Background: an optimization exercise with open tools, aiming at small area. Do not read the settings as production practice.
Function was checked by simulation only, so behaviour that the tests miss may differ from the original.
Not every run is shown, and edits may drop behaviour that the tests do not exercise.
No activity file was given, so power comes from the tool's default toggle rates.

**design.v**
```verilog
`timescale 1ns / 1ps
module field_map( input clk,
                  input we,
                  input [8:0] waddr,
                  input [2:0] wdata,
                  input [8:0] ra,
                  output logic fill_a,
                  input [4:0] row,
                  output logic row_full,
                  input [8:0] rb,
                  output logic [3:0] cell_b
    );
    logic [2:0] cells [0:20][0:9];
    logic [31:0] full;
    logic [511:0] fill_at;
    logic [3:0] color_at [0:511];
    genvar r, c, a;
    generate
        for (r = 0; r <= 20; r = r + 1) begin : g_row
            logic [9:0] f;
            for (c = 0; c < 10; c = c + 1) begin : g_col
                always_ff @(posedge clk)
                    if (we && waddr == 9'(r * 14 + c + 3)) cells[r][c] <= wdata;
                assign f[c] = |cells[r][c];
            end
            assign full[r] = &f;
        end
        for (a = 0; a < 512; a = a + 1) begin : g_addr
            if ((a % 14 >= 3) && (a % 14 <= 12) && (a / 14 <= 20)) begin : g_field
                assign fill_at[a] = |cells[a / 14][a % 14 - 3];
                assign color_at[a] = {1'b0, cells[a / 14][a % 14 - 3]};
            end else begin : g_wall
                assign fill_at[a] = (a < 308);
                assign color_at[a] = {(a < 308) ? 1'b1 : 1'b0, 3'b0};
            end
        end
    endgenerate
    assign full[31:21] = '0;
    assign fill_a = fill_at[ra];
    assign row_full = full[row];
    assign cell_b = color_at[rb];
endmodule
module piece_sequence( input [9:0] bag,
                       input [2:0] pos,
                       input [7:1] used,
                       input [13:0] digits,        
                       output logic [2:0] cur,
                       output logic [9:0] next_bag,
                       output logic [2:0] next_pos,
                       output logic [7:1] next_used,
                       output logic [13:0] next_digits,
                       output logic [13:0] first_digits   
    );
    logic [13:0] ahead;
    piece_digits table1(.bag(bag + 10'd1), .digits(ahead), .first(first_digits));
    logic [2:0] d;
    always_comb begin
        case (pos)
            3'd0: d = digits[2:0];
            3'd1: d = digits[5:3];
            3'd2: d = digits[8:6];
            3'd3: d = {1'b0, digits[10:9]};
            3'd4: d = {1'b0, digits[12:11]};
            3'd5: d = {2'b0, digits[13]};
            default: d = 3'd0;
        endcase
    end
    always_comb begin
        logic [2:0] n;
        n = 3'd0;
        cur = 3'd0;
        for (int k = 1; k <= 7; k++) begin
            if (!used[k]) begin
                if (n == d) cur = 3'(k);
                n = n + 3'd1;
            end
        end
    end
    always_comb begin
        if (pos == 3'd6 || bag == 10'd585) begin
            next_bag = (bag == 10'd585) ? 10'd0 : bag + 10'd1;
            next_pos = 3'd0;
            next_used = 7'd0;
            next_digits = (bag == 10'd585) ? first_digits : ahead;
        end else begin
            next_bag = bag;
            next_pos = pos + 3'd1;
            next_used = used | (7'd1 << (cur - 3'd1));
            next_digits = digits;
        end
    end
endmodule
module piece_digits( input [9:0] bag,
                     output logic [13:0] digits,
                     output logic [13:0] first      
    );
    assign first = 14'h122b;
    always_comb begin
        case (bag)
            10'd0: digits = 14'h122b;
            10'd1: digits = 14'h100d;
            10'd2: digits = 14'h1240;
            10'd3: digits = 14'h2452;
            10'd4: digits = 14'h310a;
            10'd5: digits = 14'h0e4b;
            10'd6: digits = 14'h085b;
            10'd7: digits = 14'h266b;
            10'd8: digits = 14'h0e19;
            10'd9: digits = 14'h109c;
            10'd10: digits = 14'h329e;
            10'd11: digits = 14'h22ab;
            10'd12: digits = 14'h221a;
            10'd13: digits = 14'h2c61;
            10'd14: digits = 14'h340e;
            10'd15: digits = 14'h3714;
            10'd16: digits = 14'h2f25;
            10'd17: digits = 14'h36c4;
            10'd18: digits = 14'h2c9b;
            10'd19: digits = 14'h1099;
            10'd20: digits = 14'h14ec;
            10'd21: digits = 14'h172c;
            10'd22: digits = 14'h2841;
            10'd23: digits = 14'h106d;
            10'd24: digits = 14'h2f2c;
            10'd25: digits = 14'h0d00;
            10'd26: digits = 14'h3004;
            10'd27: digits = 14'h0cde;
            10'd28: digits = 14'h36d3;
            10'd29: digits = 14'h0a25;
            10'd30: digits = 14'h10d4;
            10'd31: digits = 14'h0658;
            10'd32: digits = 14'h06d6;
            10'd33: digits = 14'h2208;
            10'd34: digits = 14'h22c3;
            10'd35: digits = 14'h1329;
            10'd36: digits = 14'h282e;
            10'd37: digits = 14'h2a65;
            10'd38: digits = 14'h164b;
            10'd39: digits = 14'h049c;
            10'd40: digits = 14'h20a3;
            10'd41: digits = 14'h080b;
            10'd42: digits = 14'h0aae;
            10'd43: digits = 14'h2262;
            10'd44: digits = 14'h2e92;
            10'd45: digits = 14'h2f21;
            10'd46: digits = 14'h30d6;
            10'd47: digits = 14'h361d;
            10'd48: digits = 14'h1085;
            10'd49: digits = 14'h0429;
            10'd50: digits = 14'h2ede;
            10'd51: digits = 14'h2665;
            10'd52: digits = 14'h2318;
            10'd53: digits = 14'h0ac3;
            10'd54: digits = 14'h0eec;
            10'd55: digits = 14'h2e82;
            10'd56: digits = 14'h3483;
            10'd57: digits = 14'h265a;
            10'd58: digits = 14'h0f0a;
            10'd59: digits = 14'h2263;
            10'd60: digits = 14'h2653;
            10'd61: digits = 14'h051e;
            10'd62: digits = 14'h292a;
            10'd63: digits = 14'h0d1e;
            10'd64: digits = 14'h289b;
            10'd65: digits = 14'h0f2a;
            10'd66: digits = 14'h20a5;
            10'd67: digits = 14'h229e;
            10'd68: digits = 14'h06c0;
            10'd69: digits = 14'h0ece;
            10'd70: digits = 14'h1420;
            10'd71: digits = 14'h0216;
            10'd72: digits = 14'h021b;
            10'd73: digits = 14'h20ce;
            10'd74: digits = 14'h3023;
            10'd75: digits = 14'h2690;
            10'd76: digits = 14'h0ce6;
            10'd77: digits = 14'h0006;
            10'd78: digits = 14'h3483;
            10'd79: digits = 14'h2eda;
            10'd80: digits = 14'h260c;
            10'd81: digits = 14'h0603;
            10'd82: digits = 14'h12e6;
            10'd83: digits = 14'h0a09;
            10'd84: digits = 14'h0e19;
            10'd85: digits = 14'h066a;
            10'd86: digits = 14'h2e0a;
            10'd87: digits = 14'h121d;
            10'd88: digits = 14'h1125;
            10'd89: digits = 14'h2245;
            10'd90: digits = 14'h2054;
            10'd91: digits = 14'h34c1;
            10'd92: digits = 14'h2093;
            10'd93: digits = 14'h0824;
            10'd94: digits = 14'h2aca;
            10'd95: digits = 14'h2e24;
            10'd96: digits = 14'h30dd;
            10'd97: digits = 14'h3510;
            10'd98: digits = 14'h080c;
            10'd99: digits = 14'h30ea;
            10'd100: digits = 14'h24c3;
            10'd101: digits = 14'h2ec8;
            10'd102: digits = 14'h066e;
            10'd103: digits = 14'h0c49;
            10'd104: digits = 14'h2716;
            10'd105: digits = 14'h248b;
            10'd106: digits = 14'h0090;
            10'd107: digits = 14'h302b;
            10'd108: digits = 14'h2c80;
            10'd109: digits = 14'h2281;
            10'd110: digits = 14'h0861;
            10'd111: digits = 14'h0c9d;
            10'd112: digits = 14'h20d1;
            10'd113: digits = 14'h06e5;
            10'd114: digits = 14'h06a9;
            10'd115: digits = 14'h2c68;
            10'd116: digits = 14'h0259;
            10'd117: digits = 14'h1019;
            10'd118: digits = 14'h0a58;
            10'd119: digits = 14'h0ee6;
            10'd120: digits = 14'h230d;
            10'd121: digits = 14'h2623;
            10'd122: digits = 14'h0f28;
            10'd123: digits = 14'h1715;
            10'd124: digits = 14'h3620;
            10'd125: digits = 14'h0a69;
            10'd126: digits = 14'h0ac3;
            10'd127: digits = 14'h24c5;
            10'd128: digits = 14'h3011;
            10'd129: digits = 14'h150a;
            10'd130: digits = 14'h245a;
            10'd131: digits = 14'h1651;
            10'd132: digits = 14'h092d;
            10'd133: digits = 14'h046d;
            10'd134: digits = 14'h1056;
            10'd135: digits = 14'h08e4;
            10'd136: digits = 14'h205c;
            10'd137: digits = 14'h1288;
            10'd138: digits = 14'h1103;
            10'd139: digits = 14'h0622;
            10'd140: digits = 14'h0084;
            10'd141: digits = 14'h2055;
            10'd142: digits = 14'h264d;
            10'd143: digits = 14'h025e;
            10'd144: digits = 14'h0450;
            10'd145: digits = 14'h0a14;
            10'd146: digits = 14'h36e0;
            10'd147: digits = 14'h32eb;
            10'd148: digits = 14'h2a29;
            10'd149: digits = 14'h3655;
            10'd150: digits = 14'h04e9;
            10'd151: digits = 14'h1309;
            10'd152: digits = 14'h28ab;
            10'd153: digits = 14'h2ee8;
            10'd154: digits = 14'h2652;
            10'd155: digits = 14'h2b03;
            10'd156: digits = 14'h28ce;
            10'd157: digits = 14'h3044;
            10'd158: digits = 14'h1309;
            10'd159: digits = 14'h00eb;
            10'd160: digits = 14'h372d;
            10'd161: digits = 14'h3483;
            10'd162: digits = 14'h28de;
            10'd163: digits = 14'h26c0;
            10'd164: digits = 14'h065b;
            10'd165: digits = 14'h0e6d;
            10'd166: digits = 14'h2cd0;
            10'd167: digits = 14'h2922;
            10'd168: digits = 14'h1088;
            10'd169: digits = 14'h0cc6;
            10'd170: digits = 14'h08d5;
            10'd171: digits = 14'h2c9a;
            10'd172: digits = 14'h2262;
            10'd173: digits = 14'h06e8;
            10'd174: digits = 14'h24e3;
            10'd175: digits = 14'h08ac;
            10'd176: digits = 14'h060b;
            10'd177: digits = 14'h30e5;
            10'd178: digits = 14'h0324;
            10'd179: digits = 14'h26a3;
            10'd180: digits = 14'h22cd;
            10'd181: digits = 14'h2858;
            10'd182: digits = 14'h3491;
            10'd183: digits = 14'h0cc3;
            10'd184: digits = 14'h0019;
            10'd185: digits = 14'h1604;
            10'd186: digits = 14'h2911;
            10'd187: digits = 14'h3681;
            10'd188: digits = 14'h2f20;
            10'd189: digits = 14'h345a;
            10'd190: digits = 14'h04ca;
            10'd191: digits = 14'h1002;
            10'd192: digits = 14'h0aa8;
            10'd193: digits = 14'h340e;
            10'd194: digits = 14'h2d24;
            10'd195: digits = 14'h2519;
            10'd196: digits = 14'h0b29;
            10'd197: digits = 14'h08c8;
            10'd198: digits = 14'h3202;
            10'd199: digits = 14'h2c46;
            10'd200: digits = 14'h1289;
            10'd201: digits = 14'h2f0a;
            10'd202: digits = 14'h06a0;
            10'd203: digits = 14'h0c06;
            10'd204: digits = 14'h0066;
            10'd205: digits = 14'h166e;
            10'd206: digits = 14'h2e6a;
            10'd207: digits = 14'h24ca;
            10'd208: digits = 14'h200c;
            10'd209: digits = 14'h0881;
            10'd210: digits = 14'h2e0e;
            10'd211: digits = 14'h0a8b;
            10'd212: digits = 14'h3219;
            10'd213: digits = 14'h3656;
            10'd214: digits = 14'h091d;
            10'd215: digits = 14'h34a3;
            10'd216: digits = 14'h0a2d;
            10'd217: digits = 14'h2223;
            10'd218: digits = 14'h16e4;
            10'd219: digits = 14'h1612;
            10'd220: digits = 14'h20ca;
            10'd221: digits = 14'h1728;
            10'd222: digits = 14'h0a03;
            10'd223: digits = 14'h2522;
            10'd224: digits = 14'h3514;
            10'd225: digits = 14'h10ae;
            10'd226: digits = 14'h2294;
            10'd227: digits = 14'h0c5e;
            10'd228: digits = 14'h04a0;
            10'd229: digits = 14'h2528;
            10'd230: digits = 14'h06a6;
            10'd231: digits = 14'h0d09;
            10'd232: digits = 14'h366b;
            10'd233: digits = 14'h02d0;
            10'd234: digits = 14'h2288;
            10'd235: digits = 14'h1680;
            10'd236: digits = 14'h3003;
            10'd237: digits = 14'h2245;
            10'd238: digits = 14'h1616;
            10'd239: digits = 14'h0ae9;
            10'd240: digits = 14'h04ad;
            10'd241: digits = 14'h34a9;
            10'd242: digits = 14'h284b;
            10'd243: digits = 14'h08d3;
            10'd244: digits = 14'h2318;
            10'd245: digits = 14'h200b;
            10'd246: digits = 14'h0e4d;
            10'd247: digits = 14'h3695;
            10'd248: digits = 14'h126e;
            10'd249: digits = 14'h0658;
            10'd250: digits = 14'h2ea2;
            10'd251: digits = 14'h16cc;
            10'd252: digits = 14'h3669;
            10'd253: digits = 14'h2c1e;
            10'd254: digits = 14'h2418;
            10'd255: digits = 14'h0ce0;
            10'd256: digits = 14'h22cc;
            10'd257: digits = 14'h22c2;
            10'd258: digits = 14'h02e9;
            10'd259: digits = 14'h2cda;
            10'd260: digits = 14'h2e54;
            10'd261: digits = 14'h341e;
            10'd262: digits = 14'h2a4d;
            10'd263: digits = 14'h1715;
            10'd264: digits = 14'h2810;
            10'd265: digits = 14'h32a6;
            10'd266: digits = 14'h2c05;
            10'd267: digits = 14'h22c6;
            10'd268: digits = 14'h3119;
            10'd269: digits = 14'h02c4;
            10'd270: digits = 14'h0f13;
            10'd271: digits = 14'h34d4;
            10'd272: digits = 14'h08cd;
            10'd273: digits = 14'h12ce;
            10'd274: digits = 14'h3452;
            10'd275: digits = 14'h2e4d;
            10'd276: digits = 14'h0e61;
            10'd277: digits = 14'h0899;
            10'd278: digits = 14'h0cda;
            10'd279: digits = 14'h265b;
            10'd280: digits = 14'h20a2;
            10'd281: digits = 14'h0aae;
            10'd282: digits = 14'h0496;
            10'd283: digits = 14'h064e;
            10'd284: digits = 14'h240c;
            10'd285: digits = 14'h124b;
            10'd286: digits = 14'h08e4;
            10'd287: digits = 14'h28eb;
            10'd288: digits = 14'h2c1d;
            10'd289: digits = 14'h06d8;
            10'd290: digits = 14'h06dd;
            10'd291: digits = 14'h0528;
            10'd292: digits = 14'h34c6;
            10'd293: digits = 14'h2e89;
            10'd294: digits = 14'h300e;
            10'd295: digits = 14'h3404;
            10'd296: digits = 14'h366b;
            10'd297: digits = 14'h246e;
            10'd298: digits = 14'h36ca;
            10'd299: digits = 14'h0505;
            10'd300: digits = 14'h1726;
            10'd301: digits = 14'h1694;
            10'd302: digits = 14'h3112;
            10'd303: digits = 14'h121e;
            10'd304: digits = 14'h3420;
            10'd305: digits = 14'h0f2e;
            10'd306: digits = 14'h2810;
            10'd307: digits = 14'h142a;
            10'd308: digits = 14'h052a;
            10'd309: digits = 14'h14ca;
            10'd310: digits = 14'h2894;
            10'd311: digits = 14'h22ce;
            10'd312: digits = 14'h0aa8;
            10'd313: digits = 14'h046c;
            10'd314: digits = 14'h08a4;
            10'd315: digits = 14'h0e6b;
            10'd316: digits = 14'h0659;
            10'd317: digits = 14'h28c1;
            10'd318: digits = 14'h2112;
            10'd319: digits = 14'h2a6b;
            10'd320: digits = 14'h1249;
            10'd321: digits = 14'h14e8;
            10'd322: digits = 14'h0112;
            10'd323: digits = 14'h34db;
            10'd324: digits = 14'h06d4;
            10'd325: digits = 14'h201e;
            10'd326: digits = 14'h364e;
            10'd327: digits = 14'h0d2c;
            10'd328: digits = 14'h32e8;
            10'd329: digits = 14'h2a69;
            10'd330: digits = 14'h2e1c;
            10'd331: digits = 14'h169a;
            10'd332: digits = 14'h26cb;
            10'd333: digits = 14'h125b;
            10'd334: digits = 14'h0e63;
            10'd335: digits = 14'h2859;
            10'd336: digits = 14'h06c0;
            10'd337: digits = 14'h0b20;
            10'd338: digits = 14'h0b16;
            10'd339: digits = 14'h0a88;
            10'd340: digits = 14'h2d23;
            10'd341: digits = 14'h0ca6;
            10'd342: digits = 14'h2ea0;
            10'd343: digits = 14'h20d8;
            10'd344: digits = 14'h2316;
            10'd345: digits = 14'h22d6;
            10'd346: digits = 14'h00da;
            10'd347: digits = 14'h2c4a;
            10'd348: digits = 14'h210b;
            10'd349: digits = 14'h3320;
            10'd350: digits = 14'h06e5;
            10'd351: digits = 14'h0850;
            10'd352: digits = 14'h260d;
            10'd353: digits = 14'h264d;
            10'd354: digits = 14'h20d6;
            10'd355: digits = 14'h2914;
            10'd356: digits = 14'h2c03;
            10'd357: digits = 14'h08d8;
            10'd358: digits = 14'h0d00;
            10'd359: digits = 14'h3214;
            10'd360: digits = 14'h052b;
            10'd361: digits = 14'h372d;
            10'd362: digits = 14'h10e0;
            10'd363: digits = 14'h0718;
            10'd364: digits = 14'h1516;
            10'd365: digits = 14'h0d0d;
            10'd366: digits = 14'h12c0;
            10'd367: digits = 14'h3423;
            10'd368: digits = 14'h3215;
            10'd369: digits = 14'h26d4;
            10'd370: digits = 14'h370a;
            10'd371: digits = 14'h3064;
            10'd372: digits = 14'h0eab;
            10'd373: digits = 14'h065c;
            10'd374: digits = 14'h209c;
            10'd375: digits = 14'h2a43;
            10'd376: digits = 14'h149a;
            10'd377: digits = 14'h332b;
            10'd378: digits = 14'h00ce;
            10'd379: digits = 14'h0410;
            10'd380: digits = 14'h2a9b;
            10'd381: digits = 14'h0ece;
            10'd382: digits = 14'h2f2a;
            10'd383: digits = 14'h3613;
            10'd384: digits = 14'h2453;
            10'd385: digits = 14'h0a93;
            10'd386: digits = 14'h212b;
            10'd387: digits = 14'h0a25;
            10'd388: digits = 14'h2f2e;
            10'd389: digits = 14'h2ae6;
            10'd390: digits = 14'h2621;
            10'd391: digits = 14'h141a;
            10'd392: digits = 14'h2888;
            10'd393: digits = 14'h12d0;
            10'd394: digits = 14'h3490;
            10'd395: digits = 14'h3043;
            10'd396: digits = 14'h0021;
            10'd397: digits = 14'h0f1b;
            10'd398: digits = 14'h321a;
            10'd399: digits = 14'h0119;
            10'd400: digits = 14'h1418;
            10'd401: digits = 14'h10d0;
            10'd402: digits = 14'h0093;
            10'd403: digits = 14'h1644;
            10'd404: digits = 14'h00e5;
            10'd405: digits = 14'h2a5a;
            10'd406: digits = 14'h36ed;
            10'd407: digits = 14'h1029;
            10'd408: digits = 14'h0698;
            10'd409: digits = 14'h2b09;
            10'd410: digits = 14'h321b;
            10'd411: digits = 14'h20e1;
            10'd412: digits = 14'h06ae;
            10'd413: digits = 14'h0d0c;
            10'd414: digits = 14'h006c;
            10'd415: digits = 14'h2ca9;
            10'd416: digits = 14'h250e;
            10'd417: digits = 14'h1622;
            10'd418: digits = 14'h3454;
            10'd419: digits = 14'h1496;
            10'd420: digits = 14'h0c4c;
            10'd421: digits = 14'h2e23;
            10'd422: digits = 14'h271b;
            10'd423: digits = 14'h2681;
            10'd424: digits = 14'h2a9b;
            10'd425: digits = 14'h042b;
            10'd426: digits = 14'h3725;
            10'd427: digits = 14'h0066;
            10'd428: digits = 14'h3295;
            10'd429: digits = 14'h26e4;
            10'd430: digits = 14'h2a48;
            10'd431: digits = 14'h0d0b;
            10'd432: digits = 14'h3410;
            10'd433: digits = 14'h30eb;
            10'd434: digits = 14'h060b;
            10'd435: digits = 14'h3058;
            10'd436: digits = 14'h102a;
            10'd437: digits = 14'h2682;
            10'd438: digits = 14'h14c8;
            10'd439: digits = 14'h34e0;
            10'd440: digits = 14'h2118;
            10'd441: digits = 14'h3424;
            10'd442: digits = 14'h2aae;
            10'd443: digits = 14'h2926;
            10'd444: digits = 14'h0328;
            10'd445: digits = 14'h2d2b;
            10'd446: digits = 14'h04d8;
            10'd447: digits = 14'h0e88;
            10'd448: digits = 14'h151a;
            10'd449: digits = 14'h3099;
            10'd450: digits = 14'h36a4;
            10'd451: digits = 14'h2d16;
            10'd452: digits = 14'h145e;
            10'd453: digits = 14'h0d21;
            10'd454: digits = 14'h2425;
            10'd455: digits = 14'h2214;
            10'd456: digits = 14'h0821;
            10'd457: digits = 14'h1453;
            10'd458: digits = 14'h2449;
            10'd459: digits = 14'h2288;
            10'd460: digits = 14'h24e9;
            10'd461: digits = 14'h1498;
            10'd462: digits = 14'h04e1;
            10'd463: digits = 14'h10c1;
            10'd464: digits = 14'h2825;
            10'd465: digits = 14'h2901;
            10'd466: digits = 14'h0a5a;
            10'd467: digits = 14'h0e23;
            10'd468: digits = 14'h2e8b;
            10'd469: digits = 14'h068d;
            10'd470: digits = 14'h0928;
            10'd471: digits = 14'h24c5;
            10'd472: digits = 14'h0312;
            10'd473: digits = 14'h26d9;
            10'd474: digits = 14'h106a;
            10'd475: digits = 14'h16aa;
            10'd476: digits = 14'h0a58;
            10'd477: digits = 14'h304b;
            10'd478: digits = 14'h02e3;
            10'd479: digits = 14'h24d0;
            10'd480: digits = 14'h02dd;
            10'd481: digits = 14'h14c2;
            10'd482: digits = 14'h1110;
            10'd483: digits = 14'h34c8;
            10'd484: digits = 14'h0884;
            10'd485: digits = 14'h22a6;
            10'd486: digits = 14'h1098;
            10'd487: digits = 14'h2b1e;
            10'd488: digits = 14'h2700;
            10'd489: digits = 14'h230a;
            10'd490: digits = 14'h1101;
            10'd491: digits = 14'h2e29;
            10'd492: digits = 14'h1509;
            10'd493: digits = 14'h0cd5;
            10'd494: digits = 14'h0329;
            10'd495: digits = 14'h026d;
            10'd496: digits = 14'h0104;
            10'd497: digits = 14'h1718;
            10'd498: digits = 14'h3282;
            10'd499: digits = 14'h30c0;
            10'd500: digits = 14'h0503;
            10'd501: digits = 14'h302a;
            10'd502: digits = 14'h0462;
            10'd503: digits = 14'h2aea;
            10'd504: digits = 14'h2445;
            10'd505: digits = 14'h2203;
            10'd506: digits = 14'h070d;
            10'd507: digits = 14'h072a;
            10'd508: digits = 14'h2442;
            10'd509: digits = 14'h1100;
            10'd510: digits = 14'h2f08;
            10'd511: digits = 14'h2642;
            10'd512: digits = 14'h2b1d;
            10'd513: digits = 14'h3466;
            10'd514: digits = 14'h0820;
            10'd515: digits = 14'h1600;
            10'd516: digits = 14'h1480;
            10'd517: digits = 14'h210e;
            10'd518: digits = 14'h0eec;
            10'd519: digits = 14'h36a2;
            10'd520: digits = 14'h2acb;
            10'd521: digits = 14'h0ed0;
            10'd522: digits = 14'h1020;
            10'd523: digits = 14'h0f10;
            10'd524: digits = 14'h2a0b;
            10'd525: digits = 14'h282e;
            10'd526: digits = 14'h364c;
            10'd527: digits = 14'h1014;
            10'd528: digits = 14'h2066;
            10'd529: digits = 14'h0a91;
            10'd530: digits = 14'h0326;
            10'd531: digits = 14'h2904;
            10'd532: digits = 14'h0f1b;
            10'd533: digits = 14'h0468;
            10'd534: digits = 14'h362e;
            10'd535: digits = 14'h16e9;
            10'd536: digits = 14'h062c;
            10'd537: digits = 14'h3685;
            10'd538: digits = 14'h252b;
            10'd539: digits = 14'h3289;
            10'd540: digits = 14'h0723;
            10'd541: digits = 14'h224d;
            10'd542: digits = 14'h1262;
            10'd543: digits = 14'h065c;
            10'd544: digits = 14'h1126;
            10'd545: digits = 14'h370c;
            10'd546: digits = 14'h0460;
            10'd547: digits = 14'h0ce3;
            10'd548: digits = 14'h1103;
            10'd549: digits = 14'h20ab;
            10'd550: digits = 14'h331a;
            10'd551: digits = 14'h271d;
            10'd552: digits = 14'h109a;
            10'd553: digits = 14'h2c51;
            10'd554: digits = 14'h0254;
            10'd555: digits = 14'h3710;
            10'd556: digits = 14'h2c5e;
            10'd557: digits = 14'h0f2c;
            10'd558: digits = 14'h3260;
            10'd559: digits = 14'h2229;
            10'd560: digits = 14'h300a;
            10'd561: digits = 14'h2e58;
            10'd562: digits = 14'h365b;
            10'd563: digits = 14'h10a6;
            10'd564: digits = 14'h0840;
            10'd565: digits = 14'h06ee;
            10'd566: digits = 14'h3064;
            10'd567: digits = 14'h0e82;
            10'd568: digits = 14'h350c;
            10'd569: digits = 14'h16a8;
            10'd570: digits = 14'h0a25;
            10'd571: digits = 14'h1299;
            10'd572: digits = 14'h26e3;
            10'd573: digits = 14'h0a1c;
            10'd574: digits = 14'h3062;
            10'd575: digits = 14'h1526;
            10'd576: digits = 14'h1650;
            10'd577: digits = 14'h2f1c;
            10'd578: digits = 14'h2a4c;
            10'd579: digits = 14'h28e1;
            10'd580: digits = 14'h06d0;
            10'd581: digits = 14'h069a;
            10'd582: digits = 14'h1303;
            10'd583: digits = 14'h2ecc;
            10'd584: digits = 14'h0a4a;
            10'd585: digits = 14'h0002;
            default: digits = 14'h0000;
        endcase
    end
endmodule
`timescale 1ns / 1ps
module block_offset( input [2:0] block_color,
                     input [1:0] block_state,
                     input [1:0] square,
                     output logic [5:0] off
    );
    always_comb begin
        case({block_color, block_state, square})
            7'd16: off = 6'd14;
            7'd17: off = 6'd15;
            7'd18: off = 6'd29;
            7'd19: off = 6'd30;
            7'd20: off = 6'd16;
            7'd21: off = 6'd29;
            7'd22: off = 6'd30;
            7'd23: off = 6'd43;
            7'd24: off = 6'd28;
            7'd25: off = 6'd29;
            7'd26: off = 6'd43;
            7'd27: off = 6'd44;
            7'd28: off = 6'd15;
            7'd29: off = 6'd28;
            7'd30: off = 6'd29;
            7'd31: off = 6'd42;
            7'd32: off = 6'd16;
            7'd33: off = 6'd28;
            7'd34: off = 6'd29;
            7'd35: off = 6'd30;
            7'd36: off = 6'd15;
            7'd37: off = 6'd29;
            7'd38: off = 6'd43;
            7'd39: off = 6'd44;
            7'd40: off = 6'd28;
            7'd41: off = 6'd29;
            7'd42: off = 6'd30;
            7'd43: off = 6'd42;
            7'd44: off = 6'd14;
            7'd45: off = 6'd15;
            7'd46: off = 6'd29;
            7'd47: off = 6'd43;
            7'd48: off = 6'd15;
            7'd49: off = 6'd16;
            7'd50: off = 6'd29;
            7'd51: off = 6'd30;
            7'd52: off = 6'd15;
            7'd53: off = 6'd16;
            7'd54: off = 6'd29;
            7'd55: off = 6'd30;
            7'd56: off = 6'd15;
            7'd57: off = 6'd16;
            7'd58: off = 6'd29;
            7'd59: off = 6'd30;
            7'd60: off = 6'd15;
            7'd61: off = 6'd16;
            7'd62: off = 6'd29;
            7'd63: off = 6'd30;
            7'd64: off = 6'd15;
            7'd65: off = 6'd16;
            7'd66: off = 6'd28;
            7'd67: off = 6'd29;
            7'd68: off = 6'd15;
            7'd69: off = 6'd29;
            7'd70: off = 6'd30;
            7'd71: off = 6'd44;
            7'd72: off = 6'd29;
            7'd73: off = 6'd30;
            7'd74: off = 6'd42;
            7'd75: off = 6'd43;
            7'd76: off = 6'd14;
            7'd77: off = 6'd28;
            7'd78: off = 6'd29;
            7'd79: off = 6'd43;
            7'd80: off = 6'd14;
            7'd81: off = 6'd28;
            7'd82: off = 6'd29;
            7'd83: off = 6'd30;
            7'd84: off = 6'd15;
            7'd85: off = 6'd16;
            7'd86: off = 6'd29;
            7'd87: off = 6'd43;
            7'd88: off = 6'd28;
            7'd89: off = 6'd29;
            7'd90: off = 6'd30;
            7'd91: off = 6'd44;
            7'd92: off = 6'd15;
            7'd93: off = 6'd29;
            7'd94: off = 6'd42;
            7'd95: off = 6'd43;
            7'd96: off = 6'd15;
            7'd97: off = 6'd28;
            7'd98: off = 6'd29;
            7'd99: off = 6'd30;
            7'd100: off = 6'd15;
            7'd101: off = 6'd29;
            7'd102: off = 6'd30;
            7'd103: off = 6'd43;
            7'd104: off = 6'd28;
            7'd105: off = 6'd29;
            7'd106: off = 6'd30;
            7'd107: off = 6'd43;
            7'd108: off = 6'd15;
            7'd109: off = 6'd28;
            7'd110: off = 6'd29;
            7'd111: off = 6'd43;
            7'd112: off = 6'd14;
            7'd113: off = 6'd15;
            7'd114: off = 6'd16;
            7'd115: off = 6'd17;
            7'd116: off = 6'd2;
            7'd117: off = 6'd16;
            7'd118: off = 6'd30;
            7'd119: off = 6'd44;
            7'd120: off = 6'd28;
            7'd121: off = 6'd29;
            7'd122: off = 6'd30;
            7'd123: off = 6'd31;
            7'd124: off = 6'd1;
            7'd125: off = 6'd15;
            7'd126: off = 6'd29;
            7'd127: off = 6'd43;
            default: off = 6'd0;
        endcase
    end
endmodule
`timescale 1ns / 1ps
module fall_time( input clk_in,
                  input [4:0] level,
                  output logic [13:0] fall_time
    );
    parameter LEVEL_1_FALL_TIME = 14850;
    parameter LEVEL_2_FALL_TIME = 11776;
    parameter LEVEL_3_FALL_TIME = 9174;
    parameter LEVEL_4_FALL_TIME = 7020;
    parameter LEVEL_5_FALL_TIME = 5275;
    parameter LEVEL_6_FALL_TIME = 3891;
    parameter LEVEL_7_FALL_TIME = 2817;
    parameter LEVEL_8_FALL_TIME = 2001;
    parameter LEVEL_9_FALL_TIME = 1394;
    parameter LEVEL_10_FALL_TIME = 953;
    parameter LEVEL_11_FALL_TIME = 638;
    parameter LEVEL_12_FALL_TIME = 419;
    parameter LEVEL_13_FALL_TIME = 270;
    parameter LEVEL_14_FALL_TIME = 170;
    parameter LEVEL_15_FALL_TIME = 105;
    parameter LEVEL_16_FALL_TIME = 63;
    parameter LEVEL_17_FALL_TIME = 37;
    parameter LEVEL_18_FALL_TIME = 22;
    parameter LEVEL_19_FALL_TIME = 12;
    always_comb begin
        case(level)
            1: fall_time = LEVEL_1_FALL_TIME;
            2: fall_time = LEVEL_2_FALL_TIME;
            3: fall_time = LEVEL_3_FALL_TIME;
            4: fall_time = LEVEL_4_FALL_TIME;
            5: fall_time = LEVEL_5_FALL_TIME;
            6: fall_time = LEVEL_6_FALL_TIME;
            7: fall_time = LEVEL_7_FALL_TIME;
            8: fall_time = LEVEL_8_FALL_TIME;
            9: fall_time = LEVEL_9_FALL_TIME;
            10: fall_time = LEVEL_10_FALL_TIME;
            11: fall_time = LEVEL_11_FALL_TIME;
            12: fall_time = LEVEL_12_FALL_TIME;
            13: fall_time = LEVEL_13_FALL_TIME;
            14: fall_time = LEVEL_14_FALL_TIME;
            15: fall_time = LEVEL_15_FALL_TIME;
            16: fall_time = LEVEL_16_FALL_TIME;
            17: fall_time = LEVEL_17_FALL_TIME;
            18: fall_time = LEVEL_18_FALL_TIME;
            19: fall_time = LEVEL_19_FALL_TIME;
            default: fall_time = LEVEL_19_FALL_TIME;
        endcase
    end
endmodule
`timescale 1ns / 1ps
module wall_kicks( input [2:0] block_color,
                   input [1:0] block_state,
                   input [3:0] block_x,
                   input [4:0] block_y,
                   input [2:0] kicks_tried,
                   output logic [3:0] kick_block_x,
                   output logic [4:0] kick_block_y
    );
    parameter RED = 3'b001;
    parameter ORANGE = 3'b010;
    parameter YELLOW = 3'b011;
    parameter GREEN = 3'b100;
    parameter BLUE = 3'b101;
    parameter PURPLE = 3'b110;
    parameter CYAN = 3'b111;
    logic kicks;
    logic [3:0] dx;
    logic [4:0] dy;
    assign kicks = (block_color != 3'd0) && (block_color != YELLOW) && !kicks_tried[2];
    always_comb begin
        case ({block_color == CYAN, block_state, kicks_tried[1:0]})
            5'b0_00_00: begin dx = -4'd1; dy = 5'd0; end
            5'b0_00_01: begin dx = -4'd1; dy = 5'd1; end
            5'b0_00_10: begin dx = 4'd0; dy = -5'd2; end
            5'b0_00_11: begin dx = -4'd1; dy = -5'd2; end
            5'b0_01_00: begin dx = 4'd1; dy = 5'd0; end
            5'b0_01_01: begin dx = 4'd1; dy = -5'd1; end
            5'b0_01_10: begin dx = 4'd0; dy = 5'd2; end
            5'b0_01_11: begin dx = 4'd1; dy = 5'd2; end
            5'b0_10_00: begin dx = 4'd1; dy = 5'd0; end
            5'b0_10_01: begin dx = 4'd1; dy = 5'd1; end
            5'b0_10_10: begin dx = 4'd0; dy = -5'd2; end
            5'b0_10_11: begin dx = 4'd1; dy = -5'd2; end
            5'b0_11_00: begin dx = -4'd1; dy = 5'd0; end
            5'b0_11_01: begin dx = -4'd1; dy = -5'd1; end
            5'b0_11_10: begin dx = 4'd0; dy = 5'd2; end
            5'b0_11_11: begin dx = -4'd1; dy = 5'd2; end
            5'b1_00_00: begin dx = -4'd2; dy = 5'd0; end
            5'b1_00_01: begin dx = 4'd1; dy = 5'd0; end
            5'b1_00_10: begin dx = -4'd2; dy = -5'd1; end
            5'b1_00_11: begin dx = 4'd1; dy = 5'd2; end
            5'b1_01_00: begin dx = -4'd1; dy = 5'd0; end
            5'b1_01_01: begin dx = 4'd2; dy = 5'd0; end
            5'b1_01_10: begin dx = -4'd1; dy = 5'd2; end
            5'b1_01_11: begin dx = 4'd2; dy = -5'd1; end
            5'b1_10_00: begin dx = 4'd2; dy = 5'd0; end
            5'b1_10_01: begin dx = -4'd1; dy = 5'd0; end
            5'b1_10_10: begin dx = 4'd2; dy = 5'd1; end
            5'b1_10_11: begin dx = -4'd1; dy = -5'd2; end
            5'b1_11_00: begin dx = 4'd1; dy = 5'd0; end
            5'b1_11_01: begin dx = -4'd2; dy = 5'd0; end
            5'b1_11_10: begin dx = 4'd1; dy = -5'd2; end
            5'b1_11_11: begin dx = -4'd2; dy = 5'd1; end
        endcase
        kick_block_x = (kicks) ? block_x + dx : block_x;
        kick_block_y = (kicks) ? block_y + dy : block_y;
    end
endmodule
`timescale 1ns / 1ps
module scoring( input clk_in,
                input [5:0] game_state,
                input start,
                input [2:0] rows_cleared,
                input [4:0] level,
                input [4:0] soft_drop_points,
                input [4:0] block_y,
                input [4:0] ghost_y,
                output logic [23:0] score
    );
    parameter RESET = 1;
    parameter IDLE = 0;
    parameter ADD_COMBO = 1;
    parameter ADD_CLEAR = 2;
    parameter ADD_HARD = 3;
    parameter ADD_SOFT = 4;
    parameter SINGLE = 1;
    parameter DOUBLE = 2;
    parameter TRIPLE = 3;
    parameter TETRIS = 4;
    logic [2:0] state;
    logic [2:0] last_clear;
    logic [3:0] combo_count;
    logic [8:0] lc;
    logic [15:0] clear_points;
    logic [13:0] combo_points;
    logic [5:0] hard_drop_points;
    logic [15:0] term;
    always_comb begin
        case(rows_cleared)
            SINGLE: lc = {4'd0, level};
            DOUBLE: lc = 9'(level * 3);
            TRIPLE: lc = 9'(level * 5);
            TETRIS: lc = (last_clear == TETRIS) ? {level, 4'd0} : {1'b0, level, 3'd0};
            default: lc = 9'd0;
        endcase
        clear_points = 16'(lc * 100);
        combo_points = (rows_cleared != 0) ? 14'(combo_count * level * 50) : 14'd0;
        hard_drop_points = 6'(2 * (ghost_y - block_y));
        case (state)
            ADD_COMBO: term = {2'd0, combo_points};
            ADD_CLEAR: term = clear_points;
            ADD_HARD: term = {10'd0, hard_drop_points};
            default: term = {11'd0, soft_drop_points};
        endcase
    end
    always_ff @ (posedge clk_in) begin
        if (game_state == RESET) begin
            last_clear <= 0;
            combo_count <= 0;
            score <= 0;
            state <= IDLE;
        end else case(state)
            IDLE: begin
                state <= (start) ? ADD_COMBO : IDLE;
            end
            ADD_COMBO: begin
                score <= score + term;
                state <= ADD_CLEAR;
            end
            ADD_CLEAR: begin
                score <= score + term;
                last_clear <= (rows_cleared > 0) ? rows_cleared : last_clear;
                combo_count <= (rows_cleared > 0) ? combo_count + 1 : 0;
                state <= ADD_HARD;
            end
            ADD_HARD: begin
                score <= score + term;
                state <= ADD_SOFT;
            end
            ADD_SOFT: begin
                score <= score + term;
                state <= IDLE;
            end
            default: state <= IDLE;
        endcase
    end
endmodule
`timescale 1ns / 1ps
module binary_to_bcd( input clk_in,
                      input [5:0] game_state,
                      input start,
                      input [23:0] binary_in,
                      output logic [31:0] bcd_out,
                      output logic busy
    );
    parameter RESET = 1;
    parameter IDLE = 0;
    parameter BUSY = 1;
    parameter DONE = 2;
    logic [1:0] state;
    logic [23:0] bin_in;
    logic first;
    logic [7:1] ge;
    assign ge[7] = bin_in >= 10_000_000;
    assign ge[6] = bin_in >= 1_000_000;
    assign ge[5] = bin_in >= 100_000;
    assign ge[4] = bin_in >= 10_000;
    assign ge[3] = bin_in >= 1_000;
    assign ge[2] = bin_in >= 100;
    assign ge[1] = bin_in >= 10;
    logic [7:1] sel;
    logic [23:0] pow;
    always_comb begin
        sel = 7'd0;
        pow = 24'd0;
        if (ge[7]) begin sel[7] = 1'b1; pow = 24'd10_000_000; end
        else if (ge[6]) begin sel[6] = 1'b1; pow = 24'd1_000_000; end
        else if (ge[5]) begin sel[5] = 1'b1; pow = 24'd100_000; end
        else if (ge[4]) begin sel[4] = 1'b1; pow = 24'd10_000; end
        else if (ge[3]) begin sel[3] = 1'b1; pow = 24'd1_000; end
        else if (ge[2]) begin sel[2] = 1'b1; pow = 24'd100; end
        else if (ge[1]) begin sel[1] = 1'b1; pow = 24'd10; end
    end
    logic [3:0] digit, digit_inc;
    always_comb begin
        digit = 4'd0;
        for (int k = 1; k <= 7; k++)
            if (sel[k]) digit = digit | bcd_out[4*k +: 4];
        digit_inc = digit + 4'd1;
    end
    always_ff @ (posedge clk_in) begin
        if (game_state == RESET) begin
            bcd_out <= 0;
            bin_in <= 0;
            first <= 0;
            state <= IDLE;
            busy <= 0;
        end else case(state)
            IDLE: begin
                if (start) begin
                    bin_in <= binary_in;
                    first <= 1;
                    state <= BUSY;
                    busy <= 1;
                end else state <= IDLE;
            end
            BUSY: begin
                first <= 0;
                if (first)
                    for (int k = 1; k <= 7; k++)
                        bcd_out[4*k +: 4] <= (ge[k]) ? 4'h0 : 4'hA;
                if (sel != 7'd0) begin
                    bin_in <= bin_in - pow;
                    for (int k = 1; k <= 7; k++)
                        if (sel[k]) bcd_out[4*k +: 4] <= (first) ? 4'h1 : digit_inc;
                end else begin
                    bcd_out[3:0] <= bin_in[3:0];
                    state <= DONE;
                    busy <= 0;
                end
            end
            DONE: begin
                state <= IDLE;
            end
            default: state <= IDLE;
        endcase
    end
endmodule
`timescale 1ns / 1ps
module increment_bcd( input clk_in,
                      input [5:0] game_state,
                      input start,
                      input [31:0] bcd_in,
                      output logic [31:0] bcd_out,
                      output logic busy
    );
    parameter RESET = 1;
    parameter IDLE = 0;
    parameter INCREMENT = 1;
    parameter CONVERT_BCD = 2;
    parameter REMOVE_LEADING_ZEROES = 3;
    parameter DONE = 4;
    logic [2:0] state;
    logic [3:0] D [0:7];
    logic [7:0] is_a, is_0;
    always_comb
        for (int k = 0; k < 8; k++) begin
            D[k] = bcd_out[4*k +: 4];
            is_a[k] = (D[k] == 4'hA);
            is_0[k] = (D[k] == 4'h0);
        end
    logic [7:0] carry_at;
    always_comb begin
        carry_at = 8'd0;
        for (int k = 6; k >= 0; k--)
            if (is_a[k]) carry_at = 8'd1 << k;
    end
    logic [7:0] blank_at;
    always_comb begin
        logic above;
        blank_at = 8'd0;
        blank_at[7] = is_0[7];
        above = is_a[7];
        for (int k = 6; k >= 1; k--) begin
            blank_at[k] = above & is_0[k];
            above = above & is_a[k];
        end
    end
    always_ff @ (posedge clk_in) begin
        if (game_state == RESET) begin
            bcd_out <= 0;
            state <= IDLE;
            busy <= 0;
        end else case(state)
            IDLE: begin
                if (start) begin
                    for (int k = 0; k < 8; k++)
                        bcd_out[4*k +: 4] <= (bcd_in[4*k +: 4] == 4'hA) ? 4'h0 : bcd_in[4*k +: 4];
                    state <= INCREMENT;
                    busy <= 1;
                end else state <= IDLE;
            end
            INCREMENT: begin
                bcd_out[3:0] <= bcd_out[3:0] + 4'd1;
                state <= CONVERT_BCD;
            end
            CONVERT_BCD: begin
                if (carry_at != 8'd0) begin
                    for (int k = 0; k < 7; k++)
                        if (carry_at[k]) begin
                            bcd_out[4*k +: 4] <= 4'h0;
                            bcd_out[4*(k+1) +: 4] <= D[k+1] + 4'd1;
                        end
                end else state <= REMOVE_LEADING_ZEROES;
            end
            REMOVE_LEADING_ZEROES: begin
                if (blank_at != 8'd0) begin
                    for (int k = 1; k < 8; k++)
                        if (blank_at[k]) bcd_out[4*k +: 4] <= 4'hA;
                end else begin
                    busy <= 0;
                    state <= DONE;
                end
            end
            DONE: begin
                state <= IDLE;
            end
            default: state <= IDLE;
        endcase
    end
endmodule
`timescale 1ns / 1ps
module tetris_game( input clk_in,
                    input reset_in,
                    input select_in,
                    input pause_in,
                    input up_in,
                    input down_in,
                    input left_in,
                    input right_in,
                    input rotate_in,
                    input hard_drop_in,
                    input soft_drop_in,
                    input hold_in,
                    output logic [5:0] game_state,
                    output logic pause_bgm,
                    output logic [1:0] sound_effect,
                    output logic start_blink,
                    output logic pause_select,
                    output logic game_over_select,
                    output logic write_enable,
                    output logic [8:0] square_write_addr,
                    output logic [3:0] write_color,
                    output logic flash_enable,
                    output logic [8:0] flash_addr,
                    output logic flash,
                    output logic speck_enable,
                    output logic [8:0] speck_addr,
                    output logic speck,
                    output logic [2:0] next_block_color,
                    output logic [2:0] hold_block_color,
                    output logic [31:0] score_bcd,
                    output [31:0] level_bcd,
                    output [31:0] lines_bcd
    );
    parameter RED = 3'b001;
    parameter ORANGE = 3'b010;
    parameter YELLOW = 3'b011;
    parameter GREEN = 3'b100;
    parameter BLUE = 3'b101;
    parameter PURPLE = 3'b110;
    parameter CYAN = 3'b111;
    parameter ROW_WIDTH = 10;
    parameter NUM_ROWS = 20;
    parameter ROW_START_X = 3;
    parameter ROW_START_Y = 1;
    parameter [3:0] MAP_WIDTH = 14;
    parameter BLOCK_X_START = 6;
    parameter BLOCK_Y_START = 0;
    parameter START_SCREEN = 0;
    parameter RESET = 1;
    parameter RESET_GRID = 2;
    parameter BLOCK_ADDR_WAIT = 3;
    parameter BLOCK_READ = 4;
    parameter BLOCK_READ_WAIT = 5;
    parameter BLOCK_CHECK = 6;
    parameter GHOST_WAIT = 7;
    parameter GHOST_CHECK = 8;
    parameter BLOCK_WRITE = 9;
    parameter GAME_PLAY = 10;
    parameter INCREMENT_SCORE = 11;
    parameter INCREMENT_SCORE_WAIT = 12;
    parameter PLACE_BLOCK = 13;
    parameter FALLING_SPECKS_ON = 14;
    parameter BLOCK_FLASH_ON = 15;
    parameter PLACE_FX_WAIT = 16;
    parameter FALLING_SPECKS_OFF = 17;
    parameter BLOCK_FLASH_OFF = 18;
    parameter ROW_READ = 19;
    parameter ROW_WAIT = 20;
    parameter ROW_CHECK = 21;
    parameter ROW_FLASH_ON = 22;
    parameter ROW_FLASH_ON_WAIT = 23;
    parameter ROW_FLASH_OFF = 24;
    parameter ROW_FLASH_OFF_WAIT = 25;
    parameter ROW_CLEAR = 26;
    parameter ROW_CLEAR_WAIT = 27;
    parameter ROW_SHIFT_READ = 28;
    parameter ROW_SHIFT_WAIT = 29;
    parameter ROW_SHIFT_WRITE = 30;
    parameter UPDATE_SCORE = 31;
    parameter SCORE_WAIT = 32;
    parameter GAME_PAUSE = 33;
    parameter GAME_OVER = 34;
    parameter NEW_BLOCK = 0;
    parameter FALL_DOWN = 1;
    parameter SOFT_DROP = 2;
    parameter HARD_DROP = 3;
    parameter ROTATE = 4;
    parameter MOVE_RIGHT = 5;
    parameter MOVE_LEFT = 6;
    parameter HOLD_SWITCH = 7;
    parameter LOCK_SOUND = 1;
    parameter CLEAR_SOUND = 2;
    logic [2:0] trigger;
    logic [2:0] block_color;
    logic [1:0] block_state;
    logic [3:0] block_x;
    logic [4:0] block_y;
    logic curr_is_ghost;             
    logic [7:0] ghost_row;           
    logic [4:0] ghost_y;
    assign ghost_y = ghost_row[4:0];
    logic [7:0] read_row;            
    logic gc_pend, bc_pend, gw_pend, bw_pend;
    logic [1:0] lst_idx;
    logic [8:0] lines;
    logic [4:0] level;
    logic [23:0] score;
    logic [2:0] read_color;
    logic [7:0] speck_row;
    logic [4:0] speck_y;
    assign speck_y = speck_row[4:0];
    logic [9:0] seq_bag, seq_next_bag;
    logic [2:0] seq_pos, seq_next_pos;
    logic [7:1] seq_used, seq_next_used;
    logic [13:0] seq_digits, seq_next_digits, seq_first_digits;
    logic [2:0] seq_color, seq_rd;
    piece_sequence block_buffer(.bag(seq_bag), .pos(seq_pos), .used(seq_used), .digits(seq_digits),
       .cur(seq_color), .next_bag(seq_next_bag), .next_pos(seq_next_pos), .next_used(seq_next_used),
       .next_digits(seq_next_digits), .first_digits(seq_first_digits));
    always_ff @(posedge clk_in) begin
        seq_rd <= seq_color;
        next_block_color <= seq_rd;
    end
    logic fill_enable;
    logic [8:0] fill_addr;
    logic any_filled, row_full;
    logic [4:0] row_number;
    logic read_wait;
    logic bcd_blank;
    logic [11:0] lines_lo;
    logic [7:0] level_lo;
    assign lines_bcd = {{5{bcd_blank, 1'b0, bcd_blank, 1'b0}}, lines_lo};
    assign level_bcd = {{6{bcd_blank, 1'b0, bcd_blank, 1'b0}}, level_lo};
    logic fill_a;
    logic [3:0] cell_b;
    logic [8:0] read_a, read_b, write_addr;
    logic shift_rd;
    logic [8:0] shift_addr;
    field_map field(.clk(clk_in), .we(fill_enable), .waddr((write_enable) ? square_write_addr : fill_addr),
       .wdata(write_color[2:0]), .ra(read_a), .fill_a(fill_a),
       .row(row_number), .row_full(row_full),
       .rb((shift_rd) ? shift_addr : read_b), .cell_b(cell_b));
    logic collide;
    assign any_filled = collide;
    logic [2:0] new_block_color;
    logic [1:0] new_block_state;
    logic [3:0] new_block_x;
    logic [4:0] new_block_y;
    logic [2:0] w_color;
    logic [1:0] w_state;
    logic [3:0] w_x;
    logic [7:0] w_row;
    logic [7:0] curr_row;
    assign curr_row = (curr_is_ghost) ? ghost_row : {3'b0, block_y};
    always_comb begin
        w_color = block_color;
        w_state = block_state;
        w_x = block_x;
        w_row = curr_row;
        if (game_state == BLOCK_WRITE) begin
            if (gc_pend) begin
                w_row = ghost_row;
            end else if (bc_pend) begin
                w_row = {3'b0, block_y};
            end else begin
                w_color = new_block_color;
                w_state = new_block_state;
                w_x = new_block_x;
                if (gw_pend | game_over)
                    w_row = read_row - 8'd1;
                else if (trigger == HARD_DROP)
                    w_row = read_row;
                else
                    w_row = {3'b0, new_block_y};
            end
        end else if (game_state == FALLING_SPECKS_ON || game_state == FALLING_SPECKS_OFF) begin
            w_row = speck_row;
        end
    end
    logic [2:0] p_color;
    logic [1:0] p_state;
    logic [3:0] p_x;
    logic [7:0] p_row;
    logic p_second;
    always_comb begin
        p_color = new_block_color;
        p_state = new_block_state;
        p_x = new_block_x;
        p_row = read_row;
        p_second = 1'b1;
        case (game_state)
            BLOCK_READ: begin
                p_row = {3'b0, new_block_y};
                p_second = 1'b0;
            end
            GAME_PLAY: begin
                p_color = block_color;
                p_state = block_state;
                p_x = block_x;
                p_row = ghost_row;
                p_second = 1'b0;
            end
            BLOCK_CHECK, GHOST_CHECK: begin
                p_row = read_row + 8'd1;
                p_second = 1'b0;
            end
            default: ;
        endcase
    end
    logic [5:0] off_ra, off_rb;
    logic [8:0] r_base;
    block_offset offset_ra(.block_color(p_color), .block_state(p_state), .square({p_second, 1'b0}), .off(off_ra));
    block_offset offset_rb(.block_color(p_color), .block_state(p_state), .square({p_second, 1'b1}), .off(off_rb));
    assign r_base = p_x + p_row * 9'd14;
    always_ff @(posedge clk_in) begin
        read_a <= r_base + off_ra;
        read_b <= r_base + off_rb;
    end
    logic row_mode;
    assign row_mode = (game_state == RESET_GRID || game_state == ROW_FLASH_ON || game_state == ROW_FLASH_OFF ||
        game_state == ROW_CLEAR || game_state == ROW_SHIFT_READ || game_state == ROW_SHIFT_WRITE);
    logic [3:0] g_x;
    logic [7:0] g_row;
    logic [5:0] off_w, table_w;
    block_offset offset_w(.block_color(w_color), .block_state(w_state), .square(2'd3 - lst_idx), .off(table_w));
    always_comb begin
        if (row_mode) begin
            g_x = i;
            g_row = {3'b0, op_row};
            off_w = 6'd3;
        end else begin
            g_x = w_x;
            g_row = w_row;
            off_w = table_w;
        end
    end
    assign write_addr = g_x + g_row * 9'd14 + off_w;
    logic lst_last;
    assign lst_last = (lst_idx == 2'd3);
    logic [13:0] fall_time;
    fall_time fall_time1(.clk_in(clk_in), .level(level), .fall_time(fall_time));
    logic [13:0] fall_count;
    logic fall_down;
    assign fall_down = (fall_count == fall_time);
    logic [2:0] kicks_tried;
    logic [3:0] kick_block_x;
    logic [4:0] kick_block_y;
    wall_kicks wall_kicks1(.block_color(block_color), .block_state(block_state), .block_x(block_x),
       .block_y(block_y), .kicks_tried(kicks_tried), .kick_block_x(kick_block_x), .kick_block_y(kick_block_y));                   
    logic [26:0] lock_count;
    logic [3:0] move_count;
    logic [4:0] soft_drop_points;
    logic increment;
    logic [31:0] bcd_inc;
    logic incrementer_busy;
    increment_bcd increment_score(.clk_in(clk_in), .game_state(game_state), .start(increment), 
       .bcd_in(score_bcd), .bcd_out(bcd_inc), .busy(incrementer_busy));
    logic [4:0] old_level;
    logic [3:0] line_count;
    logic [2:0] rows_cleared;
    logic calc_score;
    scoring scoring1(.clk_in(clk_in), .game_state(game_state), .start(calc_score), .rows_cleared(rows_cleared),
       .level(old_level), .soft_drop_points(soft_drop_points), .block_y(block_y), .ghost_y(ghost_y), .score(score));
    logic lines_converted, level_converted, score_converted;
    logic convert;
    logic [23:0] binary_in;
    logic [31:0] bcd_out;
    logic converter_busy;
    binary_to_bcd btb1(.clk_in(clk_in), .game_state(game_state), .start(convert), .binary_in(binary_in),
       .bcd_out(bcd_out), .busy(converter_busy));
    assign binary_in = (!lines_converted) ? lines : (!level_converted) ? level : 
      (!score_converted) ? score : 0;
    logic [3:0] i;
    logic [4:0] j;
    logic [19:0] cleared_rows_buffer;
    logic [2:0] row_idx;
    logic [4:0] cur_row;
    always_comb begin
        case (row_idx)
            3'd0: cur_row = cleared_rows_buffer[4:0];
            3'd1: cur_row = cleared_rows_buffer[9:5];
            3'd2: cur_row = cleared_rows_buffer[14:10];
            3'd3: cur_row = cleared_rows_buffer[19:15];
            default: cur_row = 5'd0;
        endcase
    end
    logic [4:0] op_row;
    always_comb begin
        if (game_state == RESET_GRID) op_row = j;
        else if (game_state == ROW_SHIFT_READ) op_row = cur_row - j - 5'd1;
        else if (game_state == ROW_SHIFT_WRITE) op_row = cur_row - j;
        else op_row = cur_row;
    end
    logic [8:0] row_addr;
    assign row_addr = write_addr;
    logic flash_count;
    logic [13:0] wait_count;
    logic hold_used;
    logic game_over;
    always_ff @(posedge clk_in) begin
        if (reset_in) begin
            game_state <= START_SCREEN;
            trigger <= 0;
            block_color <= 0;
            block_state <= 0;
            block_x <= 0;
            block_y <= 0;
            curr_is_ghost <= 0;
            ghost_row <= 0;
            read_row <= 0;
            gc_pend <= 0;
            bc_pend <= 0;
            gw_pend <= 0;
            bw_pend <= 0;
            lst_idx <= 0;
            hold_block_color <= 0;
            lines <= 0;
            level <= 0;
            start_blink <= 0;
            pause_select <= 0;
            game_over_select <= 0;
            square_write_addr <= 0;
            read_color <= 0;
            shift_rd <= 0;
            shift_addr <= 0;
            fill_enable <= 0;
            fill_addr <= 0;
            write_color <= 0;
            write_enable <= 0;
            speck_enable <= 0;
            speck_addr <= 0;
            speck <= 0;
            speck_row <= 0;
            flash_enable <= 0;
            flash_addr <= 0;
            flash <= 0;
            seq_bag <= 0;
            seq_pos <= 0;
            seq_used <= 0;
            seq_digits <= seq_first_digits;
            bcd_blank <= 0;
            lines_lo <= 0;
            level_lo <= 0;
            score_bcd <= 0;
            new_block_color <= 0;
            new_block_state <= 0;
            new_block_x <= 0;
            new_block_y <= 0;
            fall_count <= 0;
            kicks_tried <= 0;
            lock_count <= 0;
            move_count <= 0;
            soft_drop_points <= 0;
            increment <= 0;
            old_level <= 0;
            line_count <= 0;
            rows_cleared <= 0;
            calc_score <= 0;
            lines_converted <= 0;
            level_converted <= 0;
            score_converted <= 0;
            convert <= 0;
            read_wait <= 0;
            i <= 0;
            j <= 0;
            row_number <= 0;
            cleared_rows_buffer <= 0;
            row_idx <= 0;
            flash_count <= 0;
            wait_count <= 0;
            hold_used <= 0;
            game_over <= 0;
            pause_bgm <= 0;
            sound_effect <= 0;
        end else case (game_state)
            START_SCREEN: begin
                begin seq_bag <= seq_next_bag; seq_pos <= seq_next_pos; seq_used <= seq_next_used; seq_digits <= seq_next_digits; end
                wait_count <= (wait_count == 11138) ? 0 : wait_count + 1;
                start_blink <= (wait_count == 11138) ? ~start_blink : start_blink;
                if (select_in) begin
                    game_state <= RESET;
                end
            end
            RESET: begin
                game_over <= 0;
                hold_block_color <= 0;
                lines <= 0;
                level <= 1;
                line_count <= 0;
                bcd_blank <= 1;
                lines_lo <= 12'hAA0;
                level_lo <= 8'hA1;
                score_bcd <= 32'hAAAA_AAA0;
                pause_bgm <= 0;
                sound_effect <= 0;
                game_state <= RESET_GRID;
                i <= 0;
                j <= 0;
            end
            RESET_GRID: begin
                if (j <= NUM_ROWS) begin
                    write_enable <= 1;
                    fill_enable <= 1;
                    write_color <= 0;                   
                    square_write_addr <= row_addr;
                    speck_enable <= 1;
                    speck <= 0;
                    speck_addr <= row_addr;
                    flash_enable <= 1;
                    flash <= 0;
                    flash_addr <= row_addr;
                    i <= (i == ROW_WIDTH - 1) ? 0 : i + 1;
                    j <= (i == ROW_WIDTH - 1) ? j + 1 : j;
                end else begin
                    write_enable <= 0;
                    fill_enable <= 0;
                    speck_enable <= 0;
                    flash_enable <= 0;
                    game_state <= BLOCK_ADDR_WAIT;
                    trigger <= NEW_BLOCK;
                    new_block_color <= next_block_color;
                    new_block_state <= 0;
                    new_block_x <= BLOCK_X_START;
                    new_block_y <= (next_block_color == CYAN) ? BLOCK_Y_START + 1 : BLOCK_Y_START;
                    begin seq_bag <= seq_next_bag; seq_pos <= seq_next_pos; seq_used <= seq_next_used; seq_digits <= seq_next_digits; end
                    fall_count <= 0;
                    lock_count <= 0;
                    move_count <= 0;
                    soft_drop_points <= 0;
                    hold_used <= 0;
                end
            end
            BLOCK_ADDR_WAIT: begin
                game_state <= BLOCK_READ;
            end
            BLOCK_READ: begin
                read_row <= {3'b0, new_block_y};
                game_state <= BLOCK_READ_WAIT;
                read_wait <= 0;
            end
            BLOCK_READ_WAIT: begin
                collide <= (read_wait & collide) | fill_a | (|cell_b);
                read_wait <= ~read_wait;
                game_state <= (read_wait) ? BLOCK_CHECK : BLOCK_READ_WAIT;
            end
            BLOCK_CHECK: begin
                if (!any_filled) begin
                    if (trigger != HARD_DROP) begin
                        lock_count <= 0;
                    end
                    curr_is_ghost <= (trigger == HARD_DROP);
                    bc_pend <= (trigger != NEW_BLOCK);
                    bw_pend <= 1;
                    if (trigger == FALL_DOWN || trigger == SOFT_DROP || trigger == HARD_DROP) begin
                        gc_pend <= 0;
                        gw_pend <= 0;
                        if (trigger == HARD_DROP) begin
                            speck_row <= {3'b0, block_y} + 8'd1;
                        end
                        game_state <= BLOCK_WRITE;
                    end else begin
                        gc_pend <= (trigger != NEW_BLOCK);
                        read_row <= read_row + 8'd1;
                        game_state <= GHOST_WAIT;
                        read_wait <= 0;
                    end
                end else if (trigger == ROTATE && kicks_tried < 4) begin
                    new_block_x <= kick_block_x;
                    new_block_y <= kick_block_y;
                    kicks_tried <= kicks_tried + 1;
                    game_state <= BLOCK_ADDR_WAIT;
                end else if (trigger == NEW_BLOCK) begin
                    bc_pend <= 0;
                    bw_pend <= 1;
                    gc_pend <= 0;
                    gw_pend <= 0;
                    game_over <= 1;
                    game_state <= BLOCK_WRITE;
                end else if (trigger == HOLD_SWITCH) begin
                    bc_pend <= 1;
                    bw_pend <= 1;
                    gc_pend <= 1;
                    gw_pend <= 0;
                    game_over <= 1;
                    game_state <= BLOCK_WRITE;
                end else game_state <= GAME_PLAY;
            end
            GHOST_WAIT: begin
                collide <= (read_wait & collide) | fill_a | (|cell_b);
                read_wait <= ~read_wait;
                game_state <= (read_wait) ? GHOST_CHECK : GHOST_WAIT;
            end
            GHOST_CHECK: begin
                if (any_filled) begin
                    gw_pend <= 1;
                    game_state <= BLOCK_WRITE;
                end else begin
                    read_row <= read_row + 8'd1;
                    game_state <= GHOST_WAIT;
                    read_wait <= 0;
                end
            end
            BLOCK_WRITE: begin
                if (gc_pend | bc_pend | gw_pend | bw_pend) begin
                    write_enable <= 1;
                    write_color <= (gc_pend | bc_pend) ? 4'd0 : {gw_pend, new_block_color};
                    square_write_addr <= write_addr;
                    lst_idx <= lst_idx + 2'd1;
                    if (lst_last) begin
                        if (gc_pend) gc_pend <= 0;
                        else if (bc_pend) bc_pend <= 0;
                        else if (gw_pend) gw_pend <= 0;
                        else bw_pend <= 0;
                    end
                end else begin
                    write_enable <= 0;
                    if (game_over) begin
                        block_color <= new_block_color;
                    end else if (trigger != HARD_DROP) begin
                        block_color <= new_block_color;
                        block_state <= new_block_state;
                        block_x <= new_block_x;
                        block_y <= new_block_y;
                        if (trigger != FALL_DOWN && trigger != SOFT_DROP)
                            ghost_row <= read_row - 8'd1;
                    end
                    if (trigger == SOFT_DROP) begin
                        game_state <= INCREMENT_SCORE;
                    end else if (trigger == HARD_DROP) begin
                        bw_pend <= 1;
                        game_state <= PLACE_BLOCK;
                    end else if ((trigger == NEW_BLOCK || trigger == HOLD_SWITCH) && (game_over)) begin
                        game_state <= GAME_OVER;
                        game_over_select <= 0;
                        pause_bgm <= 1;
                    end else game_state <= GAME_PLAY;
                end
            end
            GAME_PLAY: begin
                fall_count <= (fall_down) ? 0 : fall_count + 1;
                lock_count <= lock_count + 1;
                if (pause_in) begin
                    game_state <= GAME_PAUSE;
                    pause_select <= 0;
                    pause_bgm <= 1;
                end else if (block_y == ghost_y && (lock_count == 7425 || move_count >= 15)) begin
                    bw_pend <= 1;
                    game_state <= PLACE_BLOCK;
                end else if ((fall_down) && (block_y != ghost_y)) begin
                    game_state <= BLOCK_ADDR_WAIT;
                    trigger <= FALL_DOWN;
                    new_block_color <= block_color;
                    new_block_state <= block_state;
                    new_block_x <= block_x;
                    new_block_y <= block_y + 1;
                end else if ((soft_drop_in) && (block_y != ghost_y)) begin
                    soft_drop_points <= soft_drop_points + 1;
                    game_state <= BLOCK_ADDR_WAIT;
                    trigger <= SOFT_DROP;
                    new_block_color <= block_color;
                    new_block_state <= block_state;
                    new_block_x <= block_x;
                    new_block_y <= block_y + 1;
                end else if (hard_drop_in) begin
                    game_state <= BLOCK_READ_WAIT;
                    trigger <= HARD_DROP;
                    new_block_color <= block_color;
                    new_block_state <= block_state;
                    new_block_x <= block_x;
                    read_row <= ghost_row;
                    read_wait <= 0;
                end else if (rotate_in && block_color != YELLOW) begin
                    game_state <= BLOCK_ADDR_WAIT;
                    trigger <= ROTATE;
                    new_block_color <= block_color;
                    new_block_state <= block_state + 1;
                    new_block_x <= block_x;
                    new_block_y <= block_y;
                    kicks_tried <= 0;
                    move_count <= (block_y == ghost_y) ? move_count + 1 : move_count;
                end else if (right_in) begin
                    game_state <= BLOCK_ADDR_WAIT;
                    trigger <= MOVE_RIGHT;
                    new_block_color <= block_color;
                    new_block_state <= block_state;
                    new_block_x <= block_x + 1;
                    new_block_y <= block_y;
                    move_count <= (block_y == ghost_y) ? move_count + 1 : move_count;
                end else if (left_in) begin
                    game_state <= BLOCK_ADDR_WAIT;
                    trigger <= MOVE_LEFT;
                    new_block_color <= block_color;
                    new_block_state <= block_state;
                    new_block_x <= block_x - 1;
                    new_block_y <= block_y;
                    move_count <= (block_y == ghost_y) ? move_count + 1 : move_count;
                end else if (hold_in & ~hold_used) begin
                    hold_block_color <= block_color;
                    hold_used <= 1;
                    if (hold_block_color) begin
                        game_state <= BLOCK_ADDR_WAIT;
                        trigger <= HOLD_SWITCH;
                        new_block_color <= hold_block_color;
                        new_block_state <= 0;
                        new_block_x <= BLOCK_X_START;
                        new_block_y <= (hold_block_color == CYAN) ? BLOCK_Y_START + 1 : BLOCK_Y_START;
                        fall_count <= 0;
                    end else begin
                        game_state <= BLOCK_ADDR_WAIT;
                        trigger <= HOLD_SWITCH;
                        new_block_color <= next_block_color;
                        new_block_state <= 0;
                        new_block_x <= BLOCK_X_START;
                        new_block_y <= (next_block_color == CYAN) ? BLOCK_Y_START + 1 : BLOCK_Y_START;
                        begin seq_bag <= seq_next_bag; seq_pos <= seq_next_pos; seq_used <= seq_next_used; seq_digits <= seq_next_digits; end
                        fall_count <= 0;
                    end
                end else game_state <= GAME_PLAY;
            end
            INCREMENT_SCORE: begin
                increment <= 1;
                game_state <= (incrementer_busy) ? INCREMENT_SCORE_WAIT : INCREMENT_SCORE;
            end
            INCREMENT_SCORE_WAIT: begin
                if (!incrementer_busy) begin
                    score_bcd <= bcd_inc;
                    game_state <= GAME_PLAY;
                end else game_state <= INCREMENT_SCORE_WAIT;
            end
            PLACE_BLOCK: begin
                if (bw_pend) begin
                    fill_enable <= 1;
                    write_color <= block_color;
                    fill_addr <= write_addr;
                    lst_idx <= lst_idx + 2'd1;
                    bw_pend <= ~lst_last;
                    sound_effect <= LOCK_SOUND;
                end else begin
                    fill_enable <= 0;
                    sound_effect <= 0;
                    game_state <= (trigger == HARD_DROP) ? FALLING_SPECKS_ON : BLOCK_FLASH_ON;
                    bw_pend <= 1;
                end
            end
            FALLING_SPECKS_ON: begin
                if (speck_y < ghost_y) begin
                    if (bw_pend) begin
                        speck_enable <= 1;
                        speck <= 1;
                        speck_addr <= write_addr;
                        lst_idx <= lst_idx + 2'd1;
                        bw_pend <= ~lst_last;
                    end else begin
                        speck_row <= speck_row + 8'd1;
                        bw_pend <= 1;
                    end
                end else begin
                    speck_enable <= 0;
                    game_state <= BLOCK_FLASH_ON;
                    bw_pend <= 1;
                end
            end
            BLOCK_FLASH_ON: begin
                if (bw_pend) begin
                    flash_enable <= 1;
                    flash <= 1;
                    flash_addr <= write_addr;
                    lst_idx <= lst_idx + 2'd1;
                    bw_pend <= ~lst_last;
                end else begin
                    flash_enable <= 0;
                    game_state <= PLACE_FX_WAIT;
                    wait_count <= 0;
                end
            end
            PLACE_FX_WAIT: begin
                if (wait_count == 1485) begin
                    game_state <= (trigger == HARD_DROP) ? FALLING_SPECKS_OFF : BLOCK_FLASH_OFF;
                    bw_pend <= (trigger != HARD_DROP);
                end else wait_count <= wait_count + 1;
            end
            FALLING_SPECKS_OFF: begin
                if (speck_y > block_y) begin
                    if (bw_pend) begin
                        speck_enable <= 1;
                        speck <= 0;
                        speck_addr <= write_addr;
                        lst_idx <= lst_idx + 2'd1;
                        bw_pend <= ~lst_last;
                    end else begin
                        speck_row <= speck_row - 8'd1;
                        bw_pend <= 1;
                    end
                end else begin
                    speck_enable <= 0;
                    game_state <= BLOCK_FLASH_OFF;
                    bw_pend <= 1;
                end
            end
            BLOCK_FLASH_OFF: begin
                if (bw_pend) begin
                    flash_enable <= 1;
                    flash <= 0;
                    flash_addr <= write_addr;
                    lst_idx <= lst_idx + 2'd1;
                    bw_pend <= ~lst_last;
                end else begin
                    flash_enable <= 0;
                    game_state <= ROW_READ;
                    row_number <= NUM_ROWS;
                    cleared_rows_buffer <= 0;
                    rows_cleared <= 0;
                    old_level <= level;
                end
            end
            ROW_READ: begin
                if (row_number > 0) begin
                    game_state <= ROW_WAIT;
                    read_wait <= 0;
                end else begin
                    if (rows_cleared == 4) begin
                        game_state <= ROW_FLASH_ON;
                        flash_count <= 0;
                        row_idx <= 0;
                        i <= 0;
                    end else if (rows_cleared) begin
                        game_state <= ROW_CLEAR;
                        sound_effect <= CLEAR_SOUND;
                        row_idx <= 0;
                        i <= 0;
                    end else begin
                        game_state <= UPDATE_SCORE;
                        calc_score <= 1;
                        lines_converted <= 0;
                        level_converted <= 0;
                        score_converted <= 0;
                        convert <= 1;
                    end
                end
            end
            ROW_WAIT: begin
                read_wait <= ~read_wait;
                game_state <= (read_wait) ? ROW_CHECK : ROW_WAIT;
            end
            ROW_CHECK: begin
                if (row_full) begin
                    rows_cleared <= rows_cleared + 1;
                    lines <= lines + 1;
                    line_count <= (line_count == 9) ? 0 : line_count + 1;
                    level <= (line_count == 9) ? level + 1 : level;
                    cleared_rows_buffer <= {cleared_rows_buffer[14:0], row_number};
                end
                game_state <= ROW_READ;
                row_number <= row_number - 1;
            end
            ROW_FLASH_ON: begin
                if (cur_row != 0) begin
                    flash_enable <= 1;
                    flash <= 1;
                    flash_addr <= row_addr;
                    i <= (i == ROW_WIDTH - 1) ? 0 : i + 1;
                    if (i == ROW_WIDTH - 1) row_idx <= row_idx + 3'd1;
                end else begin
                    flash_enable <= 0;
                    game_state <= ROW_FLASH_ON_WAIT;
                    wait_count <= 0;
                end
            end
            ROW_FLASH_ON_WAIT: begin
                if (wait_count == 2970) begin
                    game_state <= ROW_FLASH_OFF;
                    row_idx <= 0;
                    i <= 0;
                end else wait_count <= wait_count + 1;
            end
            ROW_FLASH_OFF: begin
                if (cur_row != 0) begin
                    flash_enable <= 1;
                    flash <= 0;
                    flash_addr <= row_addr;
                    i <= (i == ROW_WIDTH - 1) ? 0 : i + 1;
                    if (i == ROW_WIDTH - 1) row_idx <= row_idx + 3'd1;
                end else begin
                    flash_enable <= 0;
                    game_state <= ROW_FLASH_OFF_WAIT;
                    wait_count <= 0;
                end
            end
            ROW_FLASH_OFF_WAIT: begin
                if (wait_count == 2970) begin
                    flash_count <= flash_count + 1;
                    game_state <= (flash_count) ? ROW_CLEAR : ROW_FLASH_ON;
                    row_idx <= 0;
                    i <= 0;
                    sound_effect <= (flash_count) ? CLEAR_SOUND : 0;
                end else wait_count <= wait_count + 1;
            end
            ROW_CLEAR: begin
                sound_effect <= 0;
                if (i < ROW_WIDTH) begin
                    if (cur_row != 0) begin
                        write_enable <= 1;
                        write_color <= 0;
                        square_write_addr <= row_addr;
                        row_idx <= row_idx + 3'd1;
                    end else begin
                        write_enable <= 0;
                        game_state <= ROW_CLEAR_WAIT;
                        wait_count <= 0;
                    end
                end else begin
                    game_state <= ROW_SHIFT_READ;
                    row_idx <= 0;
                    i <= 0;
                    j <= 0;
                end    
            end
            ROW_CLEAR_WAIT: begin
                if (wait_count == 743) begin
                    game_state <= ROW_CLEAR;
                    row_idx <= 0;
                    i <= i + 1;
                end else wait_count <= wait_count + 1;
            end
            ROW_SHIFT_READ: begin
                if (cur_row != 0) begin
                    if (j < cur_row) begin
                        shift_addr <= row_addr;
                        shift_rd <= 1;
                        game_state <= ROW_SHIFT_WAIT;
                    end else begin
                        row_idx <= row_idx + 3'd1;
                        i <= 0;
                        j <= 0;
                    end
                end else begin
                    write_enable <= 0;
                    fill_enable <= 0;
                    game_state <= UPDATE_SCORE;
                    calc_score <= 1;
                    lines_converted <= 0;
                    level_converted <= 0;
                    score_converted <= 0;
                    convert <= 1;
                end
            end
            ROW_SHIFT_WAIT: begin
                read_color <= cell_b[2:0];
                shift_rd <= 0;
                game_state <= ROW_SHIFT_WRITE;
            end
            ROW_SHIFT_WRITE: begin
                write_enable <= 1;
                fill_enable <= 1;
                write_color <= {1'b0, read_color};
                square_write_addr <= row_addr;
                game_state <= ROW_SHIFT_READ;
                i <= (i == ROW_WIDTH - 1) ? 0 : i + 1;
                j <= (i == ROW_WIDTH - 1) ? j + 1 : j;
            end
            UPDATE_SCORE: begin
                calc_score <= 0;
                if (!lines_converted)
                    game_state <= (converter_busy) ? SCORE_WAIT : UPDATE_SCORE;
                else if (!level_converted)
                    game_state <= (converter_busy) ? SCORE_WAIT : UPDATE_SCORE;    
                else if (!score_converted)
                    game_state <= (converter_busy) ? SCORE_WAIT : UPDATE_SCORE;
                else begin
                    game_state <= BLOCK_ADDR_WAIT;
                    trigger <= NEW_BLOCK;
                    new_block_color <= next_block_color;
                    new_block_state <= 0;
                    new_block_x <= BLOCK_X_START;
                    new_block_y <= (next_block_color == CYAN) ? BLOCK_Y_START + 1 : BLOCK_Y_START;;
                    begin seq_bag <= seq_next_bag; seq_pos <= seq_next_pos; seq_used <= seq_next_used; seq_digits <= seq_next_digits; end
                    fall_count <= 0;
                    lock_count <= 0;
                    move_count <= 0;
                    soft_drop_points <= 0;
                    hold_used <= 0;
                end
            end
            SCORE_WAIT: begin
                if (!lines_converted) begin
                    if (!converter_busy) begin
                        lines_lo <= bcd_out[11:0];
                        lines_converted <= 1;
                        game_state <= UPDATE_SCORE;
                    end else game_state <= SCORE_WAIT;
                end else if (!level_converted) begin
                    if (!converter_busy) begin
                        level_lo <= bcd_out[7:0];
                        level_converted <= 1;
                        game_state <= UPDATE_SCORE;
                    end else game_state <= SCORE_WAIT;
                end else if (!score_converted) begin
                    if (!converter_busy) begin
                        score_bcd <= bcd_out;
                        score_converted <= 1;
                        convert <= 0;
                        game_state <= UPDATE_SCORE;
                    end else game_state <= SCORE_WAIT;
                end
            end
            GAME_PAUSE: begin
                pause_select <= (down_in) ? 1 : (up_in) ? 0 : pause_select;
                if (select_in) begin
                    game_state <= (pause_select) ? START_SCREEN : GAME_PLAY;
                    pause_bgm <= (pause_select) ? 1 : 0;
                end
            end                    
            GAME_OVER: begin
                game_over_select <= (down_in) ? 1 : (up_in) ? 0 : game_over_select;
                if (select_in) begin
                    game_state <= (game_over_select) ? START_SCREEN : RESET;
                    pause_bgm <= (game_over_select) ? 1 : 0;
                end
            end
            default: game_state <= START_SCREEN;
        endcase
    end
endmodule
```
**run.sh**
```bash
#!/bin/bash
# synth_recipe.tcl (not shown) runs the flow's synth.tcl, then flattens the netlist and writes it again
# the make line also repeats each setting of config.mk as NAME=value (left out here)
make -C /OpenROAD-flow-scripts/flow DESIGN_CONFIG=/design/flow/config.mk WORK_HOME=/design/flow/orfs CLKGATE_MAP_FILE= SYNTH_SCRIPT=/design/flow/synth_recipe.tcl finish
```
**config.mk**
```make
export PLATFORM = sky130hd
export DESIGN_NAME = tetris_game
export DESIGN_NICKNAME = tetris_game
export VERILOG_FILES = /design/flow/design.v
export SDC_FILE = /design/flow/constraint.sdc
export NUM_CORES = 4
export LEC_CHECK = 0
export CAP_MARGIN = 35
export CORE_MARGIN = 2
export CORE_UTILIZATION = 30
export CTS_BUF_LIST = sky130_fd_sc_hd__clkbuf_8
export CTS_CLUSTER_DIAMETER = 60
export CTS_CLUSTER_SIZE = 10
export PLACE_DENSITY = 0.42
export SETUP_SLACK_MARGIN = 0.2
export SLEW_MARGIN = 35
export SYNTH_MEMORY_MAX_BITS = 16384
```
**constraint.sdc**
```tcl
create_clock -name core_clock -period 10.0 [get_ports {clk_in}]
set_input_delay 2.0000 -clock core_clock [delete_from_list [all_inputs] [get_ports {clk_in}]]
set_output_delay 2.0000 -clock core_clock [all_outputs]
set_load 0.01 [all_outputs]
```
### Metal 3, run 1

Scale: 1.5 px per um. Cells faint in the background.
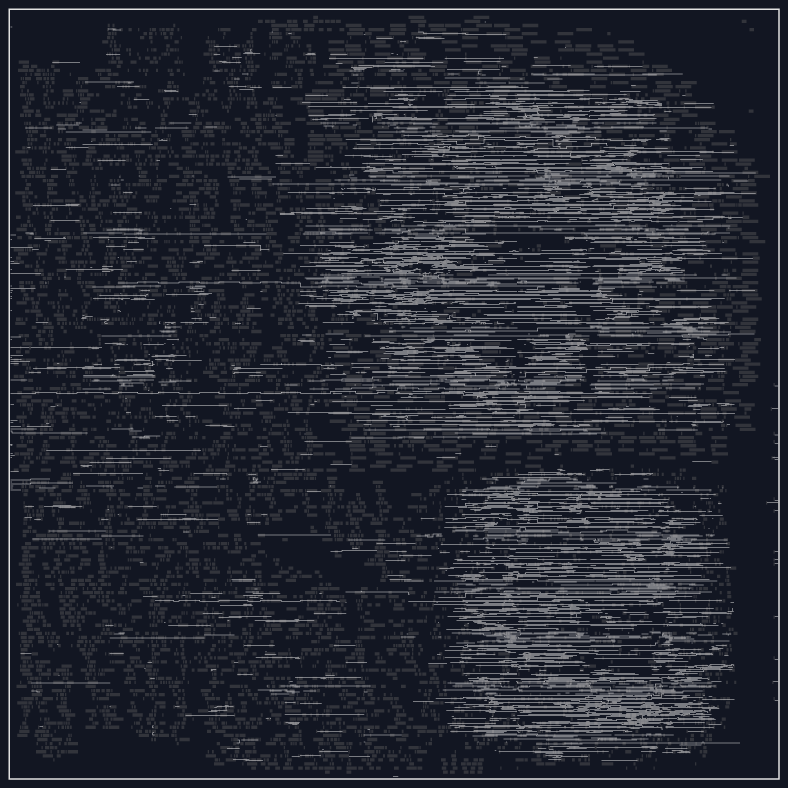
wire length on this layer: 50.3 mm
longest straight run: 260 um
nets with wire on the layer: 1341
share of all routed wire: 11%
main direction: horizontal

### Routing congestion map, run 1

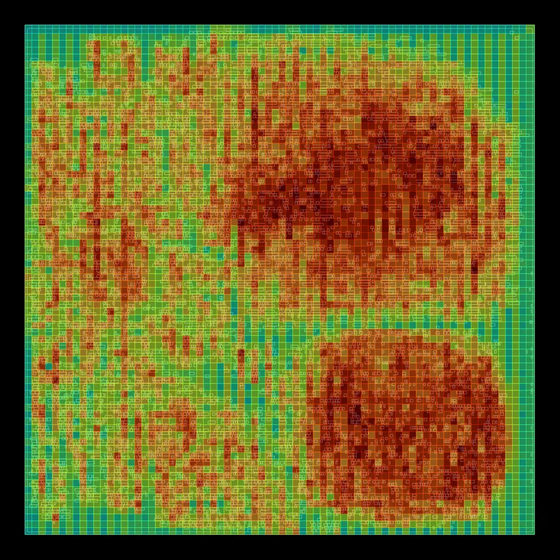
GRT Max-Usage Layer: met2
grt met1 use: 44.94%
GR Util met2: 50.64%

### Routed metal per tile, run 1

26 x 26 tiles, from black (low) to pale yellow (high), scaled to the fullest tile. Values are wire area over tile area, all layers added.
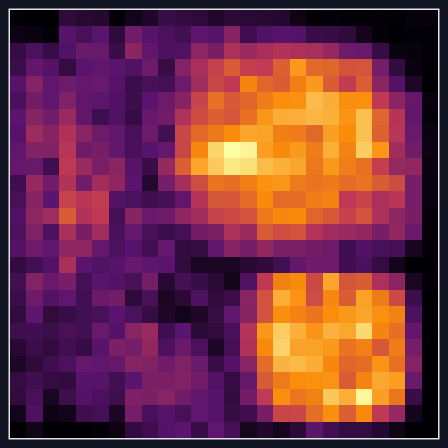
fullest tile: 0.84
tiles over half the peak: 30%
densest ninth of the die: lower right
emptiest ninth of the die: lower left
mean over tiles: 0.31

==> reports/metrics.cfg, run 1 <==
[routing]
drt_iter0_drc = 11755
wl_met1_um = 190200
drc = 0
wl_met3_um = 50320

[min_path]
hold-path-endpoint = next_block_color[1]

[power_and_ir_drop]
power-top-group = combinational logic
p_comb_uw = 8850
p_leak_uw = 0.02977
power_density_nw_per_um2 = 221.2
power_uw = 19230
p_clk_uw = 3970

[synthesis]
ys_warn_count = 13
synthTopCellsByArea = edfxtp_1 24%, dfxtp_1 14%, nor2_1 5.2%
ys.flop_type = edfxtp_1
synth.distinct_cells = 95
netlist.area_leader.share_pct = 24.46
synth-seq-cells = 1162
synth_edf_count = 631
syn_area_sq_um = 77470
yosysTopAreaCell = edfxtp_1

[setup_path]
max_stage_delay_ns = 0.60
critPathCaptureType = flop
setup.worst_path.start_class = flop
worstSetupStartpoint = old_level[2]
r2r-end = scoring1.score[23]
worstPathRequired_ns = 10.90
arrival_ns = 8.03

[clock_tree]
cts_buffer_depth = 3
path_clk_slew_ns = 0.08
cts_sinks = 1162
numCtsBuffers = 161
cts_tree = built
htreeDepth = 4

[sta]
tightest_slew_ns = 1.133
hold_ws_ns = 0.3382
fin_setup_tns_ns = 0
hold_viol_final = 0
max_freq_ghz = 0.1404
setup_ws_ns = 2.875
finalCritPeriodShare_pct = 71.25
max-slew-margin-rel_pct = 24.29

[grt]
grt_pass1_wl_um = 640500
grt_max_degree = 114
globalRoute.totalOverflow = 0

[final_layout]
layout_common_cells = 1047 x nor2_1, 925 x nand2_1, 713 x a21oi_1
fill_cells = 27172
fin_cells = 12703
synthToLayoutAreaGrowth_pct = 12.26
final_nets = 9545
stdcell_area_sq_um = 86970
seqAreaFraction_pct = 34.04

[run]
drv_cap = 0

[floorplan]
pin_count = 162
die_area_sq_um = 262300
rows = 186
taps = 3384
core_area_sq_um = 256900

[placed_design]
port_buffers = 139
dpl_cell_area_sq_um = 83620

[outcome]
status = timing/DRC/antenna clean

==> run 1: metal layers <==
layer	up-vias	GRT usage [%]
met5	-	0
met4	28	17.97
met3	1183	9.849
met2	5030	50.64
met1	40618	44.94
li1	34617	-
==> run 1: state kept, by name, indices dropped and copies added, names as in the netlist, 12 cells and up <==
signal / cells
cleared_rows_buffer: 20
field.cells: 630
lock_count: 27
lines_lo: 12
seq_digits: 14
btb1.bcd_out: 32
fall_time: 14
fall_count: 14
wait_count: 14
increment_score.bcd_out: 32
btb1.bin_in: 24
score_bcd: 32
scoring1.score: 24
==> run 1: cells by family (layout without fill, tap and decap cells) <==
| logic type | Yosys count | count (layout) | synth area share (%) |
|---|---|---|---|
| AO/OA/AOI/OAI | 2866 | 2866 | 24.44 |
| other | 1 | 39 | 0.004840 |
| flip-flops | 1162 | 1162 | 38.18 |
| multiplexers | 165 | 165 | 2.720 |
| adder cells (fa/ha/maj) | 343 | 343 | 5.947 |
| XOR/XNOR | 256 | 256 | 2.967 |
| buffers and inverters | 964 | 990 | 4.905 |
| AND/OR/NAND/NOR | 3498 | 3498 | 20.84 |
==> run 2, diff against run 1 <==
--- a/config.mk
+++ b/config.mk
@@ -10,5 +10,2 @@
 export CORE_UTILIZATION = 30
-export CTS_BUF_LIST = sky130_fd_sc_hd__clkbuf_8
-export CTS_CLUSTER_DIAMETER = 60
-export CTS_CLUSTER_SIZE = 10
 export PLACE_DENSITY = 0.42
### Wires at chosen ports, followed through buffers, run 2

Scale: 1 px per um.
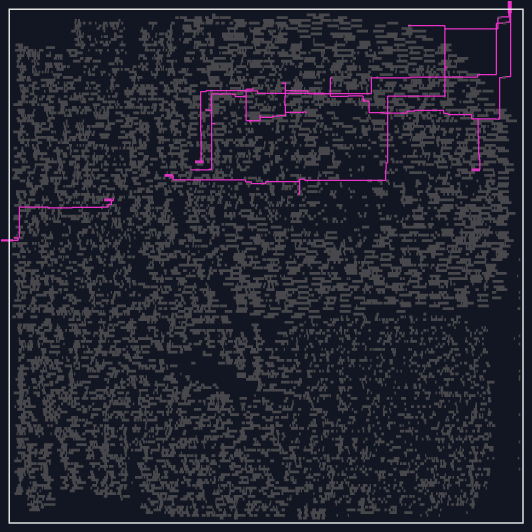
| colour | port | bits | direction | end cells | buffers | wire |
|---|---|---|---|---|---|---|
| magenta | write_color | 4 | output | 4 | 4 | 1930 um |

### Routed metal per tile, run 2

26 x 26 tiles, from black (low) to pale yellow (high), scaled to the fullest tile. Values are wire area over tile area, all layers added.
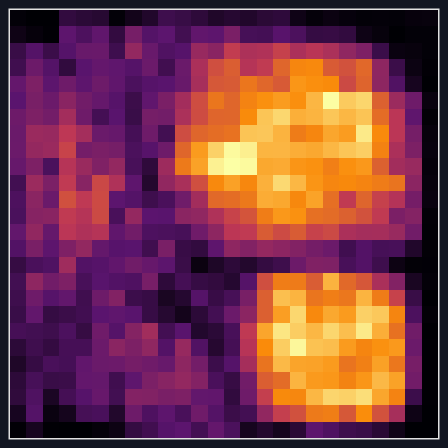
nearly empty tiles: 6.4%
tiles over half the peak: 31%
densest ninth of the die: lower right

### Metal 3, run 2

Scale: 1.5 px per um. Cells faint in the background.
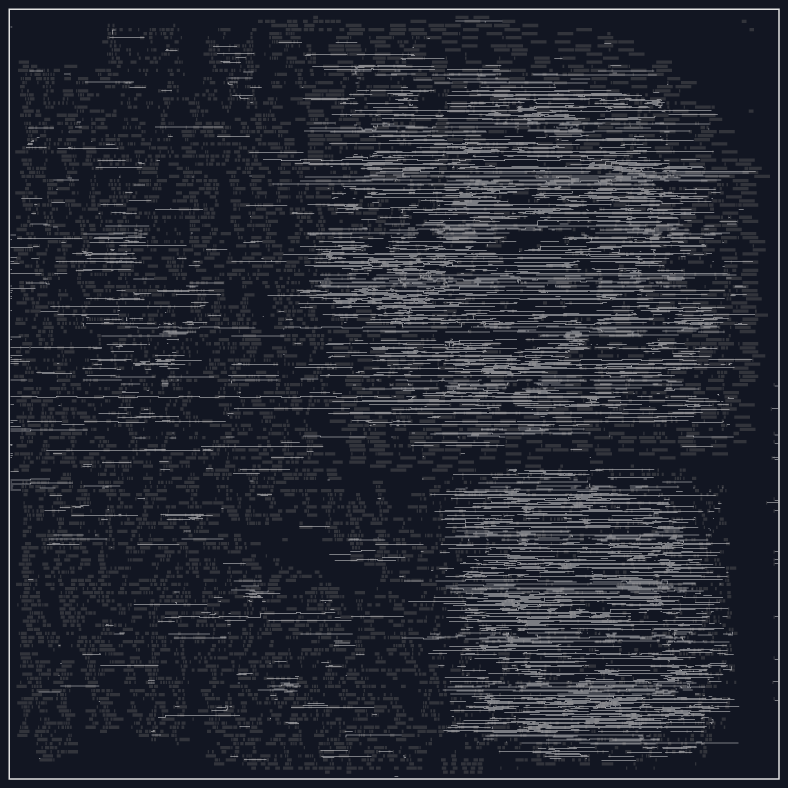
share of all routed wire: 11%
wire length on this layer: 51.0 mm

==> run 2 against run 1 <==
Effect of this change: final area grew 1.9%; highest routed layer unchanged; largest power group unchanged; core utilization is 0.65 points higher; count of clock-buffer cells in the layout grew 15; largest cell class unchanged; first-iteration DRC count grew 1.4%; global-route usage is essentially flat.
==> reports/metrics.cfg, run 2 <==
[power_and_ir_drop]
p_clk_uw = 5510  ; was 3970 uW
p_leak_uw = 0.03038  ; was 0.02977 uW
power-top-group = combinational logic  ; unchanged
p_comb_uw = 8860  ; was 8850 uW

[clock_tree]
numCtsBuffers = 149  ; was 161
cts_sinks = 1162  ; unchanged
cts_tree = built  ; unchanged

[sta]
hold_ws_ns = 0.3323  ; was 0.3382 ns
max-slew-margin-rel_pct = 17.03  ; was 24.29%
setup_ws_ns = 2.876  ; was 2.875 ns
finalCritPeriodShare_pct = 71.24  ; was 71.25%
tightest_slew_ns = 1.241  ; was 1.133 ns
fin_setup_tns_ns = 0  ; unchanged

[synthesis]
ys_warn_count = 13  ; unchanged
syn_area_sq_um = 77470  ; unchanged
yosysTopAreaCell = edfxtp_1  ; unchanged
synth_edf_count = 631  ; unchanged
synth.distinct_cells = 95  ; unchanged
synth-adder-area-share_pct = 5.947  ; unchanged
synth_top_family_by_area = compound AO/OA/AOI/OAI gates  ; unchanged
muxShareOfSynthArea_pct = 2.720  ; unchanged
netlist.area_leader.share_pct = 24.46  ; unchanged

[routing]
wl_met3_um = 51040  ; was 50320 um
wl_met1_um = 189800  ; was 190200 um
drt_iter0_drc = 11923  ; was 11.76k

[final_layout]
fill_cells = 26956  ; was 27.17k
synthToLayoutAreaGrowth_pct = 14.43  ; was 12.26%

[outcome]
status = timing/DRC/antenna clean  ; unchanged

[setup_path]
max_stage_delay_ns = 0.58  ; was 0.60 ns
arrival_ns = 7.87  ; was 8.03 ns

[floorplan]
core_area_sq_um = 256900  ; unchanged
rows = 186  ; unchanged

[grt]
use_met1_pct = 44.77  ; was 44.94%
globalRoute.totalOverflow = 0  ; unchanged

-- run 2: cell counts after synthesis --
Identical to the previous run, type by type.
-- run 2: path summary, 6_finish.rpt --
check,endpoint,slack (ns),startpoint,cells past startpoint
worst max-delay path,scoring1.score[23],2.88,old_level[2],27
worst min-delay path,next_block_color[2],0.33,seq_rd[2],0
worst max register to register,scoring1.score[23],2.88,old_level[2],27
worst min register to register,next_block_color[2],0.33,seq_rd[2],0
-- run 2: area by class of cell --
cell class / instances / share of cell area, %
antenna: 16 / 0.04517
clock buffer: 191 / 4.576
clock inverter: 73 / 0.9217
inverter: 263 / 1.114
multi-input combinational: 7150 / 50.83
sequential: 1162 / 33.39
tap: 3384 / 4.776
timing repair buffer: 452 / 4.344
-- run 2: kinds of logic after synthesis --
family	Yosys count
AOI/OAI and AO/OA	2866
other	1
xor gates and xnor gates	256
and+or+nand+nor	3498
DFF	1162
buffers and inverters	964
adders and majority gates	343
muxes	165
-- run 2: through the flow --
stage	util, %	total power (uW)	instance area, sq um	cells
after detailed placement	32.55	15090	83620	12408
after floorplan	-	11370	77550	9276
after global placement	32.45	15040	83370	12405
final	34.50	20790	88650	12691
after CTS	34.44	20610	88490	12672
after global routing	34.49	21620	88610	12676
==> run 3, diff against run 2 <==
--- a/design.v
+++ b/design.v
@@ -45,3 +45,2 @@
                        input [7:1] used,
-                       input [13:0] digits,        
                        output logic [2:0] cur,
@@ -49,9 +48,7 @@
                        output logic [2:0] next_pos,
-                       output logic [7:1] next_used,
-                       output logic [13:0] next_digits,
-                       output logic [13:0] first_digits   
+                       output logic [7:1] next_used
     );
-    logic [13:0] ahead;
-    piece_digits table1(.bag(bag + 10'd1), .digits(ahead), .first(first_digits));
+    logic [13:0] digits;
     logic [2:0] d;
+    piece_digits table1(.bag(bag), .digits(digits));
     always_comb begin
@@ -83,3 +80,2 @@
             next_used = 7'd0;
-            next_digits = (bag == 10'd585) ? first_digits : ahead;
         end else begin
@@ -88,3 +84,2 @@
             next_used = used | (7'd1 << (cur - 3'd1));
-            next_digits = digits;
         end
@@ -93,6 +88,4 @@
 module piece_digits( input [9:0] bag,
-                     output logic [13:0] digits,
-                     output logic [13:0] first      
+                     output logic [13:0] digits
     );
-    assign first = 14'h122b;
     always_comb begin
@@ -1279,7 +1272,5 @@
     logic [7:1] seq_used, seq_next_used;
-    logic [13:0] seq_digits, seq_next_digits, seq_first_digits;
     logic [2:0] seq_color, seq_rd;
-    piece_sequence block_buffer(.bag(seq_bag), .pos(seq_pos), .used(seq_used), .digits(seq_digits),
-       .cur(seq_color), .next_bag(seq_next_bag), .next_pos(seq_next_pos), .next_used(seq_next_used),
-       .next_digits(seq_next_digits), .first_digits(seq_first_digits));
+    piece_sequence block_buffer(.bag(seq_bag), .pos(seq_pos), .used(seq_used), .cur(seq_color),
+       .next_bag(seq_next_bag), .next_pos(seq_next_pos), .next_used(seq_next_used));
     always_ff @(posedge clk_in) begin
@@ -1288,4 +1279,17 @@
     end
-    logic fill_enable;
-    logic [8:0] fill_addr;
+    logic field_we;
+    logic [8:0] field_waddr;
+    logic [2:0] field_wdata;
+    always_comb begin
+        if (game_state == PLACE_BLOCK) begin
+            field_we = bw_pend;
+            field_waddr = write_addr;
+            field_wdata = block_color;
+        end else begin
+            field_we = write_enable && (game_state == RESET_GRID || game_state == ROW_SHIFT_READ ||
+                game_state == ROW_SHIFT_WAIT || game_state == ROW_SHIFT_WRITE);
+            field_waddr = square_write_addr;
+            field_wdata = write_color[2:0];
+        end
+    end
     logic any_filled, row_full;
@@ -1301,8 +1305,6 @@
     logic [8:0] read_a, read_b, write_addr;
-    logic shift_rd;
-    logic [8:0] shift_addr;
-    field_map field(.clk(clk_in), .we(fill_enable), .waddr((write_enable) ? square_write_addr : fill_addr),
-       .wdata(write_color[2:0]), .ra(read_a), .fill_a(fill_a),
+    field_map field(.clk(clk_in), .we(field_we), .waddr(field_waddr),
+       .wdata(field_wdata), .ra(read_a), .fill_a(fill_a),
        .row(row_number), .row_full(row_full),
-       .rb((shift_rd) ? shift_addr : read_b), .cell_b(cell_b));
+       .rb(read_b), .cell_b(cell_b));
     logic collide;
@@ -1344,60 +1346,43 @@
     end
-    logic [2:0] p_color;
-    logic [1:0] p_state;
-    logic [3:0] p_x;
-    logic [7:0] p_row;
-    logic p_second;
-    always_comb begin
-        p_color = new_block_color;
-        p_state = new_block_state;
-        p_x = new_block_x;
-        p_row = read_row;
-        p_second = 1'b1;
-        case (game_state)
-            BLOCK_READ: begin
-                p_row = {3'b0, new_block_y};
-                p_second = 1'b0;
-            end
-            GAME_PLAY: begin
-                p_color = block_color;
-                p_state = block_state;
-                p_x = block_x;
-                p_row = ghost_row;
-                p_second = 1'b0;
-            end
-            BLOCK_CHECK, GHOST_CHECK: begin
-                p_row = read_row + 8'd1;
-                p_second = 1'b0;
-            end
-            default: ;
-        endcase
-    end
-    logic [5:0] off_ra, off_rb;
-    logic [8:0] r_base;
-    block_offset offset_ra(.block_color(p_color), .block_state(p_state), .square({p_second, 1'b0}), .off(off_ra));
-    block_offset offset_rb(.block_color(p_color), .block_state(p_state), .square({p_second, 1'b1}), .off(off_rb));
-    assign r_base = p_x + p_row * 9'd14;
-    always_ff @(posedge clk_in) begin
-        read_a <= r_base + off_ra;
-        read_b <= r_base + off_rb;
-    end
-    logic row_mode;
+    logic read_mode, row_mode;
+    assign read_mode = (game_state == BLOCK_READ_WAIT || game_state == GHOST_WAIT);
     assign row_mode = (game_state == RESET_GRID || game_state == ROW_FLASH_ON || game_state == ROW_FLASH_OFF ||
-        game_state == ROW_CLEAR || game_state == ROW_SHIFT_READ || game_state == ROW_SHIFT_WRITE);
+        game_state == ROW_CLEAR || game_state == ROW_SHIFT_WAIT || game_state == ROW_SHIFT_WRITE);
+    logic [2:0] g_color;
+    logic [1:0] g_state, g_square;
     logic [3:0] g_x;
     logic [7:0] g_row;
-    logic [5:0] off_w, table_w;
-    block_offset offset_w(.block_color(w_color), .block_state(w_state), .square(2'd3 - lst_idx), .off(table_w));
+    logic [5:0] off_a, off_b;
+    logic [8:0] g_base;
     always_comb begin
-        if (row_mode) begin
+        if (read_mode) begin
+            g_color = new_block_color;
+            g_state = new_block_state;
+            g_x = new_block_x;
+            g_row = read_row;
+            g_square = {read_wait, 1'b0};
+        end else if (row_mode) begin
+            g_color = w_color;
+            g_state = w_state;
             g_x = i;
             g_row = {3'b0, op_row};
-            off_w = 6'd3;
+            g_square = 2'd0;
         end else begin
+            g_color = w_color;
+            g_state = w_state;
             g_x = w_x;
             g_row = w_row;
-            off_w = table_w;
+            g_square = 2'd3 - lst_idx;
         end
     end
-    assign write_addr = g_x + g_row * 9'd14 + off_w;
+    logic [5:0] table_a;
+    block_offset offset_a(.block_color(g_color), .block_state(g_state), .square(g_square), .off(table_a));
+    block_offset offset_b(.block_color(g_color), .block_state(g_state), .square({read_wait, 1'b1}), .off(table_b));
+    logic [5:0] table_b;
+    assign off_a = (row_mode) ? 6'd3 : table_a;
+    assign off_b = (row_mode) ? 6'd3 : table_b;
+    assign g_base = g_x + g_row * 9'd14;
+    assign read_a = g_base + off_a;
+    assign read_b = g_base + off_b;
+    assign write_addr = read_a;
     logic lst_last;
@@ -1454,3 +1439,3 @@
         if (game_state == RESET_GRID) op_row = j;
-        else if (game_state == ROW_SHIFT_READ) op_row = cur_row - j - 5'd1;
+        else if (game_state == ROW_SHIFT_WAIT) op_row = cur_row - j - 5'd1;
         else if (game_state == ROW_SHIFT_WRITE) op_row = cur_row - j;
@@ -1459,3 +1444,3 @@
     logic [8:0] row_addr;
-    assign row_addr = write_addr;
+    assign row_addr = read_a;
     logic flash_count;
@@ -1488,6 +1473,2 @@
             read_color <= 0;
-            shift_rd <= 0;
-            shift_addr <= 0;
-            fill_enable <= 0;
-            fill_addr <= 0;
             write_color <= 0;
@@ -1504,3 +1485,2 @@
             seq_used <= 0;
-            seq_digits <= seq_first_digits;
             bcd_blank <= 0;
@@ -1541,3 +1521,3 @@
             START_SCREEN: begin
-                begin seq_bag <= seq_next_bag; seq_pos <= seq_next_pos; seq_used <= seq_next_used; seq_digits <= seq_next_digits; end
+                begin seq_bag <= seq_next_bag; seq_pos <= seq_next_pos; seq_used <= seq_next_used; end
                 wait_count <= (wait_count == 11138) ? 0 : wait_count + 1;
@@ -1567,3 +1547,2 @@
                     write_enable <= 1;
-                    fill_enable <= 1;
                     write_color <= 0;                   
@@ -1580,3 +1559,2 @@
                     write_enable <= 0;
-                    fill_enable <= 0;
                     speck_enable <= 0;
@@ -1589,3 +1567,3 @@
                     new_block_y <= (next_block_color == CYAN) ? BLOCK_Y_START + 1 : BLOCK_Y_START;
-                    begin seq_bag <= seq_next_bag; seq_pos <= seq_next_pos; seq_used <= seq_next_used; seq_digits <= seq_next_digits; end
+                    begin seq_bag <= seq_next_bag; seq_pos <= seq_next_pos; seq_used <= seq_next_used; end
                     fall_count <= 0;
@@ -1779,3 +1757,3 @@
                         new_block_y <= (next_block_color == CYAN) ? BLOCK_Y_START + 1 : BLOCK_Y_START;
-                        begin seq_bag <= seq_next_bag; seq_pos <= seq_next_pos; seq_used <= seq_next_used; seq_digits <= seq_next_digits; end
+                        begin seq_bag <= seq_next_bag; seq_pos <= seq_next_pos; seq_used <= seq_next_used; end
                         fall_count <= 0;
@@ -1796,5 +1774,3 @@
                 if (bw_pend) begin
-                    fill_enable <= 1;
                     write_color <= block_color;
-                    fill_addr <= write_addr;
                     lst_idx <= lst_idx + 2'd1;
@@ -1803,3 +1779,2 @@
                 end else begin
-                    fill_enable <= 0;
                     sound_effect <= 0;
@@ -1992,4 +1967,2 @@
                     if (j < cur_row) begin
-                        shift_addr <= row_addr;
-                        shift_rd <= 1;
                         game_state <= ROW_SHIFT_WAIT;
@@ -2002,3 +1975,2 @@
                     write_enable <= 0;
-                    fill_enable <= 0;
                     game_state <= UPDATE_SCORE;
@@ -2013,3 +1985,2 @@
                 read_color <= cell_b[2:0];
-                shift_rd <= 0;
                 game_state <= ROW_SHIFT_WRITE;
@@ -2018,3 +1989,2 @@
                 write_enable <= 1;
-                fill_enable <= 1;
                 write_color <= {1'b0, read_color};
@@ -2040,3 +2010,3 @@
                     new_block_y <= (next_block_color == CYAN) ? BLOCK_Y_START + 1 : BLOCK_Y_START;;
-                    begin seq_bag <= seq_next_bag; seq_pos <= seq_next_pos; seq_used <= seq_next_used; seq_digits <= seq_next_digits; end
+                    begin seq_bag <= seq_next_bag; seq_pos <= seq_next_pos; seq_used <= seq_next_used; end
                     fall_count <= 0;
==> flow/run.sh (new file) <==
#!/bin/bash
# The standard layout (ORFS, the standard flow's config.mk and synthesis script), with
# these changes: the buffers abc inserted are removed at floorplan, ports get
# the smallest buffer, and clock tree synthesis adds no dummy loads and uses
# clkbuf_4. Each tool's output: make.log (and ORFS's logs under orfs/logs),
# write_def.log.
set -euo pipefail
W=$PWD
make -C "$FLOW_HOME" DESIGN_CONFIG="$FLOW_CONFIG" WORK_HOME="$W/orfs" CLKGATE_MAP_FILE= \
  SYNTH_SCRIPT="$W/synth_recipe.tcl" \
  REMOVE_ABC_BUFFERS=1 GPL_TIMING_DRIVEN=0 \
  BUFFER_PORTS_ARGS="-buffer_cell sky130_fd_sc_hd__buf_1" \
  CTS_ARGS="-sink_clustering_enable -repair_clock_nets -dont_use_dummy_load -buf_list sky130_fd_sc_hd__clkbuf_4" \
  finish > "$W/make.log" 2>&1
: # left out here: write the final layout as DEF
==> standard.sh (new file) <==
#!/bin/bash
# synth_recipe.tcl (not shown) runs the flow's synth.tcl, then flattens the netlist and writes it again
# the make line also repeats each setting of config.mk as NAME=value (left out here)
make -C /OpenROAD-flow-scripts/flow DESIGN_CONFIG=/design/flow/config.mk WORK_HOME=/design/flow/orfs CLKGATE_MAP_FILE= SYNTH_SCRIPT=/design/flow/synth_recipe.tcl "${@:-finish}"
--- a/config.mk
+++ b/config.mk
@@ -7,8 +7,9 @@
 export LEC_CHECK = 0
-export CAP_MARGIN = 35
+export CAP_MARGIN = 20
 export CORE_MARGIN = 2
-export CORE_UTILIZATION = 30
-export PLACE_DENSITY = 0.42
-export SETUP_SLACK_MARGIN = 0.2
-export SLEW_MARGIN = 35
+export CORE_UTILIZATION = 40
+export CTS_BUF_LIST = sky130_fd_sc_hd__clkbuf_4
+export GPL_TIMING_DRIVEN = 0
+export PLACE_DENSITY = 0.5
+export SLEW_MARGIN = 20
 export SYNTH_MEMORY_MAX_BITS = 16384
removed: run.sh
### Routed metal per tile, run 3

22 x 22 tiles, from black (low) to pale yellow (high), scaled to the fullest tile. Values are wire area over tile area, all layers added.
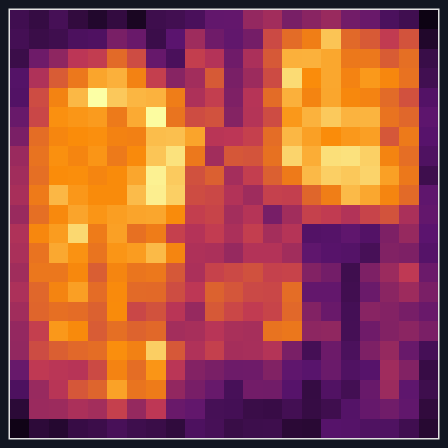
mean over tiles: 0.46
densest ninth of the die: middle left
emptiest ninth of the die: lower right

### Routing congestion map, run 3

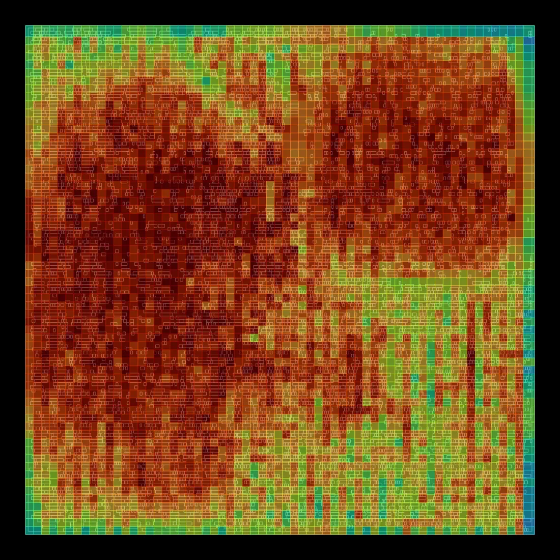
GR Layer Usage met3: 18.36%
GR Util met2: 68.54%
Post-Route Utilization: 46.16%
grt met1 use: 53.97%
GRT Total Usage: 47.56%

### Clock distribution, run 3

Scale: 1 px per um.
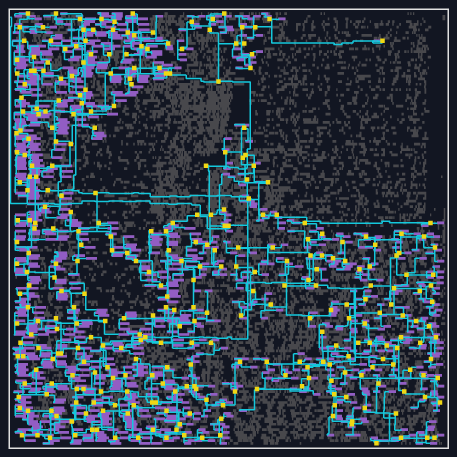
[cyan] clock wires | length: 17800 um
[yellow] clock drivers | count: 329
[purple] flip-flops | count: 1124
routed clock nets: 330

==> run 3 against run 2 <==
Effect of this change: sequential power decreased by 6.7%; critical endpoint is now block_buffer.digits[5]; critical path depth decreased by 9; core utilization increased by 12 points; highest routed layer unchanged; flip-flop and latch count decreased by 38; die area decreased by 27%; wire length increased by 0.79%; non-clock buffer count increased by 44; first-iteration DRC count increased by 19%; synthesized cell count decreased by 2.6%; critical path type unchanged; power increased by 24%; the layout now fails its checks (setup timing); worst hold slack improved by 0.045 ns.
==> reports/metrics.cfg, run 3 <==
[floorplan]
core_area_sq_um = 187200  ; was 256900 sq um
die_area_sq_um = 191300  ; was 262300 sq um

[min_path]
hold_path_depth = 2  ; was 0

[clock_tree]
path_clk_slew_ns = 0.06  ; about the same
cts_sinks = 1124  ; was 1162
numCtsBuffers = 329  ; was 149
cts_buffer_depth = 4  ; was 3
cts_tree = built  ; unchanged

[routing]
wl_met3_um = 59010  ; was 51040 um
drt_iter0_drc = 14240  ; was 11.92k

[synthesis]
syn_area_sq_um = 75130  ; was 77470 sq um
synth.distinct_cells = 105  ; was 95

[grt]
grt_max_degree = 112  ; was 114

[run]
drv_cap = 0  ; unchanged

[outcome]
status = finished with violations  ; was timing/DRC/antenna clean
so_faults = setup timing

[sta]
setup_ws_ns = -0.2877  ; was 2.876 ns
fin_setup_tns_ns = -0.4409  ; was 0 ns
setup_viol = 2  ; was 0

[setup_path]
rrSetupSlack_ns = -0.29  ; was 2.88 ns
arrival_ns = 11.53  ; was 7.87 ns
worstPathRequired_ns = 11.24  ; was 10.74 ns

[power_and_ir_drop]
power_density_nw_per_um2 = 298.2  ; was 234.5 nW/um^2
p_leak_uw = 0.02988  ; was 0.03038 uW

[final_layout]
fin_cells = 11714  ; was 12.69k

[run 3: where the power goes]
part / internal, uW / switching [uW]
clock network: 1490 / 1900
logic: 5080 / 11300
registers: 5460 / 526
total: 12000 / 13700
[run 3: what timing repair did]
action	4_1_cts	5_1_grt
pin swaps	36	55
resized for setup	150	99
buffers inserted	43	62
endpoints found under the hold margin	0	0
endpoints found under the setup margin	592	211
cloned	2	1
[run 3: cell families after synthesis]
logic type	after synthesis	share of synthesized area [%]
DFF	1124	38.36
other	1	0.004991
buffers and inverters	915	4.816
AOI/OAI and AO/OA	2750	24.11
and+or+nand+nor	3521	21.70
adders and majority gates	325	5.732
xor gates and xnor gates	234	2.791
muxes	146	2.481
[run 3: final cells by class]
class	instances	area, sq um	share of cell area (%)
timing repair buffer	496	5553	6.426
inverter	234	924.6	1.070
sequential	1124	28840	33.38
multi-input combinational	7001	45410	52.55
tap	2495	3122	3.613
clock buffer	329	2470	2.858
antenna	35	87.58	0.1014
[run 3: final timing paths]
path,startpoint,end
max,block_y[1],block_buffer.digits[5]
min,new_block_x[2],block_x[2]
max reg2reg,block_y[1],block_buffer.digits[5]
min reg2reg,new_block_x[2],block_x[2]

[static timing again, ports no longer ideal]
Ports are ideal in the flow. The routed layouts listed here were re-timed in OpenROAD.
Step 1: set_driving_cell puts a clkbuf_16 on clk_in and a buf_2 on each other input, an assumption about the parent block.
Step 2 adds t to the input delays and takes it off the output delays; t is the mean of the earliest and latest rising clock arrival at the registers after step 1. Input paths then give back, and output paths get back, about the clock's delay inside the block.
a / b / c = ideal ports / drivers / drivers and shift; a / b = the first two.
run	shift t [ns]	slack for setup (ns)	worst hold slack (ns)
run 1	1.034	2.875 / 2.875 / 2.875	0.338 / 0.338 / 0.338
run 2	0.893	2.876 / 2.876 / 2.876	0.332 / 0.332 / 0.332
run 3	1.474	-0.288 / -0.288 / -1.273	0.378 / 0.378 / 0.378
For run 3, which loses most, drivers alone change the setup slack by 0.000 ns; drivers and shift together by -0.985 ns.
